Context: an optimization exercise on an open-source flow, tuned for small area, a short achievable clock period and few clock cycles. The choices shown serve that exercise and are no tape-out recipe. RTL that was checked went through simulation tests only; none was proved equivalent to the original. The series may have gaps, and a smaller design here may also do less where the tests do not look. The RTL of runs 5 and 6 was laid out without a check of its function. Power figures rest on the tool's default switching activity, not on a simulated workload.

==> design.v <==
module mux2 #(parameter WIDTH = 8)
             (input  wire [WIDTH-1:0] d0, d1, 
              input  wire             s, 
              output wire [WIDTH-1:0] y);
  assign y = s ? d1 : d0; 
endmodule
module mux3 #(parameter WIDTH = 8)
             (input  wire [WIDTH-1:0] d0, d1, d2,
              input  wire [1:0]       s, 
              output wire [WIDTH-1:0] y);
  assign y = s[1] ? d2 : (s[0] ? d1 : d0); 
endmodule
module flopr #(parameter WIDTH = 8)
              (input                  clk, rst_n,
               input  [WIDTH-1:0]     d, 
               output reg [WIDTH-1:0] q);
  always @(posedge clk, negedge rst_n)
    if (!rst_n) q <= 0;
    else        q <= d;
endmodule
module flopenr #(parameter WIDTH = 8)
               (input                  clk, rst_n, en,
                input  [WIDTH-1:0]     d, 
                output reg [WIDTH-1:0] q);
    always @(posedge clk, negedge rst_n)
        if (!rst_n) q <= 0;
        else if (en) q <= d;
endmodule
module flopclr #(parameter WIDTH = 8)
                (input                  clk, rst_n, clr,
                 input  [WIDTH-1:0]     d, 
                 output reg [WIDTH-1:0] q);
  always @(posedge clk or negedge rst_n)
    if (!rst_n) q <= 0;
    else if (clr) q <= 0;
    else q <= d;
endmodule
module flopenclr #(parameter WIDTH = 8)
                  (input                  clk, rst_n, clr, en, 
                   input      [WIDTH-1:0] d, 
                   output reg [WIDTH-1:0] q);
  always @(posedge clk or negedge rst_n) begin
    if (!rst_n) 
        q <= 0;
    else if (en) begin       
        if (clr) q <= 0;     
        else     q <= d;     
    end
  end
endmodule
module Sign_Extend(Ins, sel_ext, ImmExt);
    input [2:0]  sel_ext;
    input [31:0] Ins;
    output reg [31:0] ImmExt;
    wire [2:0] funct3 = Ins[14:12];
    always@(*) begin
        case(sel_ext)
            3'b000: begin
            if (funct3 == 3'b110 || funct3  == 3'b100|| funct3 == 3'b111) begin
                ImmExt = {20'b0,Ins[31:20]};
            end else begin
                ImmExt = {{20{Ins[31]}}, Ins[31:20]};
                end
            end
            3'b001: ImmExt = {{20{Ins[31]}}, Ins[31:25], Ins[11:7]};
            3'b010: ImmExt = {{19{Ins[31]}}, Ins[31], Ins[7], Ins[30:25], Ins[11:8], 1'b0};
            3'b011: ImmExt = {Ins[31:12], 12'b0};
            3'b100: ImmExt = {{11{Ins[31]}}, Ins[31], Ins[19:12], Ins[20], Ins[30:21], 1'b0};
            default:   ImmExt = 32'b0;
        endcase
    end
endmodule
module ALU(
    input  signed [31:0] A, B,
    input         [3:0]  alu_control,  
    output [31:0]        Result,
    output               Zero
);
   reg [31:0] res;
   always @(*) begin
      case (alu_control)
          4'b0100:         res = A + B;
          4'b0110:         res = A - B; 
          4'b1001:         res = A ^ B;
          4'b1000:          res = A | B;
          4'b0111:         res = A & B;
          4'b0001:      res = A << B[4:0]; 
          4'b0010:      res = A >> B[4:0];  
          4'b0011: res = $signed(A) >>> B[4:0];
          4'b1011: res = (A < B) ? 32'b1 : 32'b0;  
          4'b1010:        res = ($unsigned(A) < $unsigned(B)) ? 32'b1 : 32'b0; 
          4'b1100:      res = B; 
          4'b0000:        res = A;
          default:          res = A;
      endcase
   end 
   assign Result = res;
   assign Zero = (res == 32'b0);  
endmodule
module ALU_Decoder(
    input  [1:0] ALUOp,   
    input  [2:0] funct3,
    input  funct7b5,
    input opb5,
    output reg [3:0] alu_control
);
    wire r_sub;
    assign r_sub = funct7b5 & opb5;
    always @(*) begin
        case (ALUOp)
            2'b00: alu_control = 4'b0100; 
            2'b01: alu_control = 4'b0110;
            2'b10: begin
                case (funct3)
                    3'b000: begin
                        if (r_sub)
                            alu_control = 4'b0110;
                        else
                            alu_control = 4'b0100;
                    end
                    3'b100: alu_control = 4'b1001;
                    3'b110: alu_control = 4'b1000;
                    3'b111: alu_control = 4'b0111;
                    3'b001: alu_control = 4'b0001;
                    3'b101: alu_control = (funct7b5) ? 4'b0011 : 4'b0010;
                    3'b010: alu_control = 4'b1011;
                    3'b011: alu_control = 4'b1010;
                    default: alu_control = 4'b0000;
                endcase
            end
            2'b11: begin
                alu_control = 4'b1100; 
            end
            default: alu_control = 4'b0000;
        endcase
    end
endmodule
module Op_Decoder(
    input      [6:0] Op,
    output reg       RegWrite,
    output reg [2:0] ImmSrc,
    output reg       ALUSrc,
    output reg       MemWrite,
    output reg [1:0] ResultSrc,
    output reg       Branch,
    output reg [1:0] ALUOp,
    output reg       Jump
);
    always @* begin
        RegWrite   = 1'b0;
        ImmSrc     = 3'b000;
        ALUSrc     = 1'b0;
        MemWrite   = 1'b0;
        ResultSrc  = 2'b00;
        ALUOp      = 2'b00;
        Branch     = 1'b0;
        Jump       = 1'b0;
        case (Op)
            7'b0000011: begin 
                RegWrite   = 1'b1;
                ImmSrc     = 3'b000;
                ALUSrc     = 1'b1;
                MemWrite   = 1'b0;
                ResultSrc  = 2'b01;
                ALUOp      = 2'b00;
                Branch     = 1'b0;
                Jump       = 1'b0;
            end
            7'b0100011: begin
                RegWrite   = 1'b0;
                ImmSrc     = 3'b001;
                ALUSrc     = 1'b1;
                MemWrite   = 1'b1;
                ResultSrc  = 2'b00;
                ALUOp      = 2'b00;
                Branch     = 1'b0;
                Jump       = 1'b0;
            end
            7'b0110011: begin  
                RegWrite   = 1'b1;
                ImmSrc     = 3'b000;
                ALUSrc     = 1'b0;
                MemWrite   = 1'b0;
                ResultSrc  = 2'b00;
                ALUOp      = 2'b10;
                Branch     = 1'b0;
                Jump       = 1'b0;
            end
            7'b0010011: begin  
                RegWrite   = 1'b1;
                ImmSrc     = 3'b000;
                ALUSrc     = 1'b1;
                MemWrite   = 1'b0;
                ResultSrc  = 2'b00;
                ALUOp      = 2'b10;
                Branch     = 1'b0;
                Jump       = 1'b0;
            end
            7'b1100011: begin
                RegWrite   = 1'b0;
                ImmSrc     = 3'b010;
                ALUSrc     = 1'b0;
                MemWrite   = 1'b0;
                ResultSrc  = 2'b00;
                ALUOp      = 2'b01;
                Branch     = 1'b1;
                Jump       = 1'b0;
            end
            7'b1101111: begin 
                RegWrite   = 1'b1;
                ImmSrc     = 3'b100;
                ALUSrc     = 1'b0;
                MemWrite   = 1'b0;
                ResultSrc  = 2'b10;
                ALUOp      = 2'b00;
                Branch     = 1'b0;
                Jump       = 1'b1;
            end
            7'b0110111: begin 
                RegWrite   = 1'b1;
                ImmSrc     = 3'b011;
                ALUSrc     = 1'b1;
                MemWrite   = 1'b0;
                ResultSrc  = 2'b00;
                ALUOp      = 2'b11;
                Branch     = 1'b0;
                Jump       = 1'b0;
            end
            default: ;
        endcase
    end
endmodule
module Hazard_Unit(
    input  wire [4:0] D_rf_a1, D_rf_a2,     
    input  wire [4:0] E_rf_a1, E_rf_a2,     
    input  wire [4:0] E_rf_a3, M_rf_a3, W_rf_a3,  
    input  wire       E_pcsrc,         
    input  wire       E_sel_result0,    
    input  wire       M_we_rf,      
    input  wire       W_we_rf,      
    output wire       F_stall,         
    output wire       D_flush,         
    output wire       D_stall,         
    output wire       E_flush,         
    output reg [1:0]  E_fd_A,      
    output reg [1:0]  E_fd_B       
);
    wire lwStall; 
    always @(*) begin
        if (((E_rf_a1 == M_rf_a3) && M_we_rf) && (E_rf_a1 != 0)) 
            E_fd_A = 2'b10;
        else if (((E_rf_a1 == W_rf_a3) && W_we_rf) && (E_rf_a1 != 0)) 
            E_fd_A = 2'b01;
        else 
            E_fd_A = 2'b00;
        if (((E_rf_a2 == M_rf_a3) && M_we_rf) && (E_rf_a2 != 0)) 
            E_fd_B = 2'b10;
        else if (((E_rf_a2 == W_rf_a3) && W_we_rf) && (E_rf_a2 != 0)) 
            E_fd_B = 2'b01;
        else 
            E_fd_B = 2'b00;
    end
    assign lwStall = ((D_rf_a1 == E_rf_a3) || (D_rf_a2 == E_rf_a3)) && E_sel_result0;
    assign F_stall = lwStall;
    assign D_stall = lwStall;
    assign D_flush = E_pcsrc;
    assign E_flush = lwStall || E_pcsrc;
endmodule
module Register_File(
    input  wire        clk,
    input  wire        rst_n,
    input  wire        WE,
    input  wire [31:0] WD,
    input  wire [4:0]  A1, A2, A3,
    output wire [31:0] RD1, RD2
);
    reg [31:0] Register [31:0];
    always @(posedge clk) begin
        if (WE && A3 != 5'd0) begin
            Register[A3] <= WD; 
        end
    end
    assign RD1 = (A1 == 5'd0) ? 32'd0 : 
                 ((WE && (A1 == A3)) ? WD : Register[A1]);
    assign RD2 = (A2 == 5'd0) ? 32'd0 : 
                 ((WE && (A2 == A3)) ? WD : Register[A2]);
endmodule
module Controller(
    input  clk, rst_n,
    input  axi_stall,           
    input  [6:0] op,           
    input  [2:0] funct3,        
    input  [6:0] funct7,      
    input  E_flush,        
    input  ZeroE,        
    output M_we_rf,    
    output W_we_rf,    
    output M_we_dm,    
    output E_pcsrc,        
    output [1:0] E_sel_result,   
    output [1:0] M_sel_result,  
    output [1:0] W_sel_result,   
    output [3:0] E_alu_control,  
    output E_sel_alu_src_b,      
    output [2:0] D_sel_ext,
    output E_we_rf       
);
    wire D_we_rf, D_we_dm, D_jump, D_branch, D_sel_alu_src_b;
    wire [1:0] D_sel_result;
    wire [3:0] D_alu_control;
    wire [1:0] ALUOp;
    Op_Decoder md(
        .Op(op), .RegWrite(D_we_rf), .ImmSrc(D_sel_ext),
        .ALUSrc(D_sel_alu_src_b), .MemWrite(D_we_dm),
        .ResultSrc(D_sel_result), .Branch(D_branch),
        .ALUOp(ALUOp), .Jump(D_jump)
    );
    ALU_Decoder alu_dec(
        .ALUOp(ALUOp), .funct3(funct3),
        .funct7b5(funct7[5]), .opb5(op[5]),
        .alu_control(D_alu_control)
    );
    wire E_we_dm, E_jump, E_branch;
    flopenclr #(1) RWE_reg(clk, rst_n, E_flush, ~axi_stall, D_we_rf, E_we_rf); 
    flopenclr #(2) RSE_reg(clk, rst_n, E_flush, ~axi_stall, D_sel_result, E_sel_result); 
    flopenclr #(1) MWE_reg(clk, rst_n, E_flush, ~axi_stall, D_we_dm, E_we_dm);
    flopenclr #(1) JE_reg(clk, rst_n, E_flush, ~axi_stall, D_jump, E_jump);
    flopenclr #(1) BE_reg(clk, rst_n, E_flush, ~axi_stall, D_branch, E_branch);
    flopenclr #(4) ALUConE_reg(clk, rst_n, E_flush, ~axi_stall, D_alu_control, E_alu_control);
    flopenclr #(1) ASrcE_reg(clk, rst_n, E_flush, ~axi_stall, D_sel_alu_src_b, E_sel_alu_src_b);
    assign E_pcsrc = (E_branch & ZeroE) | E_jump;
    flopenr #(1) RWM_reg(clk, rst_n, ~axi_stall, E_we_rf, M_we_rf);
    flopenr #(2) RSM_reg(clk, rst_n, ~axi_stall, E_sel_result, M_sel_result);
    flopenr #(1) MWM_reg(clk, rst_n, ~axi_stall, E_we_dm, M_we_dm);
    flopenr #(1) RWWB_reg(clk, rst_n, ~axi_stall, M_we_rf, W_we_rf);
    flopenr #(2) RSWB_reg(clk, rst_n, ~axi_stall, M_sel_result, W_sel_result);
endmodule
module Datapath(
    input  wire        clk, rst_n,
    input  wire        axi_stall,   
    output wire [31:0] F_pc,
    input  wire [31:0] F_instr,
    output wire [31:0] D_instr,
    input  wire        E_pcsrc,
    output wire [31:0] M_alu_o,
    output wire [31:0] M_rf_wd,
    input  wire [31:0] M_dm_rd,
    input  wire        W_we_rf,
    input  wire [1:0]  W_sel_result,
    input  wire        E_sel_alu_src_b,
    input  wire [2:0]  D_sel_ext,
    input  wire [3:0]  E_alu_control,
    output wire        ZeroE,
    input  wire        F_stall, D_flush, D_stall, E_flush,
    input  wire [1:0]  E_fd_A, E_fd_B,
    output wire [4:0]  D_rf_a1, D_rf_a2,
    output wire [4:0]  E_rf_a1, E_rf_a2, E_rf_a3, M_rf_a3, W_rf_a3,
    input  wire [31:0] D_rf_rd1, D_rf_rd2,
    output wire [31:0] W_result
);
    wire [31:0] F_PC_P4, E_target_PC, F_pc_next;
    wire [31:0] D_pc, D_PC_P4;
    wire [31:0] D_imm_ext;
    wire [31:0] E_rf_rd1, E_rf_rd2;
    wire [31:0] E_pc, E_imm_ext;
    wire [31:0] E_PC_P4;
    wire [31:0] E_alu_src_a, E_rf_wd_fwd, E_alu_src_b;
    wire [31:0] E_alu_result;
    wire [31:0] M_PC_P4;
    wire [31:0] W_alu_o;
    wire [31:0] W_dm_rd;
    wire [31:0] W_PC_P4;
    mux2 #(32) pcfmux(F_PC_P4, E_target_PC, E_pcsrc, F_pc_next);
    flopenr #(32) pcfflopen(clk, rst_n, ~F_stall & ~axi_stall, F_pc_next, F_pc);
    assign F_PC_P4 = F_pc + 32'd4;
    flopenclr #(32) InstrDflopenclr(clk, rst_n, D_flush, ~D_stall & ~axi_stall, F_instr, D_instr);
    flopenclr #(32) PCDflopenclr(clk, rst_n, D_flush, ~D_stall & ~axi_stall, F_pc, D_pc);
    flopenclr #(32) PCPlus4Dflopenclr(clk, rst_n, D_flush, ~D_stall & ~axi_stall, F_PC_P4, D_PC_P4);
    assign D_rf_a1 = D_instr[19:15];
    assign D_rf_a2 = D_instr[24:20];
    Sign_Extend ext(
        .Ins(D_instr),
        .sel_ext(D_sel_ext),
        .ImmExt(D_imm_ext)
    );
    flopenclr #(32) RD1Eflopclr(clk, rst_n, E_flush, ~axi_stall, D_rf_rd1, E_rf_rd1);
    flopenclr #(32) RD2Eflopclr(clk, rst_n, E_flush, ~axi_stall, D_rf_rd2, E_rf_rd2);
    flopenclr #(32) PCEflopclr(clk, rst_n, E_flush, ~axi_stall, D_pc, E_pc);
    flopenclr #(5)  Rs1Eflopclr(clk, rst_n, E_flush, ~axi_stall, D_rf_a1, E_rf_a1);
    flopenclr #(5)  Rs2Eflopclr(clk, rst_n, E_flush, ~axi_stall, D_rf_a2, E_rf_a2);
    flopenclr #(5)  RdEflopclr(clk, rst_n, E_flush, ~axi_stall, D_instr[11:7], E_rf_a3);
    flopenclr #(32) ImmExtEflopclr(clk, rst_n, E_flush, ~axi_stall, D_imm_ext, E_imm_ext);
    flopenclr #(32) PCPlus4Eflopclr(clk, rst_n, E_flush, ~axi_stall, D_PC_P4, E_PC_P4);
    mux3 #(32) SrcAEMux(E_rf_rd1, W_result, M_alu_o, E_fd_A, E_alu_src_a);
    mux3 #(32) WDEMux(E_rf_rd2, W_result, M_alu_o, E_fd_B, E_rf_wd_fwd);
    mux2 #(32) SrcBEmux(E_rf_wd_fwd, E_imm_ext, E_sel_alu_src_b, E_alu_src_b);
    assign E_target_PC = E_pc + E_imm_ext;
    ALU alu_inst(
        .A(E_alu_src_a),
        .B(E_alu_src_b),
        .alu_control(E_alu_control),
        .Result(E_alu_result),
        .Zero(ZeroE)
    );
    flopenr #(32) ALUReMflop(clk, rst_n, ~axi_stall, E_alu_result, M_alu_o);
    flopenr #(32) WMMflop(clk, rst_n, ~axi_stall, E_rf_wd_fwd, M_rf_wd);
    flopenr #(5)  RdMflop(clk, rst_n, ~axi_stall, E_rf_a3, M_rf_a3);
    flopenr #(32) PCPlus4Mflop(clk, rst_n, ~axi_stall, E_PC_P4, M_PC_P4);
    flopenr #(32) ALUReWBflop(clk, rst_n, ~axi_stall, M_alu_o, W_alu_o);
    flopenr #(32) rdWflop(clk, rst_n, ~axi_stall, M_dm_rd, W_dm_rd);
    flopenr #(5)  RdWflop(clk, rst_n, ~axi_stall, M_rf_a3, W_rf_a3);
    flopenr #(32) PCPlus4Wflop(clk, rst_n, ~axi_stall, M_PC_P4, W_PC_P4);
    mux3 #(32) ResultWMux(W_alu_o, W_dm_rd, W_PC_P4, W_sel_result, W_result);
endmodule
module rv_pl(
    (* X_INTERFACE_INFO = "xilinx.com:signal:clock:1.0 clk CLK" *)
    (* X_INTERFACE_PARAMETER = "ASSOCIATED_BUSIF M_INST_AXI:M_DATA_AXI, ASSOCIATED_RESET rst_n" *)
    input  wire        clk,
    (* X_INTERFACE_INFO = "xilinx.com:signal:reset:1.0 rst_n RST" *)
    (* X_INTERFACE_PARAMETER = "POLARITY ACTIVE_LOW" *)
    input  wire        rst_n,
    (* X_INTERFACE_INFO = "xilinx.com:interface:aximm:1.0 M_INST_AXI ARADDR" *)  output wire [31:0] m_inst_axi_araddr,
    (* X_INTERFACE_INFO = "xilinx.com:interface:aximm:1.0 M_INST_AXI ARVALID" *) output wire        m_inst_axi_arvalid,
    (* X_INTERFACE_INFO = "xilinx.com:interface:aximm:1.0 M_INST_AXI ARREADY" *) input  wire        m_inst_axi_arready,
    (* X_INTERFACE_INFO = "xilinx.com:interface:aximm:1.0 M_INST_AXI RDATA" *)   input  wire [31:0] m_inst_axi_rdata,
    (* X_INTERFACE_INFO = "xilinx.com:interface:aximm:1.0 M_INST_AXI RRESP" *)   input  wire [1:0]  m_inst_axi_rresp,
    (* X_INTERFACE_INFO = "xilinx.com:interface:aximm:1.0 M_INST_AXI RVALID" *)  input  wire        m_inst_axi_rvalid,
    (* X_INTERFACE_INFO = "xilinx.com:interface:aximm:1.0 M_INST_AXI RREADY" *)  output wire        m_inst_axi_rready,
    (* X_INTERFACE_INFO = "xilinx.com:interface:aximm:1.0 M_INST_AXI ARPROT" *)  output wire [2:0]  m_inst_axi_arprot,
    (* X_INTERFACE_INFO = "xilinx.com:interface:aximm:1.0 M_DATA_AXI AWADDR" *)  output wire [31:0] m_data_axi_awaddr,
    (* X_INTERFACE_INFO = "xilinx.com:interface:aximm:1.0 M_DATA_AXI AWVALID" *) output wire        m_data_axi_awvalid,
    (* X_INTERFACE_INFO = "xilinx.com:interface:aximm:1.0 M_DATA_AXI AWREADY" *) input  wire        m_data_axi_awready,
    (* X_INTERFACE_INFO = "xilinx.com:interface:aximm:1.0 M_DATA_AXI WDATA" *)   output wire [31:0] m_data_axi_wdata,
    (* X_INTERFACE_INFO = "xilinx.com:interface:aximm:1.0 M_DATA_AXI WSTRB" *)   output wire [3:0]  m_data_axi_wstrb,
    (* X_INTERFACE_INFO = "xilinx.com:interface:aximm:1.0 M_DATA_AXI WVALID" *)  output wire        m_data_axi_wvalid,
    (* X_INTERFACE_INFO = "xilinx.com:interface:aximm:1.0 M_DATA_AXI WREADY" *)  input  wire        m_data_axi_wready,
    (* X_INTERFACE_INFO = "xilinx.com:interface:aximm:1.0 M_DATA_AXI BRESP" *)   input  wire [1:0]  m_data_axi_bresp,
    (* X_INTERFACE_INFO = "xilinx.com:interface:aximm:1.0 M_DATA_AXI BVALID" *)  input  wire        m_data_axi_bvalid,
    (* X_INTERFACE_INFO = "xilinx.com:interface:aximm:1.0 M_DATA_AXI BREADY" *)  output wire        m_data_axi_bready,
    (* X_INTERFACE_INFO = "xilinx.com:interface:aximm:1.0 M_DATA_AXI ARADDR" *)  output wire [31:0] m_data_axi_araddr,
    (* X_INTERFACE_INFO = "xilinx.com:interface:aximm:1.0 M_DATA_AXI ARVALID" *) output wire        m_data_axi_arvalid,
    (* X_INTERFACE_INFO = "xilinx.com:interface:aximm:1.0 M_DATA_AXI ARREADY" *) input  wire        m_data_axi_arready,
    (* X_INTERFACE_INFO = "xilinx.com:interface:aximm:1.0 M_DATA_AXI RDATA" *)   input  wire [31:0] m_data_axi_rdata,
    (* X_INTERFACE_INFO = "xilinx.com:interface:aximm:1.0 M_DATA_AXI RRESP" *)   input  wire [1:0]  m_data_axi_rresp,
    (* X_INTERFACE_INFO = "xilinx.com:interface:aximm:1.0 M_DATA_AXI RVALID" *)  input  wire        m_data_axi_rvalid,
    (* X_INTERFACE_INFO = "xilinx.com:interface:aximm:1.0 M_DATA_AXI RREADY" *)  output wire        m_data_axi_rready,
    (* X_INTERFACE_INFO = "xilinx.com:interface:aximm:1.0 M_DATA_AXI ARPROT" *)  output wire [2:0]  m_data_axi_arprot,
    (* X_INTERFACE_INFO = "xilinx.com:interface:aximm:1.0 M_DATA_AXI AWPROT" *)  output wire [2:0]  m_data_axi_awprot,
    output reg         done
);
    wire [31:0] F_pc, F_instr, D_instr, D_rf_rd1, D_rf_rd2, W_result, M_alu_o, M_rf_wd, M_dm_rd;
    wire [4:0]  D_rf_a1, D_rf_a2, E_rf_a1, E_rf_a2, E_rf_a3, M_rf_a3, W_rf_a3;
    wire [3:0]  E_alu_control;
    wire [2:0]  D_sel_ext;
    wire [1:0]  E_sel_result, M_sel_result, W_sel_result, E_fd_A, E_fd_B;
    wire        E_pcsrc, E_sel_alu_src_b, E_we_rf, M_we_rf, M_we_dm, W_we_rf, ZeroE;
    wire        F_stall, D_flush, D_stall, E_flush;
    wire axi_stall; 
    localparam IF_REQ   = 2'd0;
    localparam IF_WAIT  = 2'd1;
    localparam IF_DONE  = 2'd2; 
    reg [1:0] if_state;
    reg [31:0] inst_latch; 
    wire data_waiting; 
    always @(posedge clk or negedge rst_n) begin
        if (!rst_n) begin
            if_state   <= IF_REQ;
            inst_latch <= 32'h00000013;  
        end else begin
            case (if_state)
                IF_REQ: begin
                    if (m_inst_axi_arready && !data_waiting) begin
                        if_state <= IF_WAIT;
                    end
                end
                IF_WAIT: begin
                    if (m_inst_axi_rvalid) begin
                        inst_latch <= m_inst_axi_rdata; 
                        if (axi_stall) begin
                            if_state <= IF_DONE;
                        end else begin
                            if_state <= IF_REQ; 
                        end
                    end
                end
                IF_DONE: begin
                    if (!axi_stall) begin
                        if_state <= IF_REQ;
                    end
                end
                default: if_state <= IF_REQ;
            endcase
        end
    end
   assign m_inst_axi_arvalid = rst_n && (if_state == IF_REQ) && !data_waiting;
    assign m_inst_axi_araddr  = F_pc + 32'h4000_0000;  
    assign m_inst_axi_arprot  = 3'b000;
    assign m_inst_axi_rready  = rst_n && (if_state == IF_WAIT);
    wire inst_waiting = (if_state == IF_REQ) || (if_state == IF_WAIT && !m_inst_axi_rvalid);
    assign F_instr = (if_state == IF_WAIT && m_inst_axi_rvalid) ? m_inst_axi_rdata : inst_latch;
    localparam MEM_IDLE  = 3'd0;
    localparam MEM_WADDR = 3'd1;
    localparam MEM_WDATA = 3'd2;
    localparam MEM_WRESP = 3'd3;
    localparam MEM_RADDR = 3'd4;
    localparam MEM_RDATA = 3'd5;
    localparam MEM_DONE  = 3'd6; 
    reg [2:0] mem_state;
    reg [31:0] data_latch;
    wire is_load  = (M_sel_result == 2'b01);
    wire is_store = M_we_dm;
    wire mem_req  = is_load || is_store;
    always @(posedge clk or negedge rst_n) begin
        if (!rst_n) begin
            mem_state  <= MEM_IDLE;
            data_latch <= 32'd0;
        end else begin
            case (mem_state)
                MEM_IDLE: begin
                    if (mem_req) begin
                        mem_state <= is_store ? MEM_WADDR : MEM_RADDR;
                    end
                end
                MEM_WADDR: if (m_data_axi_awready) mem_state <= MEM_WDATA;
                MEM_WDATA: if (m_data_axi_wready)  mem_state <= MEM_WRESP;
                MEM_WRESP: begin
                    if (m_data_axi_bvalid) begin
                        if (axi_stall) mem_state <= MEM_DONE;
                        else mem_state <= MEM_IDLE;
                    end
                end
                MEM_RADDR: if (m_data_axi_arready) mem_state <= MEM_RDATA;
                MEM_RDATA: begin
                    if (m_data_axi_rvalid) begin
                        data_latch <= m_data_axi_rdata;
                        if (axi_stall) mem_state <= MEM_DONE;
                        else mem_state <= MEM_IDLE;
                    end
                end
                MEM_DONE: begin
                    if (!axi_stall) mem_state <= MEM_IDLE;
                end
                default: mem_state <= MEM_IDLE;
            endcase
        end
    end
    assign m_data_axi_awvalid = rst_n && (mem_state == MEM_WADDR);
    assign m_data_axi_awaddr  = M_alu_o;
    assign m_data_axi_awprot  = 3'b000;
    assign m_data_axi_wvalid  = rst_n && (mem_state == MEM_WDATA);
    assign m_data_axi_wdata   = M_rf_wd;
    assign m_data_axi_wstrb   = 4'b1111;
    assign m_data_axi_bready  = rst_n && (mem_state == MEM_WRESP);
    assign m_data_axi_arvalid = rst_n && (mem_state == MEM_RADDR);
    assign m_data_axi_araddr  = M_alu_o;
    assign m_data_axi_arprot  = 3'b000;
    assign m_data_axi_rready  = rst_n && (mem_state == MEM_RDATA);
    assign data_waiting = mem_req && !(mem_state == MEM_DONE || 
                                      (mem_state == MEM_RDATA && m_data_axi_rvalid) || 
                                      (mem_state == MEM_WRESP && m_data_axi_bvalid) );
    assign M_dm_rd = (mem_state == MEM_RDATA && m_data_axi_rvalid) ? m_data_axi_rdata : data_latch;
    assign axi_stall = inst_waiting || data_waiting;
    always @(posedge clk or negedge rst_n) begin
        if (!rst_n) begin
            done <= 1'b0;
        end else if (mem_state == MEM_WRESP && m_data_axi_bvalid) begin
            if (M_alu_o == 32'h42001FFC && M_rf_wd == 32'hDEADBEEF)
                done <= 1'b1;
        end
    end
    Register_File RF (
        .clk(clk),            
        .rst_n(rst_n), 
        .WE(W_we_rf), .A1(D_rf_a1), .A2(D_rf_a2), .A3(W_rf_a3), 
        .WD(W_result), .RD1(D_rf_rd1), .RD2(D_rf_rd2)
    );
    Datapath datapath_inst ( 
        .clk(clk), .rst_n(rst_n), 
        .axi_stall(axi_stall), 
        .F_pc(F_pc), .F_instr(F_instr), .D_instr(D_instr), 
        .D_rf_a1(D_rf_a1), .D_rf_a2(D_rf_a2), .D_sel_ext(D_sel_ext), 
        .E_pcsrc(E_pcsrc), .E_sel_alu_src_b(E_sel_alu_src_b), .E_alu_control(E_alu_control), 
        .E_rf_a1(E_rf_a1), .E_rf_a2(E_rf_a2), .E_rf_a3(E_rf_a3), 
        .E_fd_A(E_fd_A), .E_fd_B(E_fd_B), .ZeroE(ZeroE), 
        .M_alu_o(M_alu_o), .M_rf_wd(M_rf_wd), .M_dm_rd(M_dm_rd), .M_rf_a3(M_rf_a3), 
        .W_we_rf(W_we_rf), .W_sel_result(W_sel_result), .W_rf_a3(W_rf_a3), 
        .D_rf_rd1(D_rf_rd1), .D_rf_rd2(D_rf_rd2), .W_result(W_result), 
        .F_stall(F_stall), .D_flush(D_flush), .D_stall(D_stall), .E_flush(E_flush)
    );
    Controller controller_inst ( 
        .clk(clk), .rst_n(rst_n), 
        .axi_stall(axi_stall), 
        .op(D_instr[6:0]), .funct3(D_instr[14:12]), .funct7(D_instr[31:25]), 
        .D_sel_ext(D_sel_ext), .E_flush(E_flush), .ZeroE(ZeroE), .E_pcsrc(E_pcsrc), 
        .E_sel_result(E_sel_result), .M_sel_result(M_sel_result), 
        .E_alu_control(E_alu_control), .E_sel_alu_src_b(E_sel_alu_src_b), 
        .E_we_rf(E_we_rf), .M_we_rf(M_we_rf), .M_we_dm(M_we_dm), 
        .W_we_rf(W_we_rf), .W_sel_result(W_sel_result)
    );
    Hazard_Unit hazard_inst ( 
        .D_rf_a1(D_rf_a1), .D_rf_a2(D_rf_a2), .E_rf_a1(E_rf_a1), .E_rf_a2(E_rf_a2), 
        .E_rf_a3(E_rf_a3), .E_pcsrc(E_pcsrc), .E_sel_result0(E_sel_result[0]), 
        .M_rf_a3(M_rf_a3), .M_we_rf(M_we_rf), .W_rf_a3(W_rf_a3), .W_we_rf(W_we_rf), 
        .F_stall(F_stall), .D_flush(D_flush), .D_stall(D_stall), .E_flush(E_flush), 
        .E_fd_A(E_fd_A), .E_fd_B(E_fd_B)
    );
endmodule
==> run.sh <==
#!/bin/bash
# synth_recipe.tcl (not shown) runs the flow's synth.tcl, then flattens the netlist and writes it again
# the make line also repeats each setting of config.mk as NAME=value (left out here)
make -C /OpenROAD-flow-scripts/flow DESIGN_CONFIG=/design/flow/config.mk WORK_HOME=/design/flow/orfs CLKGATE_MAP_FILE= SYNTH_SCRIPT=/design/flow/synth_recipe.tcl finish
==> config.mk <==
export PLATFORM = sky130hd
export DESIGN_NAME = rv_pl
export DESIGN_NICKNAME = rv_pl
export VERILOG_FILES = /design/flow/design.v
export SDC_FILE = /design/flow/constraint.sdc
export NUM_CORES = 8
export LEC_CHECK = 0
export CAP_MARGIN = 20
export CORE_MARGIN = 2
export CORE_UTILIZATION = 40
export SLEW_MARGIN = 20
==> constraint.sdc <==
create_clock -name core_clock -period 10.0 [get_ports {clk}]
set_input_delay 2.0000 -clock core_clock [delete_from_list [all_inputs] [get_ports {clk}]]
set_output_delay 2.0000 -clock core_clock [all_outputs]
set_load 0.01 [all_outputs]
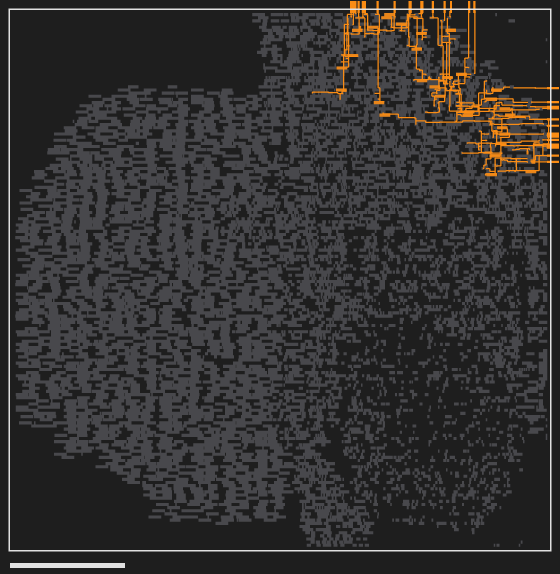
Run 1: port wiring
The bar under the picture is 100 microns long.
| colour | port | bits | direction | edge | end cells | buffers | wire |
|---|---|---|---|---|---|---|---|
| orange | m_inst_axi_araddr | 32 | output | 17 top, 15 right | 32 | 32 | 2840 microns |
Port Buffer Count: 208
io pins: 228

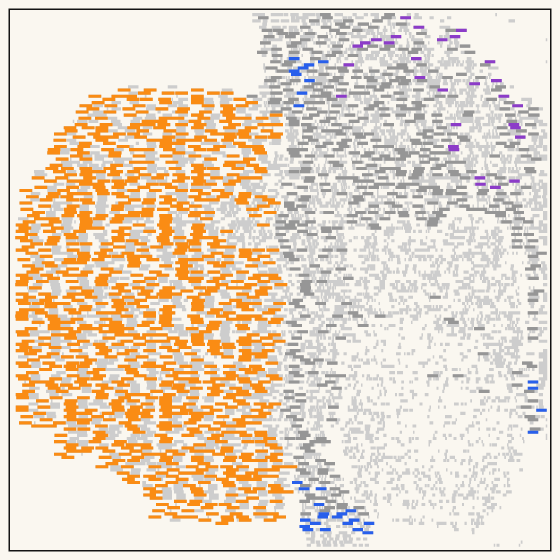
Run 1: register map, names as in the netlist
| colour | name in the netlist | sequential cells |
|---|---|---|
| blue | data_latch | 32 |
| orange | RF.Register | 1024 |
| purple | datapath_inst.PCDflopenclr.q | 30 |

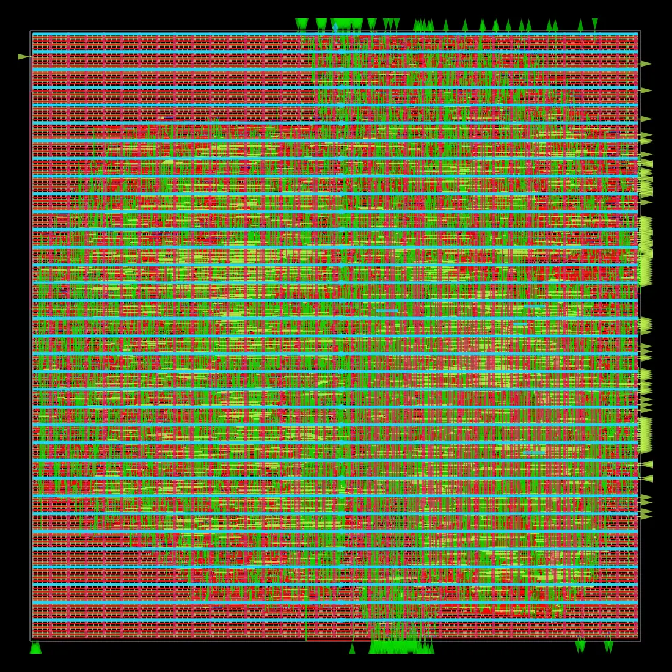
Run 1: final layout
drt total wl: 325000 microns
final cell count without fillers: 9780
chip width: 468 microns
finished layout cell area: 97900 sq um

-- run 1: cell type report --
cell class	count	area [sq um]	area share [%]
diodes	2	5.00	0.00511
well taps	2838	3550	3.63
clock buffers	229	4830	4.93
flip-flops and latches	1613	45500	46.5
inverters	122	458	0.468
repair buffers	482	4400	4.49
clock inverters	85	1050	1.07
multi-input cells	4409	38100	38.9
-- run 1: stage by stage --
stage | power (W) | hold slack [ns] | setup slack [ns]
final | 0.0340 | 0.458 | 0.548
after detailed placement | 0.0270 | 0.459 | 0.877
after global placement | 0.0269 | 0.457 | 0.900
after CTS | 0.0337 | 0.454 | 0.807
after global routing | 0.0353 | 0.488 | 0.325
after floorplan | 0.0202 | 0.439 | 2.32
-- run 1: worst max-delay path: cells and delay by family (launching register included) --
kind,cells,cell delay (ns)
buffers and inverters,6,1.12
flip-flops,1,1.00
adder cells (fa/ha/maj),1,0.47
XOR/XNOR,2,0.33
AO/OA/AOI/OAI,10,3.07
AND/OR/NAND/NOR,8,2.47
multiplexers,2,0.83
==> metrics.md, run 1 <==
| Metric | Value |
|---|---|
| Status | `complete, no violations` |
| Top cells by count, synth | `edfxtp_1, nand2_1, mux4_2` |
| Max reg flops | `1024` |
| Via count | `61700` |
| Skew-Pair Late Insertion Delay | `0.86 ns` |
| Number of synthesized flops with an enable pin | `1024` |
| GR Layer Usage met3 | `under 10%` |
| Post-synthesis area per instance | `~13 sq um` |
| DR vias/cell | `6.31` |
| Mapped Area | `approximately 86000 sq um` |
| Synth area leaders | `edfxtp_1, dfrtp_1, mux4_2, nand2_1, mux2i_1` |
| HPWL Detailed | `between 200000 and 250000 microns` |
| Critical Path End | `datapath_inst.pcfflopen.q[14]` |
| Site Rows | `between 150 and 200` |
| Metal3 WL | `between 20000 and 30000 microns` |
| Comb. pwr | `0.0170 W` |
| Largest net degree at the start of global routing | `190` |
| # setup viols final | `0` |
| Worst Setup Start Kind | `register` |
| Hold path depth | `2` |
| Clock root buffer | `clkbuf_16` |
| LEAKAGE | `35.6 nW` |
| Router iterations before antenna repair | `5` |
| CP max stage cell | `dfrtp_1` |
| Total CTS buffers | `between 150 and 200` |
| Drc violations | `0` |
| Sequential power | `~0.010 W` |
| Peak VDD IR | `around 220 uV` |
| Wl on met1 | `~130000 microns` |
| Synth Instances | `~6700` |
| Clock Path Buffers | `3` |
| Max stage delay on crit path | `1.00 ns` |
| Worst setup path start | `datapath_inst.RdWflop.q[2]` |
| GRT busiest layer | `met2` |
| Synth Area in Compound Gates | `10.8%` |
| P_sw | `between 0.01 and 0.015 W` |
| # hold bufs at CTS | `0` |
| Part of the cycle the worst path needs | `~95%` |
| Clk pin slew, worst setup/hold paths | `0.06 ns` |
| Most common cell after layout, fill and taps aside | `edfxtp_1` |
| Power Clock | `around 0.0067 W` |
| Cell Pwr Density | `around 350 nW/um^2` |
| Simple-gate share of the synthesized area | `a little under a tenth` |
| Max_slew headroom | `between 10% and 20%` |
| Routed Antenna Nets | `0` |
| Nets | `7020` |
| Worst-Margin Slew | `roughly 1.3 ns` |
| Main combinational cell family by area after synthesis | `multiplexers` |
| First-iteration detailed-routing DRC count | `a little under 8000` |
| Share of the yosys chip area belonging to registers | `a little over half` |
| Die ar. | `around 220000 sq um` |
| Number of fill cells in the layout | `around 19000` |
| Max-Cap Viols | `0` |
| Met2 GRT Util | `between 40% and 50%` |
| Logic pwr share | `about 50%` |
| Adder-Cell Fraction of Synth Area | `under 10%` |
| H-tree levels | `4` |
| CTS tree | `done` |
| Fmax | `between 100 and 150 MHz` |
| Switching Fraction | `between 40% and 50%` |
| Xor-xnor portion of the synthesized cell area | `1.24%` |
| Post-synthesis sequential element count | `~1600` |
| Crit path arrival time | `between 10 and 15 ns` |
| Core region area | `~210000 sq um` |
| R2r setup slk | `roughly 0.55 ns` |
| Initial antenna violation count | `12` |
| Hold Crit Class | `reg2reg` |
| CP endpoint kind | `register` |
| First-pass GRT wire length | `between 400000 and 500000 microns` |
| Starting Density | `between 40% and 50%` |
| Clock power share | `19.6%` |
| Post-synth ARST share | `between 30% and 40%` |
| Dpl cell area | `just over 90000 sq um` |
| Setup TNS | `0 ns` |
| Leading area contributor after synthesis | `edfxtp_1` |
| FF-to-FF Start | `datapath_inst.RdWflop.q[2]` |
| Hold path start | `datapath_inst.PCPlus4Mflop.q[3]` |
| Maximum fanout along the worst path | `25` |
| Post-CTS setup repair buffer count | `0` |
| Reg2Reg Depth | `29` |
| RSZ-0062 raised after global routing | `false` |
| Dpl cells | `approximately 9500` |
| Required @ worst endpoint | `about 11 ns` |
Testbench counts for the RTL of run 1, summed over its fixed seeds: cycles 441,894.
## Run 2: files that changed since run 1, shown whole
removed: run.sh
==> design.v <==
module rv_pl(
    input  wire        clk,
    input  wire        rst_n,
    output wire [31:0] m_inst_axi_araddr,
    output wire        m_inst_axi_arvalid,
    input  wire        m_inst_axi_arready,
    input  wire [31:0] m_inst_axi_rdata,
    input  wire [1:0]  m_inst_axi_rresp,
    input  wire        m_inst_axi_rvalid,
    output wire        m_inst_axi_rready,
    output wire [2:0]  m_inst_axi_arprot,
    output wire [31:0] m_data_axi_awaddr,
    output wire        m_data_axi_awvalid,
    input  wire        m_data_axi_awready,
    output wire [31:0] m_data_axi_wdata,
    output wire [3:0]  m_data_axi_wstrb,
    output wire        m_data_axi_wvalid,
    input  wire        m_data_axi_wready,
    input  wire [1:0]  m_data_axi_bresp,
    input  wire        m_data_axi_bvalid,
    output wire        m_data_axi_bready,
    output wire [31:0] m_data_axi_araddr,
    output wire        m_data_axi_arvalid,
    input  wire        m_data_axi_arready,
    input  wire [31:0] m_data_axi_rdata,
    input  wire [1:0]  m_data_axi_rresp,
    input  wire        m_data_axi_rvalid,
    output wire        m_data_axi_rready,
    output wire [2:0]  m_data_axi_arprot,
    output wire [2:0]  m_data_axi_awprot,
    output reg         done
);
    localparam QD      = 3;      
    localparam MAXOUT  = 4;      
    localparam [2:0] SKIPMAX = 3'd4;
    function [31:0] to_bus(input [31:0] pc);
        to_bus = {pc[31] ^ pc[30], ~pc[30], pc[29:0]};
    endfunction
    reg        ar_v;             
    reg [31:0] ar_addr;          
    reg        stale;            
    reg [2:0]  out_cnt;          
    reg [2:0]  drop_cnt;         
    reg [MAXOUT-1:0] out_pt;     
    reg [31:0] qd [0:QD-1];      
    reg [QD-1:0] qv;             
    reg [QD-1:0] qpt;            
    reg        bt_v;             
    reg [31:1] bt_tag, bt_tgt;
    reg [31:0] d_pc;             
    reg [2:0]  skip_cnt;         
    reg        ev;
    reg [31:0] op_a, op_b, e_x;  
    reg [4:0]  e_rd;
    reg [4:0]  e_sh;             
    reg        e_fa, e_fb, e_fx, e_fs;   
    reg        w_v;
    reg [4:0]  w_rd;
    reg [31:0] w_res;
    reg        e_sub, e_sra, e_shl, e_wr, e_lw, e_sw, e_beq;
    reg        e_add, e_shf, e_slt, e_sltu, e_xor, e_or, e_and;    
    reg        e_skip;           
    reg [2:0]  e_skipn;
    reg        d_arv, d_awv, d_wv;
    reg        ld_busy, st_busy;
    reg [31:0] d_addr, d_wdata;
    reg [4:0]  ld_rd;
    reg [31:0] rf [1:31];
    wire [31:0] ea = e_fa ? w_res : op_a;
    wire [31:0] eb = e_fb ? w_res : op_b;
    wire [31:0] ex = e_fx ? w_res : e_x;
    wire [4:0]  es = e_fs ? w_res[4:0] : e_sh;
    wire [32:0] sum = {1'b0, ea} + {1'b0, eb ^ {32{e_sub}}} + {32'd0, e_sub};
    wire ltu = ~sum[32];
    wire lts = (ea[31] ^ eb[31]) ? ea[31] : sum[31];
    function [31:0] rev32(input [31:0] x);
        integer k;
        for (k = 0; k < 32; k = k + 1) rev32[k] = x[31-k];
    endfunction
    wire [31:0] sh_in = e_shl ? rev32(ea) : ea;
    wire [32:0] sh_r  = $signed({e_sra & ea[31], sh_in}) >>> es;
    wire [31:0] e_res = ({32{e_add}} & sum[31:0])
                      | ({32{e_shf & ~e_shl}} & sh_r[31:0])
                      | ({32{e_shf & e_shl}} & rev32(sh_r[31:0]))
                      | {31'd0, (e_slt & lts) | (e_sltu & ltu)}
                      | ({32{e_xor}} & (ea ^ eb))
                      | ({32{e_or}} & (ea | eb))
                      | ({32{e_and}} & (ea & eb));
    wire e_mem   = e_lw | e_sw;
    wire mem_wait = (st_busy & ~m_data_axi_bvalid) | (ld_busy & ~m_data_axi_rvalid);
    wire e_block = ev & e_mem & mem_wait;      
    wire e_fire  = ev & ~e_block;
    wire e_taken = ev & e_beq & (ea == eb);
    wire e_redir = e_taken & ~e_skip;
    wire e_sk    = e_taken & e_skip;
    wire        ld_ret = ld_busy & m_data_axi_rvalid;
    wire        e_wb   = ev & e_wr;             
    wire        wb_en  = ld_busy ? m_data_axi_rvalid : w_v;
    wire [4:0]  wb_rd  = ld_busy ? ld_rd : w_rd;
    wire [31:0] wb_val = ld_busy ? m_data_axi_rdata : w_res;
    always @(posedge clk or negedge rst_n) begin
        if (!rst_n) w_v <= 1'b0;
        else w_v <= e_wb;
    end
    always @(posedge clk) begin
        if (e_wb) begin
            w_res <= e_res;
            w_rd  <= e_rd;
        end
    end
    always @(posedge clk) begin
        if (wb_en && wb_rd != 5'd0) rf[wb_rd] <= wb_val;
    end
    wire [31:0] ins = qd[0];
    wire        dv  = qv[0];
    wire [4:0]  opc = ins[6:2];
    wire is_lui = (opc == 5'b01101);
    wire is_jal = (opc == 5'b11011);
    wire is_beq = (opc == 5'b11000);
    wire is_lw  = (opc == 5'b00000);
    wire is_sw  = (opc == 5'b01000);
    wire is_opi = (opc == 5'b00100);
    wire is_op  = (opc == 5'b01100);
    wire [2:0] f3 = ins[14:12];
    wire [4:0] rs1 = ins[19:15];
    wire [4:0] rs2 = ins[24:20];
    wire sgn  = ins[31];
    wire zext = is_opi & f3[2] & (f3[1] | ~f3[0]);    
    wire [31:0] imm_i = {{20{sgn & ~zext}}, ins[31:20]};
    wire [31:0] imm_s = {{20{sgn}}, ins[31:25], ins[11:7]};
    wire [31:0] imm_b = {{20{sgn}}, ins[7], ins[30:25], ins[11:8], 1'b0};
    wire [31:0] imm_j = {{12{sgn}}, ins[19:12], ins[20], ins[30:21], 1'b0};
    wire [31:0] imm_u = {ins[31:12], 12'b0};
    reg [31:0] rf1, rf2;
    integer r;
    always @(*) begin
        rf1 = 32'd0;
        rf2 = 32'd0;
        for (r = 1; r < 32; r = r + 1) begin
            rf1 = rf1 | (rf[r] & {32{rs1 == r}});
            rf2 = rf2 | (rf[r] & {32{rs2 == r}});
        end
    end
    wire [31:0] d_pc4 = d_pc + 32'd4;
    wire [31:0] d_tgt = d_pc + (ins[2] ? imm_j : imm_b);
    wire d_mem   = is_lw | is_sw;
    wire d_dep   = ((rs1 == ld_rd) & (rs1 != 5'd0)) | (is_sw & (rs2 == ld_rd) & (rs2 != 5'd0));
    wire d_ok    = ~e_block & ~(ev & e_lw) & (~ld_busy | ld_ret | (d_mem & ~d_dep));
    wire squash  = (skip_cnt != 3'd0) | e_sk;
    wire d_load  = dv & d_ok;                            
    wire d_adv   = d_load & ~squash & ~e_redir;          
    wire d_sq    = dv & squash;                          
    wire d_take  = dv & (d_ok | squash);                 
    wire d_jal   = is_jal & ~squash;
    wire d_redir_raw = d_take & (d_jal ^ qpt[0]);
    wire d_redir = d_redir_raw & ~e_redir;
    wire [31:0] d_next = d_jal ? d_tgt : d_pc4;
    wire d_short = is_beq & ~sgn & (ins[30:25] == 6'd0) & ~ins[7] & ~ins[8]
                 & (ins[11:10] != 2'b00) & (ins[11:9] <= SKIPMAX);
    wire [2:0] skip_n = (e_sk ? e_skipn : skip_cnt) - {2'b0, d_sq};
    assign m_inst_axi_arvalid = ar_v;
    assign m_inst_axi_araddr  = ar_addr;
    assign m_inst_axi_arprot  = 3'b000;
    assign m_inst_axi_rready  = ~qv[QD-1];    
    wire redirect = e_redir | d_redir;
    wire hs_ar   = ar_v & m_inst_axi_arready;
    wire hs_r    = m_inst_axi_rvalid & ~qv[QD-1];
    wire dropped = hs_r & (drop_cnt != 3'd0);
    wire keep    = hs_r & (drop_cnt == 3'd0) & ~redirect;
    wire pend_n  = ar_v & ~m_inst_axi_arready;
    wire bt_hit  = bt_v & (bt_tag == ar_addr[31:1]);
    wire [2:0] out_n  = out_cnt + {2'b0, hs_ar} - {2'b0, hs_r};
    wire [2:0] drop_n = redirect ? out_n : (drop_cnt - {2'b0, dropped} + {2'b0, hs_ar & stale});
    wire issue  = ~pend_n & (({2'b0, out_cnt} + {4'b0, ar_v}) < MAXOUT);
    wire [QD-1:0] qv_s = d_take ? (qv >> 1) : qv;
    wire [QD-1:0] qv_n = redirect ? {QD{1'b0}} : (keep ? {qv_s[QD-2:0], 1'b1} : qv_s);
    integer i;
    always @(posedge clk) begin
        for (i = 0; i < QD; i = i + 1) begin
            if (d_take) begin
                if (i + 1 < QD && qv[(i + 1) % QD]) qd[i] <= qd[(i + 1) % QD];
                else qd[i] <= m_inst_axi_rdata;
            end else if (!qv[i]) begin
                qd[i] <= m_inst_axi_rdata;
            end
        end
    end
    always @(posedge clk or negedge rst_n) begin
        if (!rst_n) begin
            ar_v     <= 1'b0;
            ar_addr  <= 32'h4000_0000;
            stale    <= 1'b0;
            out_cnt  <= 3'd0;
            drop_cnt <= 3'd0;
            out_pt   <= {MAXOUT{1'b0}};
            qv       <= {QD{1'b0}};
            qpt      <= {QD{1'b0}};
            bt_v     <= 1'b0;
            d_pc     <= 32'd0;
            skip_cnt <= 3'd0;
        end else begin
            out_cnt  <= out_n;
            drop_cnt <= drop_n;
            qv       <= qv_n;
            skip_cnt <= skip_n;
            begin : optq
                reg [MAXOUT-1:0] o;
                o = hs_r ? (out_pt >> 1) : out_pt;
                if (hs_ar) o[out_cnt - {2'b0, hs_r}] = bt_hit & ~stale;
                out_pt <= o;
            end
            begin : qptq
                reg [QD-1:0] q;
                q = d_take ? (qpt >> 1) : qpt;
                for (i = 0; i < QD; i = i + 1) if (!qv_s[i]) q[i] = out_pt[0];
                qpt <= q;
            end
            if (e_redir) d_pc <= e_x;
            else if (d_take) d_pc <= d_next;
            if (d_redir & d_jal) begin
                bt_v   <= 1'b1;
                bt_tag <= ar_tag(d_pc);
                bt_tgt <= ar_tag(d_tgt);
            end
            if (redirect & pend_n) stale <= 1'b1;
            else if (hs_ar) stale <= 1'b0;
            if (e_redir & ~pend_n) ar_addr <= to_bus(e_x);
            else if (d_redir_raw & ~pend_n) ar_addr <= to_bus(d_next);
            else if (hs_ar) ar_addr <= stale ? to_bus(d_pc) : (bt_hit ? {bt_tgt, 1'b0} : ar_addr + 32'd4);
            ar_v <= pend_n | issue;
        end
    end
    function [31:1] ar_tag(input [31:0] pc);
        reg [31:0] t;
        begin
            t = to_bus(pc);
            ar_tag = t[31:1];
        end
    endfunction
    wire uses_b = is_op | is_beq;
    wire fwdE1 = e_wb & (e_rd == rs1) & (rs1 != 5'd0);
    wire fwdE2 = e_wb & (e_rd == rs2) & (rs2 != 5'd0);
    wire fwdW1 = wb_en & (wb_rd == rs1) & (rs1 != 5'd0);
    wire fwdW2 = wb_en & (wb_rd == rs2) & (rs2 != 5'd0);
    wire [31:0] rv1 = fwdW1 ? wb_val : rf1;
    wire [31:0] rv2 = fwdW2 ? wb_val : rf2;
    wire [31:0] a_src = is_jal ? d_pc4 : (is_lui ? 32'd0 : rv1);
    wire [31:0] b_src = uses_b ? rv2 : (is_sw ? imm_s : (is_lui ? imm_u : (is_jal ? 32'd0 : imm_i)));
    wire [31:0] x_src = is_sw ? rv2 : d_tgt;
    wire is_sh = (is_op | is_opi) & (f3[1:0] == 2'b01);
    always @(posedge clk) begin
        if (d_load) begin
            op_a  <= a_src;
            op_b  <= b_src;
            e_x   <= x_src;
            e_sh  <= is_sh ? b_src[4:0] : 5'd0;
            e_fa  <= fwdE1 & ~is_jal & ~is_lui;
            e_fb  <= fwdE2 & uses_b;
            e_fx  <= fwdE2 & is_sw;
            e_fs  <= fwdE2 & is_op & is_sh;
            e_rd  <= ins[11:7];
            e_sub <= (is_op & ins[30] & (f3 == 3'd0)) | ((is_op | is_opi) & (f3[2:1] == 2'b01));
            e_sra <= ins[30];
            e_shl <= ~f3[2];
            e_add <= ~(is_op | is_opi) | (f3 == 3'd0);
            e_shf <= is_sh;
            e_slt <= (is_op | is_opi) & (f3 == 3'd2);
            e_sltu <= (is_op | is_opi) & (f3 == 3'd3);
            e_xor <= (is_op | is_opi) & (f3 == 3'd4);
            e_or  <= (is_op | is_opi) & (f3 == 3'd6);
            e_and <= (is_op | is_opi) & (f3 == 3'd7);
            e_wr  <= is_lui | is_jal | is_op | is_opi;
            e_lw  <= is_lw;
            e_sw  <= is_sw;
            e_beq <= is_beq;
            e_skip  <= d_short;
            e_skipn <= ins[11:9] - 3'd1;
        end
    end
    always @(posedge clk or negedge rst_n) begin
        if (!rst_n) ev <= 1'b0;
        else ev <= e_block | d_adv;
    end
    assign m_data_axi_araddr  = d_addr;
    assign m_data_axi_awaddr  = d_addr;
    assign m_data_axi_arvalid = d_arv;
    assign m_data_axi_awvalid = d_awv;
    assign m_data_axi_wvalid  = d_wv;
    assign m_data_axi_wdata   = d_wdata;
    assign m_data_axi_wstrb   = 4'b1111;
    assign m_data_axi_arprot  = 3'b000;
    assign m_data_axi_awprot  = 3'b000;
    assign m_data_axi_rready  = 1'b1;
    assign m_data_axi_bready  = 1'b1;
    always @(posedge clk) begin
        if (e_fire & e_mem) d_addr <= sum[31:0];
        if (e_fire & e_sw)  d_wdata <= ex;
        if (e_fire & e_lw)  ld_rd <= e_rd;
    end
    always @(posedge clk or negedge rst_n) begin
        if (!rst_n) begin
            d_arv   <= 1'b0;
            d_awv   <= 1'b0;
            d_wv    <= 1'b0;
            ld_busy <= 1'b0;
            st_busy <= 1'b0;
            done    <= 1'b0;
        end else begin
            if (m_data_axi_arready) d_arv <= 1'b0;
            if (m_data_axi_awready) d_awv <= 1'b0;
            if (m_data_axi_wready)  d_wv  <= 1'b0;
            if (m_data_axi_rvalid)  ld_busy <= 1'b0;
            if (m_data_axi_bvalid) begin
                st_busy <= 1'b0;
                if (st_busy && d_addr == 32'h42001FFC && d_wdata == 32'hDEADBEEF) done <= 1'b1;
            end
            if (e_fire & e_lw) begin
                d_arv   <= 1'b1;
                ld_busy <= 1'b1;
            end
            if (e_fire & e_sw) begin
                d_awv   <= 1'b1;
                d_wv    <= 1'b1;
                st_busy <= 1'b1;
            end
        end
    end
endmodule
==> flow/run.sh <==
#!/bin/bash
# Layout with the standard flow, with timing repair aimed past the clock period.
set -euo pipefail
bash standard.sh SETUP_SLACK_MARGIN=6.2 finish > standard_finish.log 2>&1
==> standard.sh <==
#!/bin/bash
# synth_recipe.tcl (not shown) runs the flow's synth.tcl, then flattens the netlist and writes it again
# the make line also repeats each setting of config.mk as NAME=value (left out here)
make -C /OpenROAD-flow-scripts/flow DESIGN_CONFIG=/design/flow/config.mk WORK_HOME=/design/flow/orfs CLKGATE_MAP_FILE= SYNTH_SCRIPT=/design/flow/synth_recipe.tcl "${@:-finish}"
==> config.mk <==
export PLATFORM = sky130hd
export DESIGN_NAME = rv_pl
export DESIGN_NICKNAME = rv_pl
export VERILOG_FILES = /design/flow/design.v
export SDC_FILE = /design/flow/constraint.sdc
export NUM_CORES = 8
export LEC_CHECK = 0
export CAP_MARGIN = 20
export CORE_MARGIN = 2
export CORE_UTILIZATION = 55
export CTS_BUF_LIST = sky130_fd_sc_hd__clkbuf_8
export CTS_CLUSTER_SIZE = 30
export SLEW_MARGIN = 20
==> run 2 against run 1 <==
Effect of this change:
- still clean
- cell area is 10% lower
- sequential cell count is 141 lower
- combinational power is 41% lower
- global-route usage is 21 points higher
- sequential share of layout area is 2.6 points higher
- clock skew is 0.0075 ns lower
- synthesized area is 15% lower
- hold slack better by 0.014 ns
- sequential power is 15% lower
- synthesized cell count is 11% lower
- register-to-register slack better by 5.4 ns
- critical path depth is 13 lower
- largest power group unchanged
- highest routed layer unchanged
==> metrics.md, run 2 <==
| Metric | Value |
|---|---|
| Status | `complete, no violations (unchanged)` |
| Top cells by count, synth | `edfxtp_1, a22oi_1, nand2_1 (was edfxtp_1, nand2_1, mux4_2)` |
| Multi-input logic area | `30900 sq um (was 38100 sq um)` |
| Max-Cap Viols | `0 (unchanged)` |
| Met2 wire length | `141000 microns (was 149000 microns)` |
| CP endpoint kind | `register (unchanged)` |
| Via count | `65100 (was 61700)` |
| Drc violations | `0 (unchanged)` |
| Skew-Pair Late Insertion Delay | `1.02 ns (was 0.86 ns)` |
| Max Used Layer | `met5 (unchanged)` |
| Worst Path Buf+Inv | `5 (was 6)` |
| Maximum fanout along the worst path | `8 (was 25)` |
| CP top delay family | `simple AND/OR/NAND/NOR gates (was compound AO/OA/AOI/OAI gates)` |
| GR Layer Usage met3 | `22.0% (was 5.27%)` |
| DR vias/cell | `7.74 (was 6.31)` |
| Router iterations before antenna repair | `12 (was 5)` |
| Max reg flops | `992 (was 1024)` |
| Largest net degree at the start of global routing | `78 (was 190)` |
| Final worst slack | `5.96 ns (was 0.548 ns)` |
| Mapped Area | `73000 sq um (was 86000 sq um)` |
| Core region area | `132000 sq um (was 214000 sq um)` |
| Synth area leaders | `edfxtp_1, a22oi_1, dfrtp_1, ha_1, mux2_2 (was edfxtp_1, dfrtp_1, mux4_2, nand2_1, mux2i_1)` |
| Cell-by-cell trace of the critical path | `buf_8 -> buf_12 -> buf_16 -> mux2i_4 -> ha_1 -> nor4b_4 -> nand3_4 -> or4_4 -> nand3_4 -> buf_12 -> o211ai_4 -> a21oi_4 -> buf_8 -> nor2_4 -> a31o_4 -> o31ai_2` |
| Cell Pwr Density | `273 nW/um^2 (was 347 nW/um^2)` |
| Worst reg2reg endpoint | `ar_addr[1] (was datapath_inst.pcfflopen.q[14])` |
| Layout cell share with drive strength beyond 1 | `22.3% (was 20.3%)` |
| Worst hold endpoint | `qd[1][24] (was datapath_inst.PCPlus4Wflop.q[3])` |
| Starting Density | `55.4% (was 40.2%)` |
| Clk pin slew, worst setup/hold paths | `0.07 ns (was 0.06 ns)` |
| RSZ-0062 raised after global routing | `true (was false)` |
| H-tree levels | `4 (unchanged)` |
| # setup viols final | `0 (unchanged)` |
| Post-synth cell types | `94 (was 103)` |
| Critical path class | `reg2reg (unchanged)` |
| HPWL Detailed | `198000 microns (was 221000 microns)` |
| Chip width | `368 microns (was 468 microns)` |
| Synth top area share | `54.2% (was 35.7%)` |
| Hold path start | `qd[1][24] (was datapath_inst.PCPlus4Mflop.q[3])` |
| Number of global-route vias before repair | `59600 (was 60300)` |
| Hold path depth | `2 (unchanged)` |
| FF-to-FF Start | `e_fb (was datapath_inst.RdWflop.q[2])` |
| Most frequent cells in the layout | `edfxtp_1, a22oi_1, nand2_1, buf_4, nor2_1 (was edfxtp_1, nand2_1, mux4_2, dfrtp_1, o21ai_0)` |
| CP Depth | `16 (was 29)` |
| Io pins | `228 (unchanged)` |
| Clock Skew | `0.0617 ns (was 0.0692 ns)` |
| Peak VDD IR | `169 uV (was 221 uV)` |
| Max_slew headroom | `13.0% (about the same)` |
| Initial antenna violation count | `21 (was 12)` |
| Worst Setup Start Kind | `register (unchanged)` |
| Gates resized, CTS repair | `522 (was 0)` |
| Number of synthesized flops with an enable pin | `1318 (was 1024)` |
| Synth Instances | `5948 (was 6707)` |
| GRT busiest layer | `met2 (unchanged)` |
| Most common cell after layout, fill and taps aside | `edfxtp_1 (unchanged)` |
| Post-CTS setup repair buffer count | `207 (was 0)` |
| Reg area | `43200 sq um (was 45500 sq um)` |
| Post-synthesis area per instance | `12.3 sq um (was 12.8 sq um)` |
| Synthesis-to-layout area growth | `20.6% (was 13.8%)` |
| Routed Antenna Nets | `0 (unchanged)` |
| Met2 GRT Util | `70.1% (was 45.7%)` |
| Worst setup path start | `e_fb (was datapath_inst.RdWflop.q[2])` |
| Leading area contributor after synthesis | `edfxtp_1 (unchanged)` |
| Clock Path Buffers | `3 (unchanged)` |
| Slew Viols, Final | `0 (unchanged)` |
| Post-synthesis sequential element count | `1472 (was 1613)` |
| Max stage delay on crit path | `0.51 ns (was 1.00 ns)` |
| First-pass GRT wire length | `470000 microns (was 459000 microns)` |
| Worst slack at placement | `3.01 ns (was 0.877 ns)` |
| First-iteration detailed-routing DRC count | `14200 (was 7845)` |
| Critical Path End | `ar_addr[1] (was datapath_inst.pcfflopen.q[14])` |
| Clock root buffer | `clkbuf_8 (was clkbuf_16)` |
| Fmax | `247 MHz (was 106 MHz)` |
| WL per Instance | `41.8 microns (was 33.3 microns)` |
| Share of the yosys chip area belonging to registers | `59.1% (was 52.9%)` |
| # hold bufs at CTS | `0 (unchanged)` |
| Final min period | `4.04 ns (was 9.45 ns)` |
| Setup TNS | `0 ns (unchanged)` |
| CTS sink count | `1472 (was 1613)` |
| CP max stage cell | `or4_4 (was dfrtp_1)` |
| Final Hold Viols | `0 (unchanged)` |
| GRT overflow | `0 (unchanged)` |
| Syn. warnings | `2 (was 16)` |
| Routing usage on met1 | `61.2% (was 39.7%)` |
| Wl on met1 | `113000 microns (was 129000 microns)` |
| Largest registers | `rf: 992 flops, qd: 90 flops` |
| Top-count cell post-synth | `edfxtp_1 (unchanged)` |
| Total CTS buffers | `233 (was 174)` |
| Nets | `6654 (was 7020)` |
| Die Height | `368 microns (was 468 microns)` |
| Biggest register | `rf (was RF.Register)` |
| Hold Crit Class | `reg2reg (unchanged)` |
| Metal3 WL | `61100 microns (was 27800 microns)` |
| Post-synth ARST share | `6.39% (was 36.5%)` |
| Routability congestion estimate | `1.03 (was 1.04)` |
| GRT Overall Usage | `50.0% (was 29.5%)` |
| Part of the cycle the worst path needs | `40.4% (was 94.5%)` |
| Crit path arrival time | `4.93 ns (was 10.15 ns)` |
| Reg2Reg Depth | `16 (was 29)` |
| Number of fill cells in the layout | `9906 (was 19000)` |
| R2r setup slk | `5.96 ns (was 0.55 ns)` |
| Required @ worst endpoint | `10.88 ns (was 10.70 ns)` |
| Worst-Margin Slew | `1.30 ns (was 1.31 ns)` |
| Ys flop type | `edfxtp_1 (unchanged)` |
| LEAKAGE | `30.5 nW (was 35.6 nW)` |
| CTS tree | `done (unchanged)` |
Testbench counts for the RTL of run 2, summed over its fixed seeds: cycles 188,293.
[run 2: cell families (layout without fill, tap and decap cells)]
kind of cell	count (synthesis)	in the layout	share of synthesized area [%]
compound gates	1761	1764	17.6
xor+xnor	214	214	2.57
fa+ha+maj	142	142	2.48
buf+inv	595	1252	3.46
flops	1472	1472	59.1
mux	340	340	5.58
other cells	2	28	0.0103
simple gates	1422	1435	9.15
[run 2: per-stage QoR]
step                      hold WS [ns]  instance area [sq um]  power (W)  std cells
final                            0.472                  88000     0.0240       8402
after global routing             0.483                  88000     0.0245       8392
after CTS                        0.472                  86000     0.0228       8307
after detailed placement         0.458                  77600     0.0168       7638
after global placement           0.452                  77600     0.0167       7638
after floorplan                  0.439                  73500     0.0134       5961
[run 2: final cells by class]
cell class	count	share of cell area, %
flip-flops and latches	1472	49.1
repair inverters	1	0.00569
repair buffers	668	7.33
clock inverters	199	1.56
multi-input cells	3910	35.2
clock buffers	237	3.71
diodes	13	0.0370
well taps	1755	2.50
inverters	147	0.654
[run 2: report_power, final]
part	switching, W	internal, W	total (W)
clock network	0.00257	0.00267	0.00524
logic	0.00644	0.00356	0.0100
registers	0.000774	0.00801	0.00878
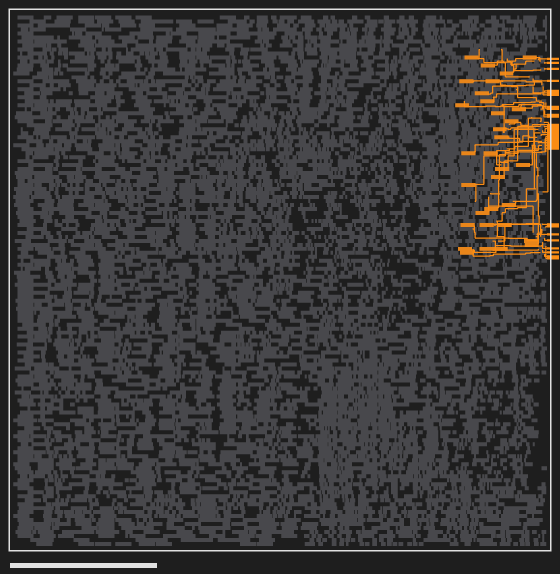
Run 2: port wiring
The bar under the picture is 100 microns long.
| colour | port | bits | direction | edge | end cells | buffers | wire |
|---|---|---|---|---|---|---|---|
| orange | m_inst_axi_araddr | 32 | output | right | 32 | 32 | 1780 microns |
Port Buffer Count: 204

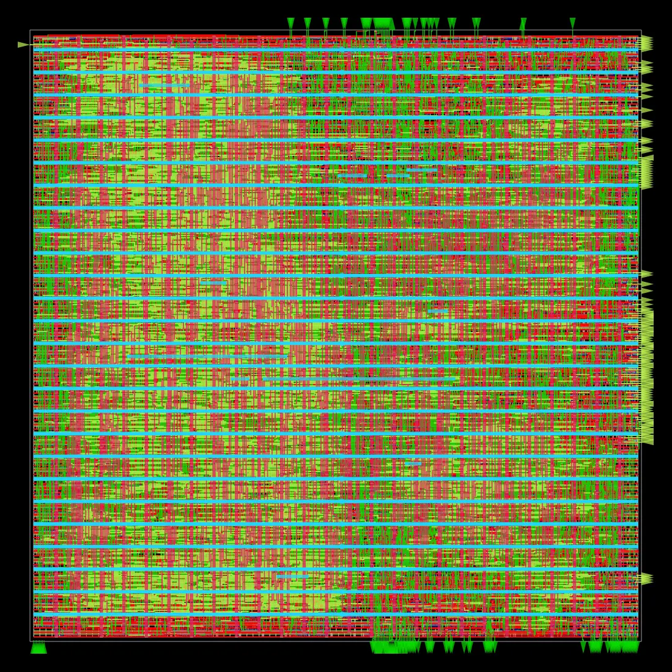
Run 2: final layout
Site Rows: 133
drt total wl: 351000 microns
Die ar.: 136000 sq um

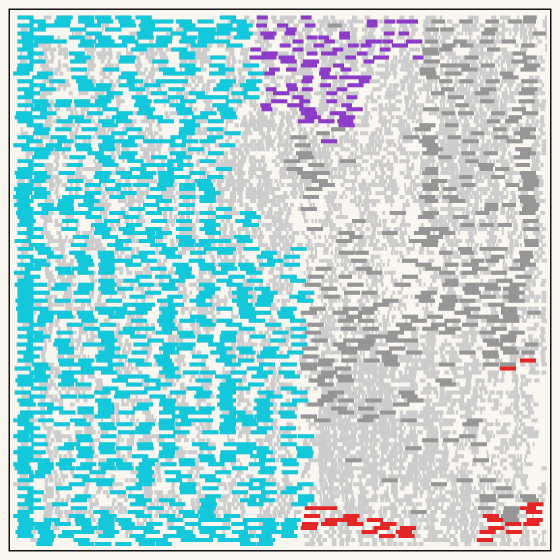
Run 2: register map, names as in the netlist
| colour | name in the netlist | sequential cells |
|---|---|---|
| purple | qd | 90 |
| red | d_addr | 32 |
| cyan | rf | 992 |
not coloured: 358
final cell utilization of the core: 66.9%
sequential power: 0.00878 W
Seq/total area: 49.1%

## Run 3: what changed since run 2
--- a/design.v
+++ b/design.v
@@ -53,7 +53,6 @@
     reg [31:0] op_a, op_b, e_x;  
     reg [4:0]  e_rd;
     reg [4:0]  e_sh;             
-    reg        e_fa, e_fb, e_fx, e_fs;   
     reg        w_v;
     reg [4:0]  w_rd;
     reg [31:0] w_res;
@@ -66,10 +65,10 @@
     reg [31:0] d_addr, d_wdata;
     reg [4:0]  ld_rd;
     reg [31:0] rf [1:31];
-    wire [31:0] ea = e_fa ? w_res : op_a;
-    wire [31:0] eb = e_fb ? w_res : op_b;
-    wire [31:0] ex = e_fx ? w_res : e_x;
-    wire [4:0]  es = e_fs ? w_res[4:0] : e_sh;
+    wire [31:0] ea = op_a;
+    wire [31:0] eb = op_b;
+    wire [31:0] ex = e_x;
+    wire [4:0]  es = e_sh;
     wire [32:0] sum = {1'b0, ea} + {1'b0, eb ^ {32{e_sub}}} + {32'd0, e_sub};
     wire ltu = ~sum[32];
     wire lts = (ea[31] ^ eb[31]) ? ea[31] : sum[31];
@@ -217,7 +216,7 @@
             end
             if (e_redir) d_pc <= e_x;
             else if (d_take) d_pc <= d_next;
-            if (d_redir & d_jal) begin
+            if (dv & is_jal & ~qpt[0]) begin
                 bt_v   <= 1'b1;
                 bt_tag <= ar_tag(d_pc);
                 bt_tgt <= ar_tag(d_tgt);
@@ -250,14 +249,10 @@
     wire is_sh = (is_op | is_opi) & (f3[1:0] == 2'b01);
     always @(posedge clk) begin
         if (d_load) begin
-            op_a  <= a_src;
-            op_b  <= b_src;
-            e_x   <= x_src;
-            e_sh  <= is_sh ? b_src[4:0] : 5'd0;
-            e_fa  <= fwdE1 & ~is_jal & ~is_lui;
-            e_fb  <= fwdE2 & uses_b;
-            e_fx  <= fwdE2 & is_sw;
-            e_fs  <= fwdE2 & is_op & is_sh;
+            op_a  <= (fwdE1 & ~is_jal & ~is_lui) ? e_res : a_src;
+            op_b  <= (fwdE2 & uses_b) ? e_res : b_src;
+            e_x   <= (fwdE2 & is_sw) ? e_res : x_src;
+            e_sh  <= ~is_sh ? 5'd0 : ((fwdE2 & is_op) ? e_res[4:0] : b_src[4:0]);
             e_rd  <= ins[11:7];
             e_sub <= (is_op & ins[30] & (f3 == 3'd0)) | ((is_op | is_opi) & (f3[2:1] == 2'b01));
             e_sra <= ins[30];
==> flow/run.sh (replaced) <==
#!/bin/bash
# Layout with the standard flow, with timing repair aimed past the clock period.
set -euo pipefail
bash standard.sh SETUP_SLACK_MARGIN=6.5 finish > standard_finish.log 2>&1
--- a/config.mk
+++ b/config.mk
@@ -7,7 +7,7 @@
 export LEC_CHECK = 0
 export CAP_MARGIN = 20
 export CORE_MARGIN = 2
-export CORE_UTILIZATION = 55
+export CORE_UTILIZATION = 58
 export CTS_BUF_LIST = sky130_fd_sc_hd__clkbuf_8
 export CTS_CLUSTER_SIZE = 30
 export SLEW_MARGIN = 20
==> run 3 against run 2 <==
Effect of this change:
- still clean on timing, DRC and antenna
- hold slack worse by 0.0025 ns
- wire length down 0.35%
- sequential cell count down 4
- non-clock buffer count up 225
- critical path type unchanged
- largest cell class unchanged
==> metrics.md, run 3 <==
| Metric | Value |
|---|---|
| Status | `complete, no violations (unchanged)` |
| Dpl cells | `7563 (was 7638)` |
| Logic pwr share | `45.6% (was 41.6%)` |
| Via count | `66500 (was 65100)` |
| Cell-by-cell trace of the critical path | `buf_6 -> buf_16 -> xor2_1 -> ha_1 -> buf_4 -> a21oi_1 -> o211ai_1 -> o21bai_4 -> a31o_4 -> a41o_1 -> a21oi_2 -> xnor2_2 -> a221o_2 -> mux2_4 (was buf_8 -> buf_12 -> buf_16 -> mux2i_4 -> ha_1 -> nor4b_4 -> nand3_4 -> or4_4 -> nand3_4 -> buf_12 -> o211ai_4 -> a21oi_4 -> buf_8 -> nor2_4 -> a31o_4 -> o31ai_2)` |
| Most common cell after layout, fill and taps aside | `edfxtp_1 (unchanged)` |
| Worst Setup Start Kind | `register (unchanged)` |
| Final worst slack | `6.15 ns (was 5.96 ns)` |
| Io pins | `228 (unchanged)` |
| Worst Path Buf+Inv | `3 (was 5)` |
| Ys flop type | `edfxtp_1 (unchanged)` |
| Hold Crit Class | `reg2reg (unchanged)` |
| Top-count cell post-synth | `edfxtp_1 (unchanged)` |
| Number of non-clock buffers in the layout | `893 (was 668)` |
| LEAKAGE | `32.0 nW (was 30.5 nW)` |
| Post-synthesis sequential element count | `1468 (was 1472)` |
| WL per Instance | `41.0 microns (was 41.8 microns)` |
| Total CTS buffers | `228 (was 233)` |
| Initial antenna violation count | `18 (was 21)` |
| Peak VDD IR | `174 uV (was 169 uV)` |
| Fraction of area in multi-input gates | `34.7% (was 35.2%)` |
| Post-synthesis area per instance | `12.2 sq um (was 12.3 sq um)` |
| Hold slack | `0.470 ns (was 0.472 ns)` |
| Largest net degree at the start of global routing | `77 (was 78)` |
| Slew Viols, Final | `0 (unchanged)` |
| Post-CTS setup repair buffer count | `324 (was 207)` |
| Number of synthesized flops with an enable pin | `1314 (was 1318)` |
| Setup TNS | `0 ns (unchanged)` |
| CTS tree | `done (unchanged)` |
| Maximum fanout along the worst path | `8 (unchanged)` |
| Worst hold endpoint | `d_wdata[3] (was qd[1][24])` |
| Biggest register | `rf (unchanged)` |
| Comb_multi_in | `3925 (was 3910)` |
| Largest area class, layout | `registers (unchanged)` |
| Critical Path End | `op_a[24] (was ar_addr[1])` |
| First-pass GRT wire length | `466000 microns (was 470000 microns)` |
| Cell Pwr Density | `283 nW/um^2 (was 273 nW/um^2)` |
| Router iterations before antenna repair | `15 (was 12)` |
| Gates resized, CTS repair | `991 (was 522)` |
| HPWL Detailed | `197000 microns (was 198000 microns)` |
| FF-to-FF Start | `e_sub (was e_fb)` |
| Clk pin slew, worst setup/hold paths | `0.06 ns (was 0.07 ns)` |
| GRT overflow | `0 (unchanged)` |
| Number of global-route vias before repair | `60600 (was 59600)` |
| Tap Count | `1650 (was 1755)` |
| Worst setup path start | `e_sub (was e_fb)` |
| Mapped Area | `73200 sq um (was 73000 sq um)` |
| Hold path depth | `0 (was 2)` |
| Final Hold Viols | `0 (unchanged)` |
| # hold bufs at CTS | `0 (unchanged)` |
| Share of the yosys chip area belonging to registers | `58.8% (was 59.1%)` |
| CP Depth | `14 (was 16)` |
| First-iteration detailed-routing DRC count | `14900 (was 14200)` |
| Critical path class | `reg2reg (unchanged)` |
| CP top delay family | `compound AO/OA/AOI/OAI gates (was simple AND/OR/NAND/NOR gates)` |
| Hold path start | `e_x[3] (was qd[1][24])` |
| Post-synth cell types | `105 (was 94)` |
| Synth top area share | `53.9% (was 54.2%)` |
| Clock Skew | `0.116 ns (was 0.0617 ns)` |
| Clock root buffer | `clkbuf_8 (unchanged)` |
| Layout cell share with drive strength beyond 1 | `27.3% (was 22.3%)` |
| Clock power share | `20.1% (was 21.8%)` |
| Required @ worst endpoint | `10.75 ns (was 10.88 ns)` |
| Crit path arrival time | `4.60 ns (was 4.93 ns)` |
| Syn. warnings | `2 (unchanged)` |
| CP max stage cell | `a221o_2 (was or4_4)` |
| Top Consumer | `combinational cells (unchanged)` |
| Comb. pwr | `0.0116 W (was 0.0100 W)` |
| Reg2Reg Depth | `14 (was 16)` |
| Max_slew headroom | `26.9% (was 13.0%)` |
| Clock Buffer Count | `232 (was 237)` |
| Worst-Margin Slew | `1.10 ns (was 1.30 ns)` |
| # setup viols final | `0 (unchanged)` |
| GRT Overall Usage | `51.6% (was 50.0%)` |
| Finished layout cell area | `89800 sq um (was 88000 sq um)` |
| Port Buffer Count | `204 (unchanged)` |
| Power consumption | `0.0254 W (was 0.0240 W)` |
| Skew-Pair Late Insertion Delay | `1.07 ns (was 1.02 ns)` |
| Drc violations | `0 (unchanged)` |
| Leading area contributor after synthesis | `edfxtp_1 (unchanged)` |
| Power Clock | `0.00509 W (was 0.00524 W)` |
| Inverters excl. clock | `156 (was 148)` |
| Worst slack at placement | `4.38 ns (was 3.01 ns)` |
| Part of the cycle the worst path needs | `38.5% (was 40.4%)` |
| Drt total wl | `350000 microns (was 351000 microns)` |
| Int Pwr | `0.0150 W (was 0.0142 W)` |
| Synth area leaders | `edfxtp_1, a22oi_1, dfrtp_1, nand2_1, ha_1 (was edfxtp_1, a22oi_1, dfrtp_1, ha_1, mux2_2)` |
| Dpl cell area | `77400 sq um (was 77600 sq um)` |
| Top cells by count, synth | `edfxtp_1, a22oi_1, nand2_1 (unchanged)` |
| Sequential cell count | `1468 (was 1472)` |
| Routed Antenna Nets | `0 (unchanged)` |
| Fmax | `259 MHz (was 247 MHz)` |
| Starting Density | `58.3% (was 55.4%)` |
| Switching Fraction | `41.0% (was 40.7%)` |
| Routability congestion estimate | `0.989 (was 1.03)` |
| Max reg flops | `992 (unchanged)` |
| Most frequent cells in the layout | `edfxtp_1, a22oi_1, buf_4, nand2_1, clkbuf_8 (was edfxtp_1, a22oi_1, nand2_1, buf_4, nor2_1)` |
| H-tree levels | `4 (unchanged)` |
| Post-synth ARST share | `6.40% (was 6.39%)` |
| R2r setup slk | `6.15 ns (was 5.96 ns)` |
| Largest registers | `rf: 992 flops, qd: 90 flops (unchanged)` |
| Clock Path Buffers | `3 (unchanged)` |
| Number of fill cells in the layout | `8570 (was 9906)` |
| Max stage delay on crit path | `0.53 ns (was 0.51 ns)` |
| P_sw | `0.0104 W (was 0.00978 W)` |
| Ant diodes | `10 (was 13)` |
| RSZ-0062 raised after global routing | `true (unchanged)` |
| Nets | `6893 (was 6654)` |
| Core region area | `125000 sq um (was 132000 sq um)` |
Testbench counts for the RTL of run 3, summed over its fixed seeds: cycles 188,293.
## run 3: cell types whose count changed after synthesis, moves of 34 or more
cell / before / now
a22oi_1: 604 / 827
a221oi_1: 182 / 67
a22o_1: 170 / 58
nor2_1: 373 / 300
mux2i_1: 148 / 83
nand2_1: 439 / 498
xnor2_1: 157 / 111
xor2_1: 57 / 101
nand3_1: 145 / 104
o211ai_1: 53 / 94
nand4_1: 186 / 220
## run 3: kinds of logic after synthesis
group,synth area share [%]
adders and majority gates,2.47
and+or+nand+nor,9.29
xor gates and xnor gates,2.54
AOI/OAI and AO/OA,18.6
other,0.0103
muxes,4.57
DFF,58.8
buffers and inverters,3.78
## run 3: metal layers
layer	vias up	part of all wire (%)	global-route usage (%)
li1	25200	-	-
met1	31500	32	63.0
met2	7460	39	70.4
met3	2269	18	24.1
met4	32	11	39.6
met5	-	0.21	2.63
## run 3: worst register-to-register path, delay by kind of cell, from the launching register on
family,cells,cell delay [ns]
buffers and inverters,3,0.48
DFF,1,0.38
xor gates and xnor gates,2,0.25
muxes,1,0.31
AOI/OAI and AO/OA,7,1.85
adders and majority gates,1,0.33
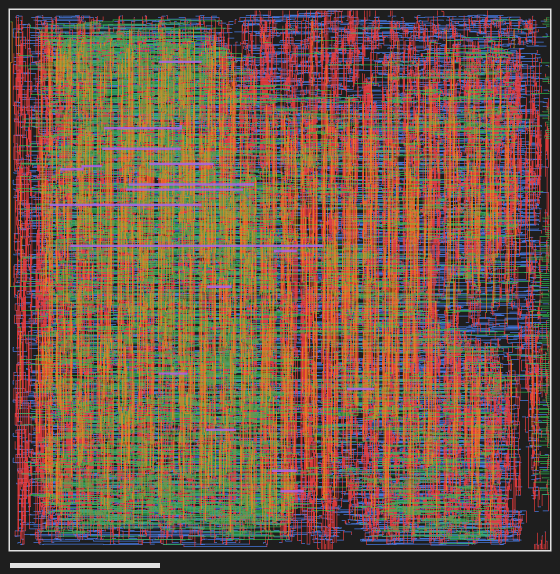
Run 3: metal layers overlaid
The bar under the picture is 100 microns long.
| colour | layer | wire length |
|---|---|---|
| green | metal 3 | 62.4 mm |
| red | metal 2 | 138 mm |
| purple | metal 5 | 733 microns |
| orange | metal 4 | 37.7 mm |
| blue | metal 1 | 111 mm |

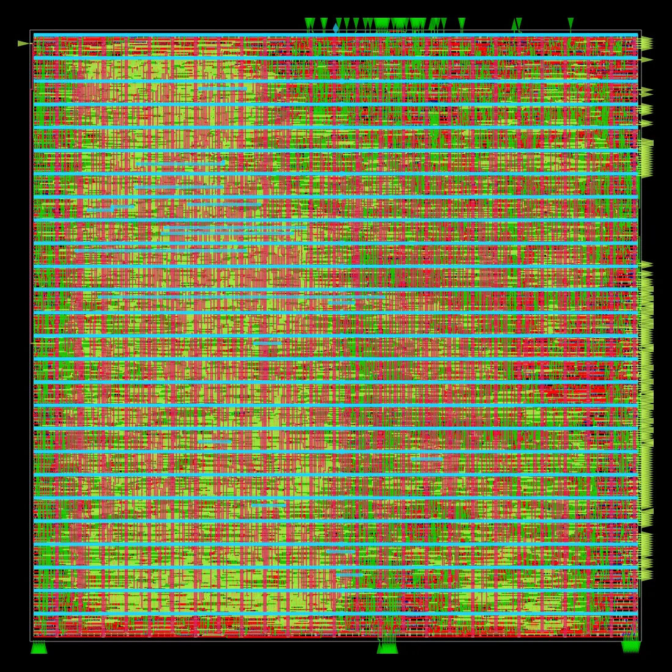
Run 3: final layout
Site Rows: 130
chip width: 359 microns
Die ar.: 129000 sq um
final cell count without fillers: 8526

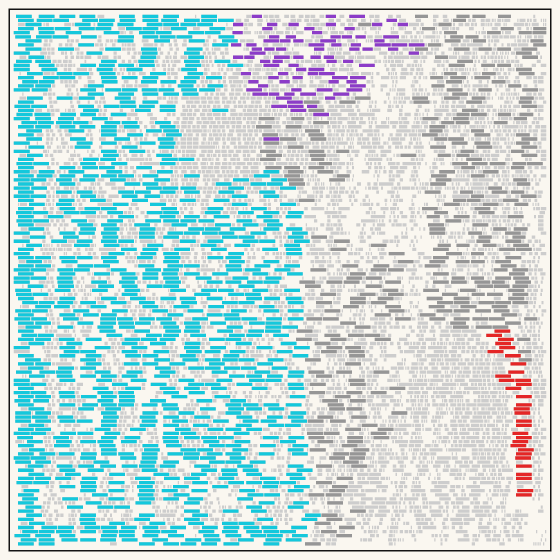
Run 3: register map, names as in the netlist
| colour | name in the netlist | sequential cells |
|---|---|---|
| purple | qd | 90 |
| cyan | rf | 992 |
| red | d_addr | 32 |
not coloured: 354
final cell utilization of the core: 71.6%
Seq/total area: 47.9%
sequential power: 0.00871 W
Reg area: 43100 sq um

## Run 4: what changed since run 3
==> flow/run.sh (replaced) <==
#!/bin/bash
# Layout with the standard flow: timing repair aimed past the clock period,
# and plain buf_2 cells (instead of the default weak delay cells) as port buffers.
set -euo pipefail
bash standard.sh SETUP_SLACK_MARGIN=6.4 "BUFFER_PORTS_ARGS=-buffer_cell sky130_fd_sc_hd__buf_2" finish > standard_finish.log 2>&1
--- a/config.mk
+++ b/config.mk
@@ -7,7 +7,7 @@
 export LEC_CHECK = 0
 export CAP_MARGIN = 20
 export CORE_MARGIN = 2
-export CORE_UTILIZATION = 58
+export CORE_UTILIZATION = 62
 export CTS_BUF_LIST = sky130_fd_sc_hd__clkbuf_8
 export CTS_CLUSTER_SIZE = 30
 export SLEW_MARGIN = 20
==> run 4 against run 3 <==
Effect of this change:
- still clean on timing, DRC and antenna
- fmax shrank 2.3%
- register-to-register slack got worse by 0.09 ns
- highest routed layer unchanged
- largest power group unchanged
- die area decreased by 6.4%
- via count decreased by 0.42%
- utilization increased by 2.8 points
- cell area is 2.5% lower
- non-clock buffer count down 155
- critical endpoint unchanged
- sequential share of layout area increased by 1.2 points
- sequential cell count stayed put
- critical path type unchanged
==> metrics.md, run 4 <==
| Metric | Value |
|---|---|
| Drc violations | `0 (unchanged)` |
| Clock Skew | `0.104 ns (was 0.116 ns)` |
| Post-synth ARST share | `6.40% (unchanged)` |
| Core region area | `118000 sq um (was 125000 sq um)` |
| Starting Density | `62.2% (was 58.3%)` |
| Adder-Cell Fraction of Synth Area | `2.47% (unchanged)` |
| Worst slack at placement | `4.55 ns (was 4.38 ns)` |
| GRT Overall Usage | `54.1% (was 51.6%)` |
| Synth Area in Compound Gates | `18.6% (unchanged)` |
| Synth top area share | `53.9% (unchanged)` |
| R2r setup slk | `6.06 ns (was 6.15 ns)` |
| Worst hold endpoint | `d_wdata[14] (was d_wdata[3])` |
| Worst Setup Start Kind | `register (unchanged)` |
| First-iteration detailed-routing DRC count | `15500 (was 14900)` |
| Initial antenna violation count | `22 (was 18)` |
| Simple-gate share of the synthesized area | `9.29% (unchanged)` |
| Main combinational cell family by area after synthesis | `compound AO/OA/AOI/OAI gates (unchanged)` |
| Crit path arrival time | `4.68 ns (was 4.60 ns)` |
| Number of global-route vias before repair | `59600 (was 60600)` |
| Syn. warnings | `2 (unchanged)` |
| Worst Path Buf+Inv | `3 (unchanged)` |
| Mapped Area | `73200 sq um (unchanged)` |
| Synthesis-to-layout area growth | `19.6% (was 22.8%)` |
| Met2 wire length | `134000 microns (was 138000 microns)` |
| Setup TNS | `0 ns (unchanged)` |
| GRT busiest layer | `met2 (unchanged)` |
| Post-synthesis area per instance | `12.2 sq um (unchanged)` |
| Hold path depth | `0 (unchanged)` |
| Fmax | `254 MHz (was 259 MHz)` |
| Routing usage on met1 | `65.0% (was 63.0%)` |
| Router iterations before antenna repair | `14 (was 15)` |
| CTS tree | `done (unchanged)` |
| Max_slew headroom | `20.5% (was 26.9%)` |
| Met2 GRT Util | `73.5% (was 70.4%)` |
| Largest net degree at the start of global routing | `125 (was 77)` |
| Dpl cell area | `76100 sq um (was 77400 sq um)` |
| LEAKAGE | `30.9 nW (was 32.0 nW)` |
| Max reg flops | `992 (unchanged)` |
| Power consumption | `0.0252 W (was 0.0254 W)` |
| Skew-Pair Late Insertion Delay | `1.05 ns (was 1.07 ns)` |
| Worst-Margin Slew | `1.18 ns (was 1.10 ns)` |
| CP max stage cell | `a221o_2 (unchanged)` |
| Top-count cell post-synth | `edfxtp_1 (unchanged)` |
| Status | `complete, no violations (unchanged)` |
| WL per Instance | `41.3 microns (was 41.0 microns)` |
| Most common cell after layout, fill and taps aside | `edfxtp_1 (unchanged)` |
| Final min period | `3.94 ns (was 3.85 ns)` |
| Maximum fanout along the worst path | `8 (unchanged)` |
| Synth area leaders | `edfxtp_1, a22oi_1, dfrtp_1, nand2_1, ha_1 (unchanged)` |
| Hold slack | `0.475 ns (was 0.470 ns)` |
| Clock Path Buffers | `3 (unchanged)` |
| Share of the yosys chip area belonging to registers | `58.8% (unchanged)` |
| Cell-by-cell trace of the critical path | `buf_6 -> buf_12 -> buf_16 -> xor2_4 -> ha_4 -> and3_4 -> nor2b_4 -> nand2_1 -> o21bai_1 -> a31o_4 -> a41o_1 -> a21oi_2 -> xnor2_2 -> a221o_2 -> mux2_4 (was buf_6 -> buf_16 -> xor2_1 -> ha_1 -> buf_4 -> a21oi_1 -> o211ai_1 -> o21bai_4 -> a31o_4 -> a41o_1 -> a21oi_2 -> xnor2_2 -> a221o_2 -> mux2_4)` |
| Top cells by count, synth | `edfxtp_1, a22oi_1, nand2_1 (unchanged)` |
| Routed Antenna Nets | `0 (unchanged)` |
| Hold path start | `e_x[14] (was e_x[3])` |
| Port Buffer Count | `204 (unchanged)` |
| Required @ worst endpoint | `10.74 ns (was 10.75 ns)` |
| HPWL Detailed | `189000 microns (was 197000 microns)` |
| Critical path class | `reg2reg (unchanged)` |
| DR vias/cell | `8.02 (was 7.80)` |
| Synth Instances | `5994 (unchanged)` |
| Via count | `66200 (was 66500)` |
| Final cell count without fillers | `8258 (was 8526)` |
| Xor-xnor portion of the synthesized cell area | `2.54% (unchanged)` |
| # setup viols final | `0 (unchanged)` |
| Final Hold Viols | `0 (unchanged)` |
| Final worst slack | `6.06 ns (was 6.15 ns)` |
| Ys flop type | `edfxtp_1 (unchanged)` |
| Part of the cycle the worst path needs | `39.4% (was 38.5%)` |
| Largest registers | `rf: 992 flops, qd: 90 flops (unchanged)` |
| Io pins | `228 (unchanged)` |
| First-pass GRT wire length | `453000 microns (was 466000 microns)` |
| Peak VDD IR | `173 uV (was 174 uV)` |
| Nets | `6736 (was 6893)` |
| CP top delay family | `compound AO/OA/AOI/OAI gates (unchanged)` |
| Total CTS buffers | `226 (was 228)` |
| GRT overflow | `0 (unchanged)` |
| CTS sink count | `1468 (unchanged)` |
| Final cell utilization of the core | `74.4% (was 71.6%)` |
| RSZ-0062 raised after global routing | `true (unchanged)` |
| CP endpoint kind | `register (unchanged)` |
| Max stage delay on crit path | `0.48 ns (was 0.53 ns)` |
| Mux cell area share after synthesis | `4.57% (unchanged)` |
| Worst reg2reg endpoint | `op_a[24] (unchanged)` |
| Chip width | `348 microns (was 359 microns)` |
| Max Used Layer | `met5 (unchanged)` |
| Metal3 WL | `63900 microns (was 62400 microns)` |
| Cell Pwr Density | `288 nW/um^2 (was 283 nW/um^2)` |
| Hold Crit Class | `reg2reg (unchanged)` |
| Most frequent cells in the layout | `edfxtp_1, a22oi_1, nand2_1, buf_4, clkbuf_8 (was edfxtp_1, a22oi_1, buf_4, nand2_1, clkbuf_8)` |
| GR Layer Usage met3 | `28.1% (was 24.1%)` |
| Dpl cells | `7434 (was 7563)` |
| Max-Cap Viols | `0 (unchanged)` |
| Reg2Reg Depth | `15 (was 14)` |
| Leading area contributor after synthesis | `edfxtp_1 (unchanged)` |
| Biggest register | `rf (unchanged)` |
| Number of synthesized flops with an enable pin | `1314 (unchanged)` |
| Wl on met1 | `105000 microns (was 111000 microns)` |
| FF-to-FF Start | `e_sub (unchanged)` |
| Routability congestion estimate | `1.01 (was 0.989)` |
| Post-synth cell types | `105 (unchanged)` |
| Clk pin slew, worst setup/hold paths | `0.07 ns (was 0.06 ns)` |
| Slew Viols, Final | `0 (unchanged)` |
| Clock root buffer | `clkbuf_8 (unchanged)` |
| Layout cell share with drive strength beyond 1 | `26.1% (was 27.3%)` |
| H-tree levels | `4 (unchanged)` |
| Post-synthesis sequential element count | `1468 (unchanged)` |
==> run 4: worst max path at each step <==
stage,endpoint,cells past startpoint,from
global route,op_a[24],15,e_sub
finish,op_a[24],15,e_sub
detailed placement,e_x[18],10,m_data_axi_rvalid
floorplan,rf[21][0],3,m_data_axi_rvalid
CTS,e_x[18],12,ld_busy
global placement,e_x[18],10,m_data_axi_rvalid
==> run 4: where the power goes <==
| part | internal [W] | switching, W | total [W] |
|---|---|---|---|
| Combinational | 0.00414 | 0.00710 | 0.0112 |
| Sequential | 0.00803 | 0.000673 | 0.00870 |
| Clock | 0.00274 | 0.00255 | 0.00529 |
==> run 4: repair_timing <==
item | CTS | global route
setup buffers | 232 | 135
endpoints found under the setup margin | 650 | 333
hold buffers | 0 | 0
pin swaps | 89 | 129
gates resized for setup | 333 | 364
gates cloned | 11 | 11
==> run 4: final cells by class <==
class,count,area (sq um)
sequential,1468,43000
multi-input combinational,3925,31000
fill,7697,30100
timing repair buffer,738,6240
clock buffer,234,3220
tap,1536,1920
clock inverter,182,1420
inverter,155,603
antenna,19,47.5
timing repair inverter,1,7.51
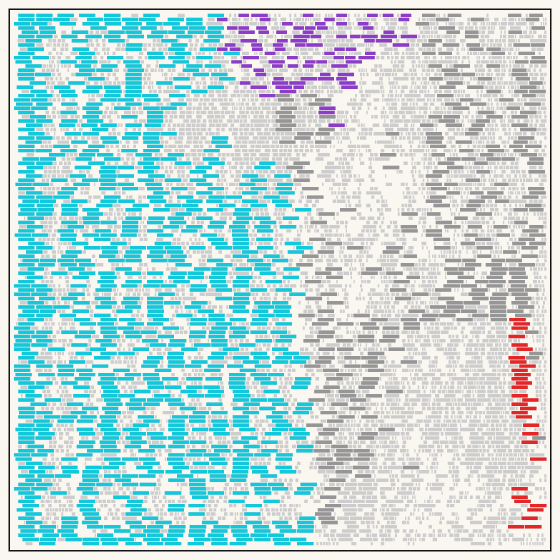
Run 4: register map, names as in the netlist
| colour | name in the netlist | sequential cells |
|---|---|---|
| red | d_addr | 32 |
| cyan | rf | 992 |
| purple | qd | 90 |
not coloured: 354

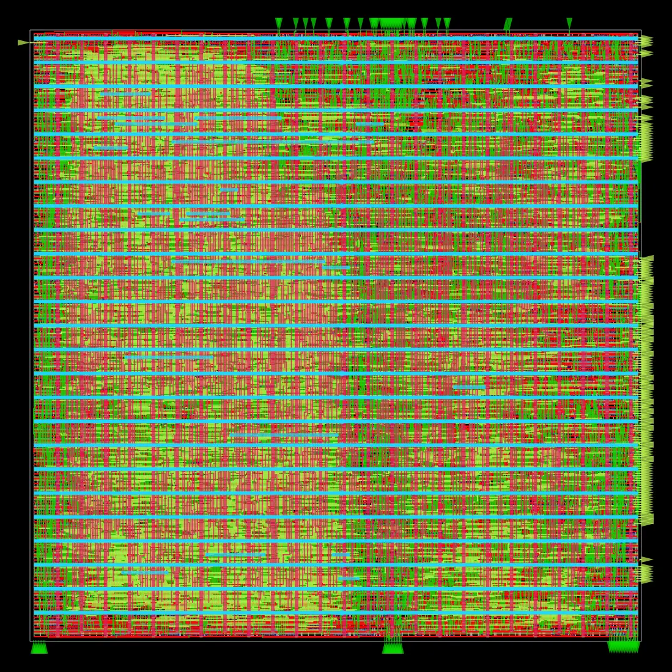
Run 4: final layout
finished layout cell area: 87500 sq um
Die Height: 348 microns
Die ar.: 121000 sq um
Site Rows: 126
drt total wl: 341000 microns

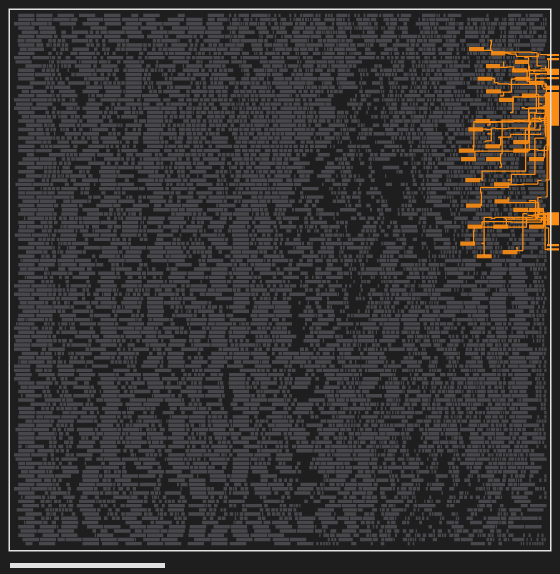
Run 4: port wiring
The bar under the picture is 100 microns long.
| colour | port | bits | direction | edge | end cells | buffers | wire |
|---|---|---|---|---|---|---|---|
| orange | m_inst_axi_araddr | 32 | output | right | 32 | 32 | 1670 microns |

## Run 5: what changed since run 4
--- a/design.v
+++ b/design.v
@@ -53,9 +53,6 @@
     reg [31:0] op_a, op_b, e_x;  
     reg [4:0]  e_rd;
     reg [4:0]  e_sh;             
-    reg        w_v;
-    reg [4:0]  w_rd;
-    reg [31:0] w_res;
     reg        e_sub, e_sra, e_shl, e_wr, e_lw, e_sw, e_beq;
     reg        e_add, e_shf, e_slt, e_sltu, e_xor, e_or, e_and;    
     reg        e_skip;           
@@ -65,48 +62,34 @@
     reg [31:0] d_addr, d_wdata;
     reg [4:0]  ld_rd;
     reg [31:0] rf [1:31];
-    wire [31:0] ea = op_a;
-    wire [31:0] eb = op_b;
-    wire [31:0] ex = e_x;
-    wire [4:0]  es = e_sh;
-    wire [32:0] sum = {1'b0, ea} + {1'b0, eb ^ {32{e_sub}}} + {32'd0, e_sub};
+    wire [32:0] sum = {1'b0, op_a} + {1'b0, op_b ^ {32{e_sub}}} + {32'd0, e_sub};
     wire ltu = ~sum[32];
-    wire lts = (ea[31] ^ eb[31]) ? ea[31] : sum[31];
+    wire lts = (op_a[31] ^ op_b[31]) ? op_a[31] : sum[31];
     function [31:0] rev32(input [31:0] x);
         integer k;
         for (k = 0; k < 32; k = k + 1) rev32[k] = x[31-k];
     endfunction
-    wire [31:0] sh_in = e_shl ? rev32(ea) : ea;
-    wire [32:0] sh_r  = $signed({e_sra & ea[31], sh_in}) >>> es;
+    wire [31:0] sh_in = e_shl ? rev32(op_a) : op_a;
+    wire [32:0] sh_r  = $signed({e_sra & op_a[31], sh_in}) >>> e_sh;
     wire [31:0] e_res = ({32{e_add}} & sum[31:0])
                       | ({32{e_shf & ~e_shl}} & sh_r[31:0])
                       | ({32{e_shf & e_shl}} & rev32(sh_r[31:0]))
                       | {31'd0, (e_slt & lts) | (e_sltu & ltu)}
-                      | ({32{e_xor}} & (ea ^ eb))
-                      | ({32{e_or}} & (ea | eb))
-                      | ({32{e_and}} & (ea & eb));
+                      | ({32{e_xor}} & (op_a ^ op_b))
+                      | ({32{e_or}} & (op_a | op_b))
+                      | ({32{e_and}} & (op_a & op_b));
     wire e_mem   = e_lw | e_sw;
     wire mem_wait = (st_busy & ~m_data_axi_bvalid) | (ld_busy & ~m_data_axi_rvalid);
     wire e_block = ev & e_mem & mem_wait;      
     wire e_fire  = ev & ~e_block;
-    wire e_taken = ev & e_beq & (ea == eb);
+    wire e_taken = ev & e_beq & (op_a == op_b);
     wire e_redir = e_taken & ~e_skip;
     wire e_sk    = e_taken & e_skip;
     wire        ld_ret = ld_busy & m_data_axi_rvalid;
     wire        e_wb   = ev & e_wr;             
-    wire        wb_en  = ld_busy ? m_data_axi_rvalid : w_v;
-    wire [4:0]  wb_rd  = ld_busy ? ld_rd : w_rd;
-    wire [31:0] wb_val = ld_busy ? m_data_axi_rdata : w_res;
-    always @(posedge clk or negedge rst_n) begin
-        if (!rst_n) w_v <= 1'b0;
-        else w_v <= e_wb;
-    end
-    always @(posedge clk) begin
-        if (e_wb) begin
-            w_res <= e_res;
-            w_rd  <= e_rd;
-        end
-    end
+    wire        wb_en  = ld_busy ? m_data_axi_rvalid : e_wb;
+    wire [4:0]  wb_rd  = ld_busy ? ld_rd : e_rd;
+    wire [31:0] wb_val = ld_busy ? m_data_axi_rdata : e_res;
     always @(posedge clk) begin
         if (wb_en && wb_rd != 5'd0) rf[wb_rd] <= wb_val;
     end
@@ -151,8 +134,7 @@
     wire d_sq    = dv & squash;                          
     wire d_take  = dv & (d_ok | squash);                 
     wire d_jal   = is_jal & ~squash;
-    wire d_redir_raw = d_take & (d_jal ^ qpt[0]);
-    wire d_redir = d_redir_raw & ~e_redir;
+    wire d_redir = d_take & ~e_redir & (d_jal ^ qpt[0]);
     wire [31:0] d_next = d_jal ? d_tgt : d_pc4;
     wire d_short = is_beq & ~sgn & (ins[30:25] == 6'd0) & ~ins[7] & ~ins[8]
                  & (ins[11:10] != 2'b00) & (ins[11:9] <= SKIPMAX);
@@ -162,6 +144,7 @@
     assign m_inst_axi_arprot  = 3'b000;
     assign m_inst_axi_rready  = ~qv[QD-1];    
     wire redirect = e_redir | d_redir;
+    wire [31:0] redir_pc = e_redir ? e_x : d_next;
     wire hs_ar   = ar_v & m_inst_axi_arready;
     wire hs_r    = m_inst_axi_rvalid & ~qv[QD-1];
     wire dropped = hs_r & (drop_cnt != 3'd0);
@@ -216,16 +199,18 @@
             end
             if (e_redir) d_pc <= e_x;
             else if (d_take) d_pc <= d_next;
-            if (dv & is_jal & ~qpt[0]) begin
+            if (d_redir & d_jal) begin
                 bt_v   <= 1'b1;
                 bt_tag <= ar_tag(d_pc);
                 bt_tgt <= ar_tag(d_tgt);
             end
             if (redirect & pend_n) stale <= 1'b1;
             else if (hs_ar) stale <= 1'b0;
-            if (e_redir & ~pend_n) ar_addr <= to_bus(e_x);
-            else if (d_redir_raw & ~pend_n) ar_addr <= to_bus(d_next);
-            else if (hs_ar) ar_addr <= stale ? to_bus(d_pc) : (bt_hit ? {bt_tgt, 1'b0} : ar_addr + 32'd4);
+            if (redirect) begin
+                if (!pend_n) ar_addr <= to_bus(redir_pc);
+            end else if (hs_ar) begin
+                ar_addr <= stale ? to_bus(d_pc) : (bt_hit ? {bt_tgt, 1'b0} : ar_addr + 32'd4);
+            end
             ar_v <= pend_n | issue;
         end
     end
@@ -237,12 +222,12 @@
         end
     endfunction
     wire uses_b = is_op | is_beq;
-    wire fwdE1 = e_wb & (e_rd == rs1) & (rs1 != 5'd0);
-    wire fwdE2 = e_wb & (e_rd == rs2) & (rs2 != 5'd0);
-    wire fwdW1 = wb_en & (wb_rd == rs1) & (rs1 != 5'd0);
-    wire fwdW2 = wb_en & (wb_rd == rs2) & (rs2 != 5'd0);
-    wire [31:0] rv1 = fwdW1 ? wb_val : rf1;
-    wire [31:0] rv2 = fwdW2 ? wb_val : rf2;
+    wire fwdE1 = ~ld_busy & e_wb & (e_rd == rs1) & (rs1 != 5'd0);
+    wire fwdE2 = ~ld_busy & e_wb & (e_rd == rs2) & (rs2 != 5'd0);
+    wire fwdL1 = ld_ret & (ld_rd == rs1) & (rs1 != 5'd0);
+    wire fwdL2 = ld_ret & (ld_rd == rs2) & (rs2 != 5'd0);
+    wire [31:0] rv1 = fwdL1 ? m_data_axi_rdata : rf1;
+    wire [31:0] rv2 = fwdL2 ? m_data_axi_rdata : rf2;
     wire [31:0] a_src = is_jal ? d_pc4 : (is_lui ? 32'd0 : rv1);
     wire [31:0] b_src = uses_b ? rv2 : (is_sw ? imm_s : (is_lui ? imm_u : (is_jal ? 32'd0 : imm_i)));
     wire [31:0] x_src = is_sw ? rv2 : d_tgt;
@@ -289,7 +274,7 @@
     assign m_data_axi_bready  = 1'b1;
     always @(posedge clk) begin
         if (e_fire & e_mem) d_addr <= sum[31:0];
-        if (e_fire & e_sw)  d_wdata <= ex;
+        if (e_fire & e_sw)  d_wdata <= e_x;
         if (e_fire & e_lw)  ld_rd <= e_rd;
     end
     always @(posedge clk or negedge rst_n) begin
==> flow/run.sh (replaced) <==
#!/bin/bash
# Layout with the standard flow, with timing repair aimed past the clock period.
set -euo pipefail
bash standard.sh SETUP_SLACK_MARGIN=6.5 finish > standard_finish.log 2>&1
--- a/config.mk
+++ b/config.mk
@@ -7,7 +7,6 @@
 export LEC_CHECK = 0
 export CAP_MARGIN = 20
 export CORE_MARGIN = 2
-export CORE_UTILIZATION = 62
-export CTS_BUF_LIST = sky130_fd_sc_hd__clkbuf_8
-export CTS_CLUSTER_SIZE = 30
+export CORE_UTILIZATION = 40
+export SETUP_SLACK_MARGIN = 5
 export SLEW_MARGIN = 20
==> run 5 against run 4 <==
Effect of this change:
- still clean on timing, DRC and antenna
- sequential share of layout area fell by 3.0 points
- utilization decreased by 23 points
- hold slack worse by 0.019 ns
- first-iteration DRC count down 11%
- highest routed layer unchanged
==> metrics.md, run 5 <==
| Metric | Value |
|---|---|
| Power consumption | `0.0265 W (was 0.0252 W)` |
| Cell Pwr Density | `292 nW/um^2 (was 288 nW/um^2)` |
| Worst Path Buf+Inv | `3 (unchanged)` |
| Initial antenna violation count | `17 (was 22)` |
| Hold slack | `0.456 ns (was 0.475 ns)` |
| Clock power share | `21.6% (was 21.0%)` |
| Post-synthesis sequential element count | `1430 (was 1468)` |
| Mapped Area | `71300 sq um (was 73200 sq um)` |
| CTS sink count | `1430 (was 1468)` |
| Largest net degree at the start of global routing | `68 (was 125)` |
| Int Pwr | `0.0162 W (was 0.0149 W)` |
| CP max stage cell | `o211ai_1 (was a221o_2)` |
| Fraction of area in multi-input gates | `34.5% (was 35.4%)` |
| Drc violations | `0 (unchanged)` |
| Layout cell share with drive strength beyond 1 | `26.0% (was 26.1%)` |
| Synth top area share | `53.8% (was 53.9%)` |
| First-iteration detailed-routing DRC count | `13800 (was 15500)` |
| Setup TNS | `0 ns (unchanged)` |
| Worst Setup Start Kind | `register (unchanged)` |
| Port Buffer Count | `204 (unchanged)` |
| Gates resized, CTS repair | `1005 (was 333)` |
| Slew Viols, Final | `0 (unchanged)` |
| Leading area contributor after synthesis | `edfxtp_1 (unchanged)` |
| Crit-path most repeated cell | `a21o_1` |
| GRT busiest layer | `met2 (unchanged)` |
| Switching Fraction | `38.9% (was 40.9%)` |
| Most common cell after layout, fill and taps aside | `edfxtp_1 (unchanged)` |
| Wl on met1 | `116000 microns (was 105000 microns)` |
| Clock Path Buffers | `3 (unchanged)` |
| Clock Buffer Count | `182 (was 234)` |
| Starting Density | `40.4% (was 62.2%)` |
| Chip width | `426 microns (was 348 microns)` |
| LEAKAGE | `32.0 nW (was 30.9 nW)` |
| Routability congestion estimate | `1.03 (was 1.01)` |
| Hold Crit Class | `reg2reg (unchanged)` |
| RSZ-0062 raised after global routing | `true (unchanged)` |
| CP top delay family | `compound AO/OA/AOI/OAI gates (unchanged)` |
| Reg2Reg Depth | `15 (unchanged)` |
| Clock Skew | `0.0597 ns (was 0.104 ns)` |
| Worst-Margin Slew | `1.19 ns (was 1.18 ns)` |
| Comb_multi_in | `3941 (was 3925)` |
| Final min period | `4.37 ns (was 3.94 ns)` |
| CP endpoint kind | `register (unchanged)` |
| Max stage delay on crit path | `0.59 ns (was 0.48 ns)` |
| Status | `complete, no violations (unchanged)` |
| Synthesis-to-layout area growth | `27.2% (was 19.6%)` |
| GRT overflow | `0 (unchanged)` |
| Routed Antenna Nets | `0 (unchanged)` |
| Sequential share of power | `33.5% (was 34.5%)` |
| Via count | `65200 (was 66200)` |
| CP Depth | `15 (unchanged)` |
| Met2 GRT Util | `53.2% (was 73.5%)` |
| Peak VDD IR | `186 uV (was 173 uV)` |
| Fmax | `229 MHz (was 254 MHz)` |
| GR Layer Usage met3 | `17.7% (was 28.1%)` |
| CTS tree | `done (unchanged)` |
| Nets | `6799 (was 6736)` |
| Final cell count without fillers | `9057 (was 8258)` |
| Biggest register | `rf (unchanged)` |
| Core region area | `177000 sq um (was 118000 sq um)` |
| Post-synth cell types | `99 (was 105)` |
| Hold path start | `e_x[11] (was e_x[14])` |
| Multi-input logic area | `31300 sq um (was 31000 sq um)` |
| Routing usage on met1 | `44.2% (was 65.0%)` |
| # hold bufs at CTS | `0 (unchanged)` |
| Metal3 WL | `60900 microns (was 63900 microns)` |
| Post-synth ARST share | `6.50% (was 6.40%)` |
| Worst reg2reg endpoint | `e_x[21] (was op_a[24])` |
| Sequential cell count | `1430 (was 1468)` |
| Top cells by count, synth | `edfxtp_1, a22oi_1, nand2_1 (unchanged)` |
| Post-synthesis area per instance | `12.0 sq um (was 12.2 sq um)` |
| H-tree levels | `4 (unchanged)` |
| Share of the yosys chip area belonging to registers | `58.7% (was 58.8%)` |
| Tap Count | `2340 (was 1536)` |
| Worst slack at placement | `4.22 ns (was 4.55 ns)` |
| Maximum fanout along the worst path | `7 (was 8)` |
| Ant diodes | `21 (was 19)` |
| Max-Cap Viols | `0 (unchanged)` |
| Synth Instances | `5937 (was 5994)` |
| # setup viols final | `0 (unchanged)` |
| GRT Overall Usage | `37.7% (was 54.1%)` |
| Critical path class | `reg2reg (unchanged)` |
| Final Hold Viols | `0 (unchanged)` |
| Total CTS buffers | `152 (was 226)` |
| DR vias/cell | `7.20 (was 8.02)` |
| Max reg flops | `992 (unchanged)` |
| Final worst slack | `5.63 ns (was 6.06 ns)` |
| Skew-Pair Late Insertion Delay | `0.85 ns (was 1.05 ns)` |
| Number of fill cells in the layout | `14900 (was 7697)` |
| Inverters excl. clock | `179 (was 156)` |
| Dpl cell area | `76800 sq um (was 76100 sq um)` |
| Largest area class, layout | `registers (unchanged)` |
| Clock root buffer | `clkbuf_16 (was clkbuf_8)` |
| Syn. warnings | `2 (unchanged)` |
| Top-count cell post-synth | `edfxtp_1 (unchanged)` |
| Dpl cells | `8225 (was 7434)` |
| Most frequent cells in the layout | `edfxtp_1, a22oi_1, nand2_1, buf_4, nor2_1 (was edfxtp_1, a22oi_1, nand2_1, buf_4, clkbuf_8)` |
| Number of synthesized flops with an enable pin | `1277 (was 1314)` |
| Met2 wire length | `145000 microns (was 134000 microns)` |
| Logic pwr share | `44.9% (was 44.6%)` |
| Die Height | `426 microns (was 348 microns)` |
| Required @ worst endpoint | `10.72 ns (was 10.74 ns)` |
| Number of non-clock buffers in the layout | `874 (was 738)` |
| Router iterations before antenna repair | `12 (was 14)` |
| P_sw | `0.0103 W (about the same)` |
| Worst hold endpoint | `d_wdata[11] (was d_wdata[14])` |
| Cell-by-cell trace of the critical path | `buf_6 -> buf_12 -> xor2_2 -> ha_1 -> a21o_1 -> a21o_1 -> a2111o_1 -> a221o_1 -> buf_4 -> a31o_4 -> a221oi_4 -> xnor2_2 -> a21boi_4 -> o211ai_1 -> o21a_1 (was buf_6 -> buf_12 -> buf_16 -> xor2_4 -> ha_4 -> and3_4 -> nor2b_4 -> nand2_1 -> o21bai_1 -> a31o_4 -> a41o_1 -> a21oi_2 -> xnor2_2 -> a221o_2 -> mux2_4)` |
| R2r setup slk | `5.63 ns (was 6.06 ns)` |
| Crit path arrival time | `5.09 ns (was 4.68 ns)` |
| WL per Instance | `39.7 microns (was 41.3 microns)` |
| Non-clk buf share | `9.80% (was 7.13%)` |
| Synth area leaders | `edfxtp_1, a22oi_1, dfrtp_1, ha_1, nand2_1 (was edfxtp_1, a22oi_1, dfrtp_1, nand2_1, ha_1)` |
| Max_slew headroom | `20.8% (was 20.5%)` |
| Clk pin slew, worst setup/hold paths | `0.07 ns (about the same)` |
| Finished layout cell area | `90700 sq um (was 87500 sq um)` |
| Post-CTS setup repair buffer count | `345 (was 232)` |
| Io pins | `228 (unchanged)` |
| Hold path depth | `0 (unchanged)` |
| FF-to-FF Start | `e_sub (unchanged)` |
| Die ar. | `182000 sq um (was 121000 sq um)` |
| Largest registers | `rf: 992 flops, qd: 90 flops (unchanged)` |
| Clock network share of area | `5.41% (was 5.30%)` |
| First-pass GRT wire length | `477000 microns (was 453000 microns)` |
| Max Used Layer | `met5 (unchanged)` |
| HPWL Detailed | `194000 microns (was 189000 microns)` |
| Part of the cycle the worst path needs | `43.7% (was 39.4%)` |
| Number of global-route vias before repair | `59800 (was 59600)` |
| Ys flop type | `edfxtp_1 (unchanged)` |
[run 5: cell families (layout without fill, tap and decap cells)]
group | Yosys count | in the layout | share of synthesized area, %
buffers and inverters | 621 | 1325 | 3.68
multiplexers | 259 | 297 | 4.75
AO/OA/AOI/OAI | 1822 | 1822 | 18.3
other | 2 | 36 | 0.0105
XOR/XNOR | 195 | 195 | 2.39
flip-flops | 1430 | 1430 | 58.7
AND/OR/NAND/NOR | 1466 | 1470 | 9.60
adder cells (fa/ha/maj) | 142 | 142 | 2.53
[run 5: worst max-delay path by stage]
stage,slack [ns],from,to
after floorplan,5.21,m_data_axi_rvalid,e_add
after global placement,4.24,m_data_axi_rvalid,bt_tgt[21]
after detailed placement,4.22,m_data_axi_rvalid,bt_tgt[25]
after CTS,5.86,e_sub,e_x[21]
after global routing,5.58,e_sub,e_x[21]
final,5.63,e_sub,e_x[21]
[run 5: power by group through the flow]
stage	combinational [W]	clock, W	sequential (W)
final	0.0119	0.00570	0.00886
after detailed placement	0.00764	0	0.00914
after global placement	0.00754	0	0.00912
after floorplan	0.00460	0	0.00880
after CTS	0.0102	0.00568	0.00884
after global routing	0.0122	0.00593	0.00889
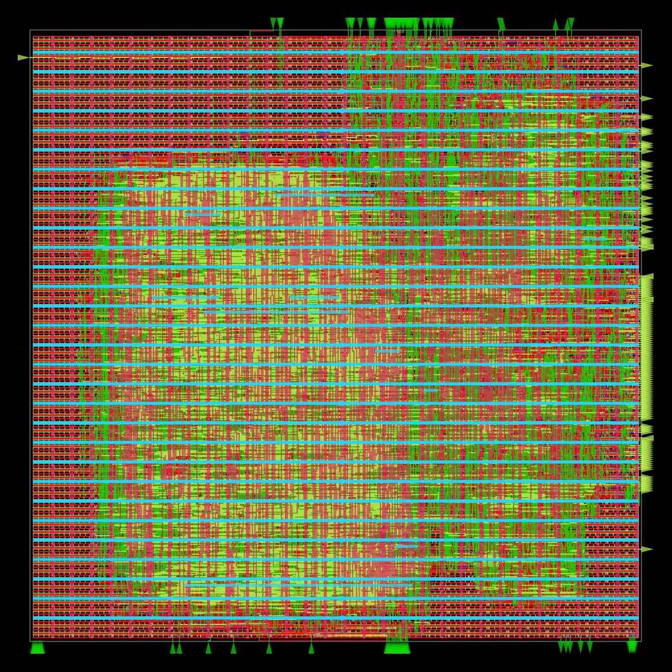
Run 5: final layout
Site Rows: 154
drt total wl: 360000 microns

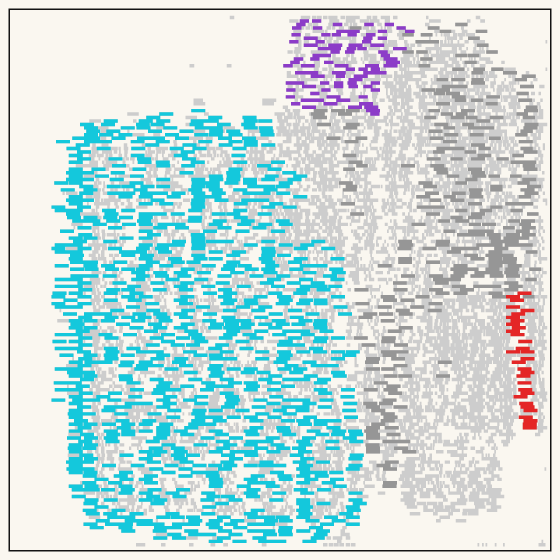
Run 5: register map, names as in the netlist
| colour | name in the netlist | sequential cells |
|---|---|---|
| red | d_addr | 32 |
| purple | qd | 90 |
| cyan | rf | 992 |
Reg area: 41900 sq um
Seq/total area: 46.2%
final cell utilization of the core: 51.3%
sequential power: 0.00886 W

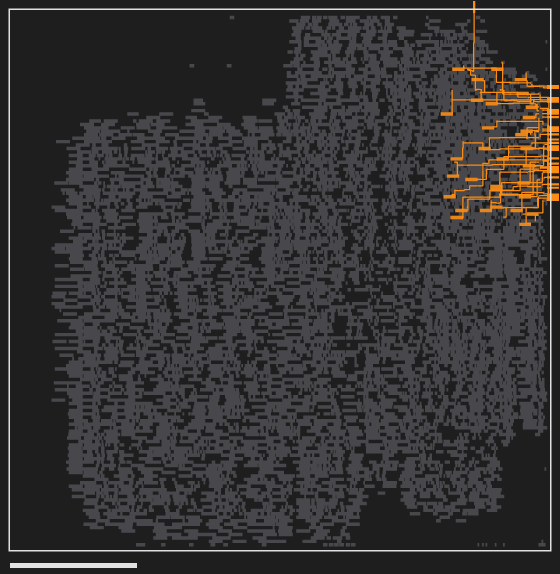
Run 5: port wiring
The bar under the picture is 100 microns long.
| colour | port | bits | direction | edge | end cells | buffers | wire |
|---|---|---|---|---|---|---|---|
| orange | m_inst_axi_araddr | 32 | output | 31 right, 1 top | 32 | 32 | 1890 microns |

## Run 6: what changed since run 5
==> flow/run.sh (replaced) <==
#!/bin/bash
# Layout with the standard flow, with timing repair aimed past the clock period.
set -euo pipefail
bash standard.sh SETUP_SLACK_MARGIN=6.0 finish > standard_finish.log 2>&1
==> run 6 against run 5 <==
Effect of this change:
- synthesized area unchanged
- synthesized cell count is the same
- sequential power rose by 0.9%
- first-iteration DRC count barely moved
- sequential share of layout area up 2.7 points
- largest cell class unchanged
- still clean
==> metrics.md, run 6 <==
| Metric | Value |
|---|---|
| Gates resized, CTS repair | `144 (was 1005)` |
| Biggest register | `rf (unchanged)` |
| Share of the yosys chip area belonging to registers | `58.7% (unchanged)` |
| Reg area | `41900 sq um (about the same)` |
| Ys flop type | `edfxtp_1 (unchanged)` |
| Post-synthesis sequential element count | `1430 (unchanged)` |
| Worst Path Buf+Inv | `3 (unchanged)` |
| CTS sink count | `1430 (unchanged)` |
| Ant diodes | `21 (unchanged)` |
| Largest net degree at the start of global routing | `72 (was 68)` |
| Peak VDD IR | `185 uV (was 186 uV)` |
| Starting Density | `40.4% (unchanged)` |
| Drc violations | `0 (unchanged)` |
| Clock root buffer | `clkbuf_16 (unchanged)` |
| Largest registers | `rf: 992 flops, qd: 90 flops (unchanged)` |
| LEAKAGE | `29.7 nW (was 32.0 nW)` |
| Io pins | `228 (unchanged)` |
| Critical path class | `reg2reg (unchanged)` |
| Maximum fanout along the worst path | `5 (was 7)` |
| Post-synth cell types | `99 (unchanged)` |
| Sequential cell count | `1430 (unchanged)` |
| Largest area class, layout | `registers (unchanged)` |
| Final Hold Viols | `0 (unchanged)` |
| Top cells by count, synth | `edfxtp_1, a22oi_1, nand2_1 (unchanged)` |
| Initial antenna violation count | `26 (was 17)` |
| Clock network share of area | `6.08% (was 5.41%)` |
| First-iteration detailed-routing DRC count | `13800 (about the same)` |
| Fraction of area in multi-input gates | `33.9% (was 34.5%)` |
| Clock Buffer Count | `188 (was 182)` |
| Most frequent cells in the layout | `edfxtp_1, a22oi_1, nand2_1, nor2_1, buf_4 (was edfxtp_1, a22oi_1, nand2_1, buf_4, nor2_1)` |
| Post-CTS setup repair buffer count | `134 (was 345)` |
| Synthesis-to-layout area growth | `20.0% (was 27.2%)` |
| Nets | `6499 (was 6799)` |
| Worst Setup Start Kind | `register (unchanged)` |
| Slew Viols, Final | `0 (unchanged)` |
| Tap Count | `2340 (unchanged)` |
| Part of the cycle the worst path needs | `43.4% (was 43.7%)` |
| Port Buffer Count | `204 (unchanged)` |
| Synth area leaders | `edfxtp_1, a22oi_1, dfrtp_1, ha_1, nand2_1 (unchanged)` |
| Site Rows | `154 (unchanged)` |
| Seq/total area | `49.0% (was 46.2%)` |
| Total CTS buffers | `150 (was 152)` |
| Comb_multi_in | `3912 (was 3941)` |
| Synth Instances | `5937 (unchanged)` |
| GRT overflow | `0 (unchanged)` |
| Routed Antenna Nets | `0 (unchanged)` |
| Leading area contributor after synthesis | `edfxtp_1 (unchanged)` |
| Synth Area in Compound Gates | `18.3% (unchanged)` |
| GRT Overall Usage | `36.7% (was 37.7%)` |
| Chip width | `426 microns (unchanged)` |
| Number of synthesized flops with an enable pin | `1277 (unchanged)` |
| Layout cell share with drive strength beyond 1 | `17.5% (was 26.0%)` |
| Number of fill cells in the layout | `15500 (was 14900)` |
| Fmax | `231 MHz (was 229 MHz)` |
| Dpl cell area | `76700 sq um (was 76800 sq um)` |
| Clock Skew | `0.0562 ns (was 0.0597 ns)` |
| Max-Cap Viols | `0 (unchanged)` |
| Status | `complete, no violations (unchanged)` |
| CP endpoint kind | `register (unchanged)` |
| CP max stage cell | `o211ai_1 (unchanged)` |
| Adder-Cell Fraction of Synth Area | `2.53% (unchanged)` |
| Post-synth ARST share | `6.50% (unchanged)` |
| Routability congestion estimate | `1.04 (was 1.03)` |
| Xor-xnor portion of the synthesized cell area | `2.39% (unchanged)` |
| Cell-by-cell trace of the critical path | `buf_6 -> clkbuf_16 -> xor2_1 -> ha_1 -> nand3_2 -> nor3_2 -> a2111o_1 -> a221o_1 -> a31o_4 -> a221oi_4 -> xnor2_2 -> a21boi_4 -> buf_12 -> o211ai_1 -> o21a_1 (was buf_6 -> buf_12 -> xor2_2 -> ha_1 -> a21o_1 -> a21o_1 -> a2111o_1 -> a221o_1 -> buf_4 -> a31o_4 -> a221oi_4 -> xnor2_2 -> a21boi_4 -> o211ai_1 -> o21a_1)` |
| Number of non-clock buffers in the layout | `606 (was 874)` |
| Most common cell after layout, fill and taps aside | `edfxtp_1 (unchanged)` |
| Non-clk buf share | `6.74% (was 9.80%)` |
| Cell Pwr Density | `284 nW/um^2 (was 292 nW/um^2)` |
| Synth top area share | `53.8% (unchanged)` |
| Syn. warnings | `2 (unchanged)` |
| Core region area | `177000 sq um (unchanged)` |
| CTS tree | `done (unchanged)` |
| Post-synthesis area per instance | `12.0 sq um (unchanged)` |
| Max_slew headroom | `18.7% (was 20.8%)` |
| Worst-Margin Slew | `1.21 ns (was 1.19 ns)` |
| Simple-gate share of the synthesized area | `9.60% (unchanged)` |
| # setup viols final | `0 (unchanged)` |
| # hold bufs at CTS | `0 (unchanged)` |
| Top-count cell post-synth | `edfxtp_1 (unchanged)` |
| Router iterations before antenna repair | `13 (was 12)` |
| Skew-Pair Late Insertion Delay | `0.85 ns (about the same)` |
| Mux cell area share after synthesis | `4.75% (unchanged)` |
| Hold Crit Class | `reg2reg (unchanged)` |
| Required @ worst endpoint | `10.72 ns (about the same)` |
| Max reg flops | `992 (unchanged)` |
| RSZ-0062 raised after global routing | `true (unchanged)` |
| HPWL Detailed | `196000 microns (was 194000 microns)` |
| Final min period | `4.34 ns (was 4.37 ns)` |
| Clock Path Buffers | `3 (unchanged)` |
| CP top delay family | `compound AO/OA/AOI/OAI gates (unchanged)` |
| Clk pin slew, worst setup/hold paths | `0.06 ns (was 0.07 ns)` |
| Crit path arrival time | `5.06 ns (was 5.09 ns)` |
| Setup TNS | `0 ns (unchanged)` |
| DR vias/cell | `7.13 (was 7.20)` |
| H-tree levels | `4 (unchanged)` |
| Mapped Area | `71300 sq um (unchanged)` |
| First-pass GRT wire length | `463000 microns (was 477000 microns)` |
| Multi-input logic area | `29000 sq um (was 31300 sq um)` |
| Inverters excl. clock | `178 (was 179)` |
| Main combinational cell family by area after synthesis | `compound AO/OA/AOI/OAI gates (unchanged)` |
| Max stage delay on crit path | `0.65 ns (was 0.59 ns)` |
| Number of global-route vias before repair | `57300 (was 59800)` |
[run 6: per-layer routing]
metal  routed length (microns)  GRT usage, %  vias up
li1                          -             -    24100
met1                    114000          43.5    30100
met2                    141000          52.4     6444
met3                     56400          16.0     1818
met4                     34300          27.6       20
met5                       230         0.317        -
[run 6: final timing paths]
kind	from	to	slack, ns	cells after the start
setup / recovery	e_sub	e_x[21]	5.66	15
hold / removal	e_x[15]	d_wdata[15]	0.45	0
setup reg to reg	e_sub	e_x[21]	5.66	15
hold reg to reg	e_x[15]	d_wdata[15]	0.45	0
max in group asynchronous	rst_n	ld_busy	7.42	2
min in group asynchronous	rst_n	ar_addr[11]	1.11	1
[run 6: power by group]
group          total, W  internal (W)  switching, W
Clock           0.00596       0.00343       0.00253
Combinational   0.00941       0.00330       0.00611
Sequential      0.00894       0.00827      0.000671
Total            0.0243        0.0150       0.00932
[run 6: stage by stage]
stage          total power (W)  hold WS (ns)  cells  setup slack [ns]
2_1_floorplan           0.0133         0.421   5950              5.21
3_3_place_gp            0.0166         0.442   8246              4.64
3_5_place_dp            0.0167         0.438   8246              4.59
4_1_cts                 0.0231         0.452   8672              5.82
5_1_grt                 0.0249         0.470   8751              5.62
6_report                0.0243         0.451   8764              5.66
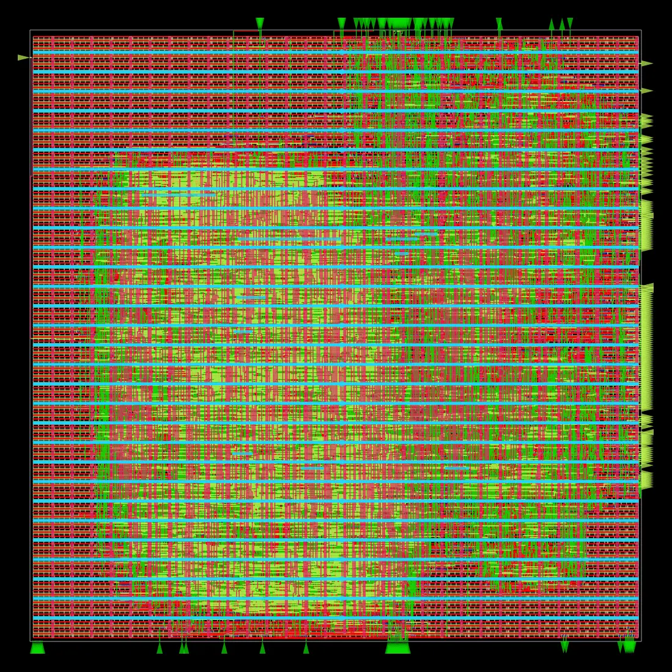
Run 6: final layout
Die Height: 426 microns
final cell utilization of the core: 48.4%
Die ar.: 182000 sq um
finished layout cell area: 85600 sq um
final cell count without fillers: 8764

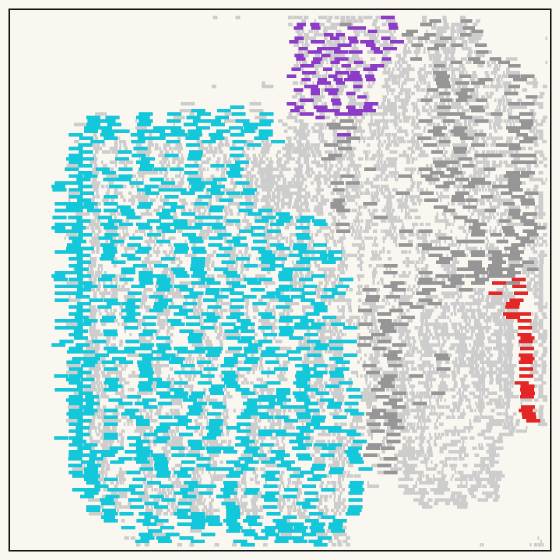
Run 6: register map, names as in the netlist
| colour | name in the netlist | sequential cells |
|---|---|---|
| cyan | rf | 992 |
| purple | qd | 90 |
| red | d_addr | 32 |

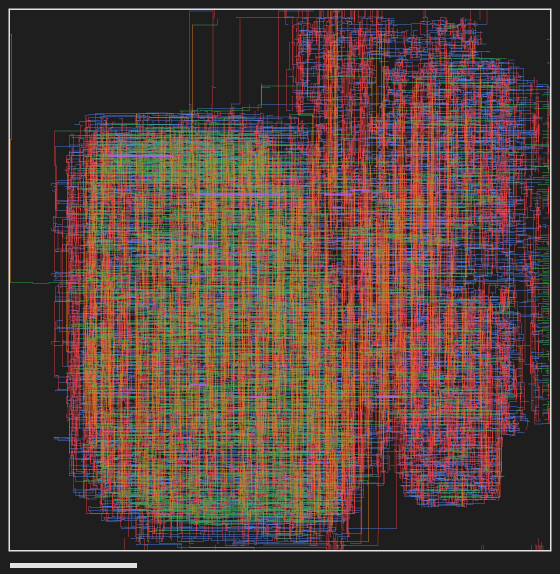
Run 6: metal layers overlaid
The bar under the picture is 100 microns long.
| colour | layer | wire length |
|---|---|---|
| purple | metal 5 | 231 microns |
| green | metal 3 | 56.4 mm |
| red | metal 2 | 141 mm |
| blue | metal 1 | 114 mm |
| orange | metal 4 | 34.3 mm |
via count: 62500
WL per Instance: 39.5 microns
drt total wl: 346000 microns


==> gallery <==
Routed metal per tile.
Plate I
The die is cut into 37 by 37 equal tiles; white is low, dark blue is high, scaled to the fullest tile. Values are wire area over tile area, all layers added.
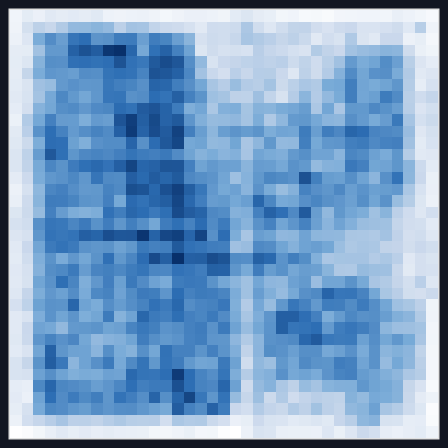
Plate II
The die is cut into 21 by 21 equal tiles; white is low, dark blue is high, scaled to the fullest tile. Values are wire area over tile area, all layers added.
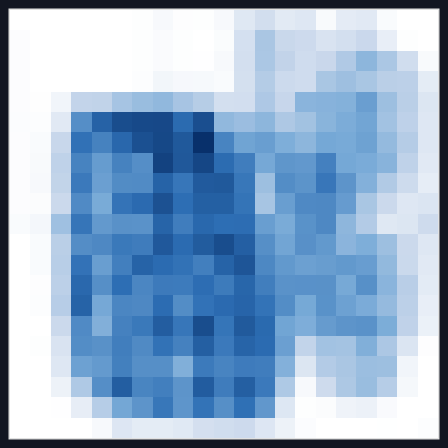
| from | picture |
|---|---|
| run 6 | Plate II |
| run 2 | Plate I |

Key to Plate II:
fullest tile: 0.94
tiles over half the peak: 41%
mean over tiles: 0.36


==> layout pictures side by side <==
Metal layers overlaid.
The bar under the picture is 100 microns long.
picture 1
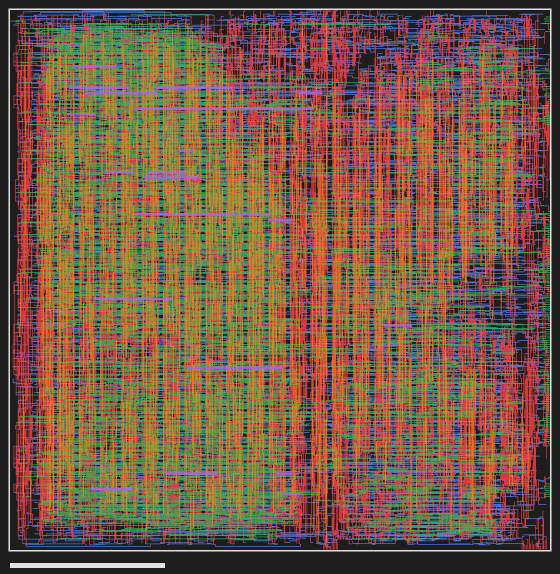
picture 2
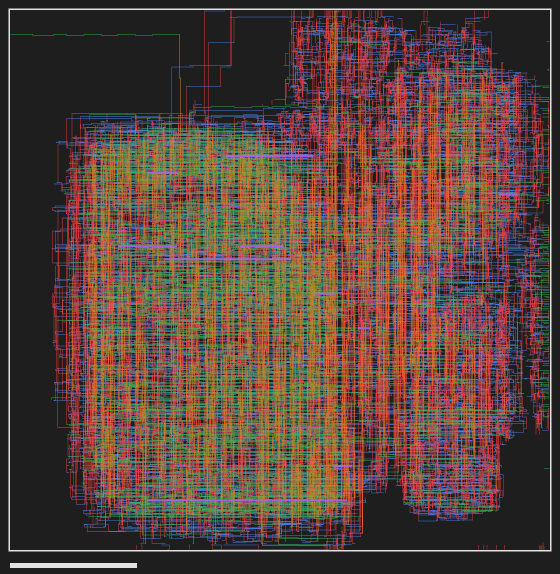
picture 3
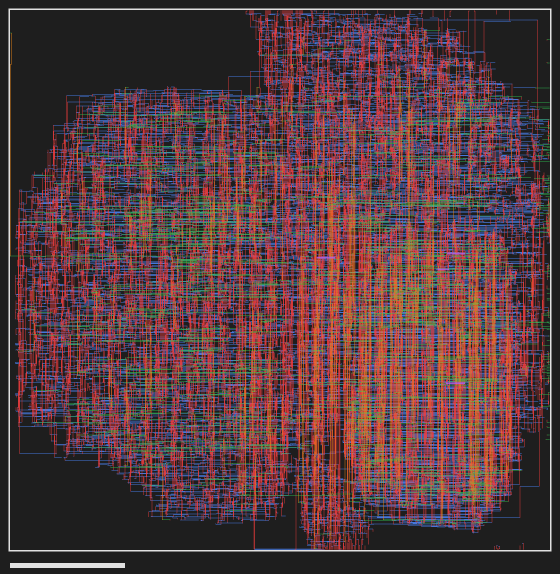
picture 2: run 5
picture 1: run 4
picture 3: run 1
- smallest die: picture 1

Key to picture 2:
| colour | layer | wire length |
|---|---|---|
| orange | metal 4 | 36.8 mm |
| blue | metal 1 | 116 mm |
| purple | metal 5 | 472 microns |
| red | metal 2 | 145 mm |
| green | metal 3 | 60.9 mm |

## what the ideal ports hide
In the flow no input, the clock included, has a driving cell. The finished layouts below were timed again as built, in two steps. Step 1: set_driving_cell puts a clkbuf_16 on clk and a buf_2 on each other input, an assumption about the parent block. Step 2 moves the port delays by t, midway between the first and last clock arrival at a register: inputs arrive t later, outputs are due t later. That takes back most of the time a late clock gives input paths. Slacks: no drivers / after step 1 / after step 2; pairs: no drivers / after step 1.
run | shift t [ns] | setup slack, ns | worst slew at a driven data input, ns
run 1 | 0.905 | 0.548 / 0.548 / 0.548 | 0.06
run 2 | 1.075 | 5.957 / 5.957 / 4.962 | 0.09
run 3 | 1.087 | 6.146 / 6.146 / 5.190 | 0.10
run 4 | 1.083 | 6.056 / 6.056 / 5.073 | 0.08
run 5 | 0.911 | 5.631 / 5.631 / 5.282 | 0.20
run 6 | 0.907 | 5.663 / 5.663 / 5.038 | 0.17
After both steps setup and hold are still met in every run listed. The setup slack of run 2, which loses most, moves by 0.000 ns with the drivers and by -0.995 ns with both steps.
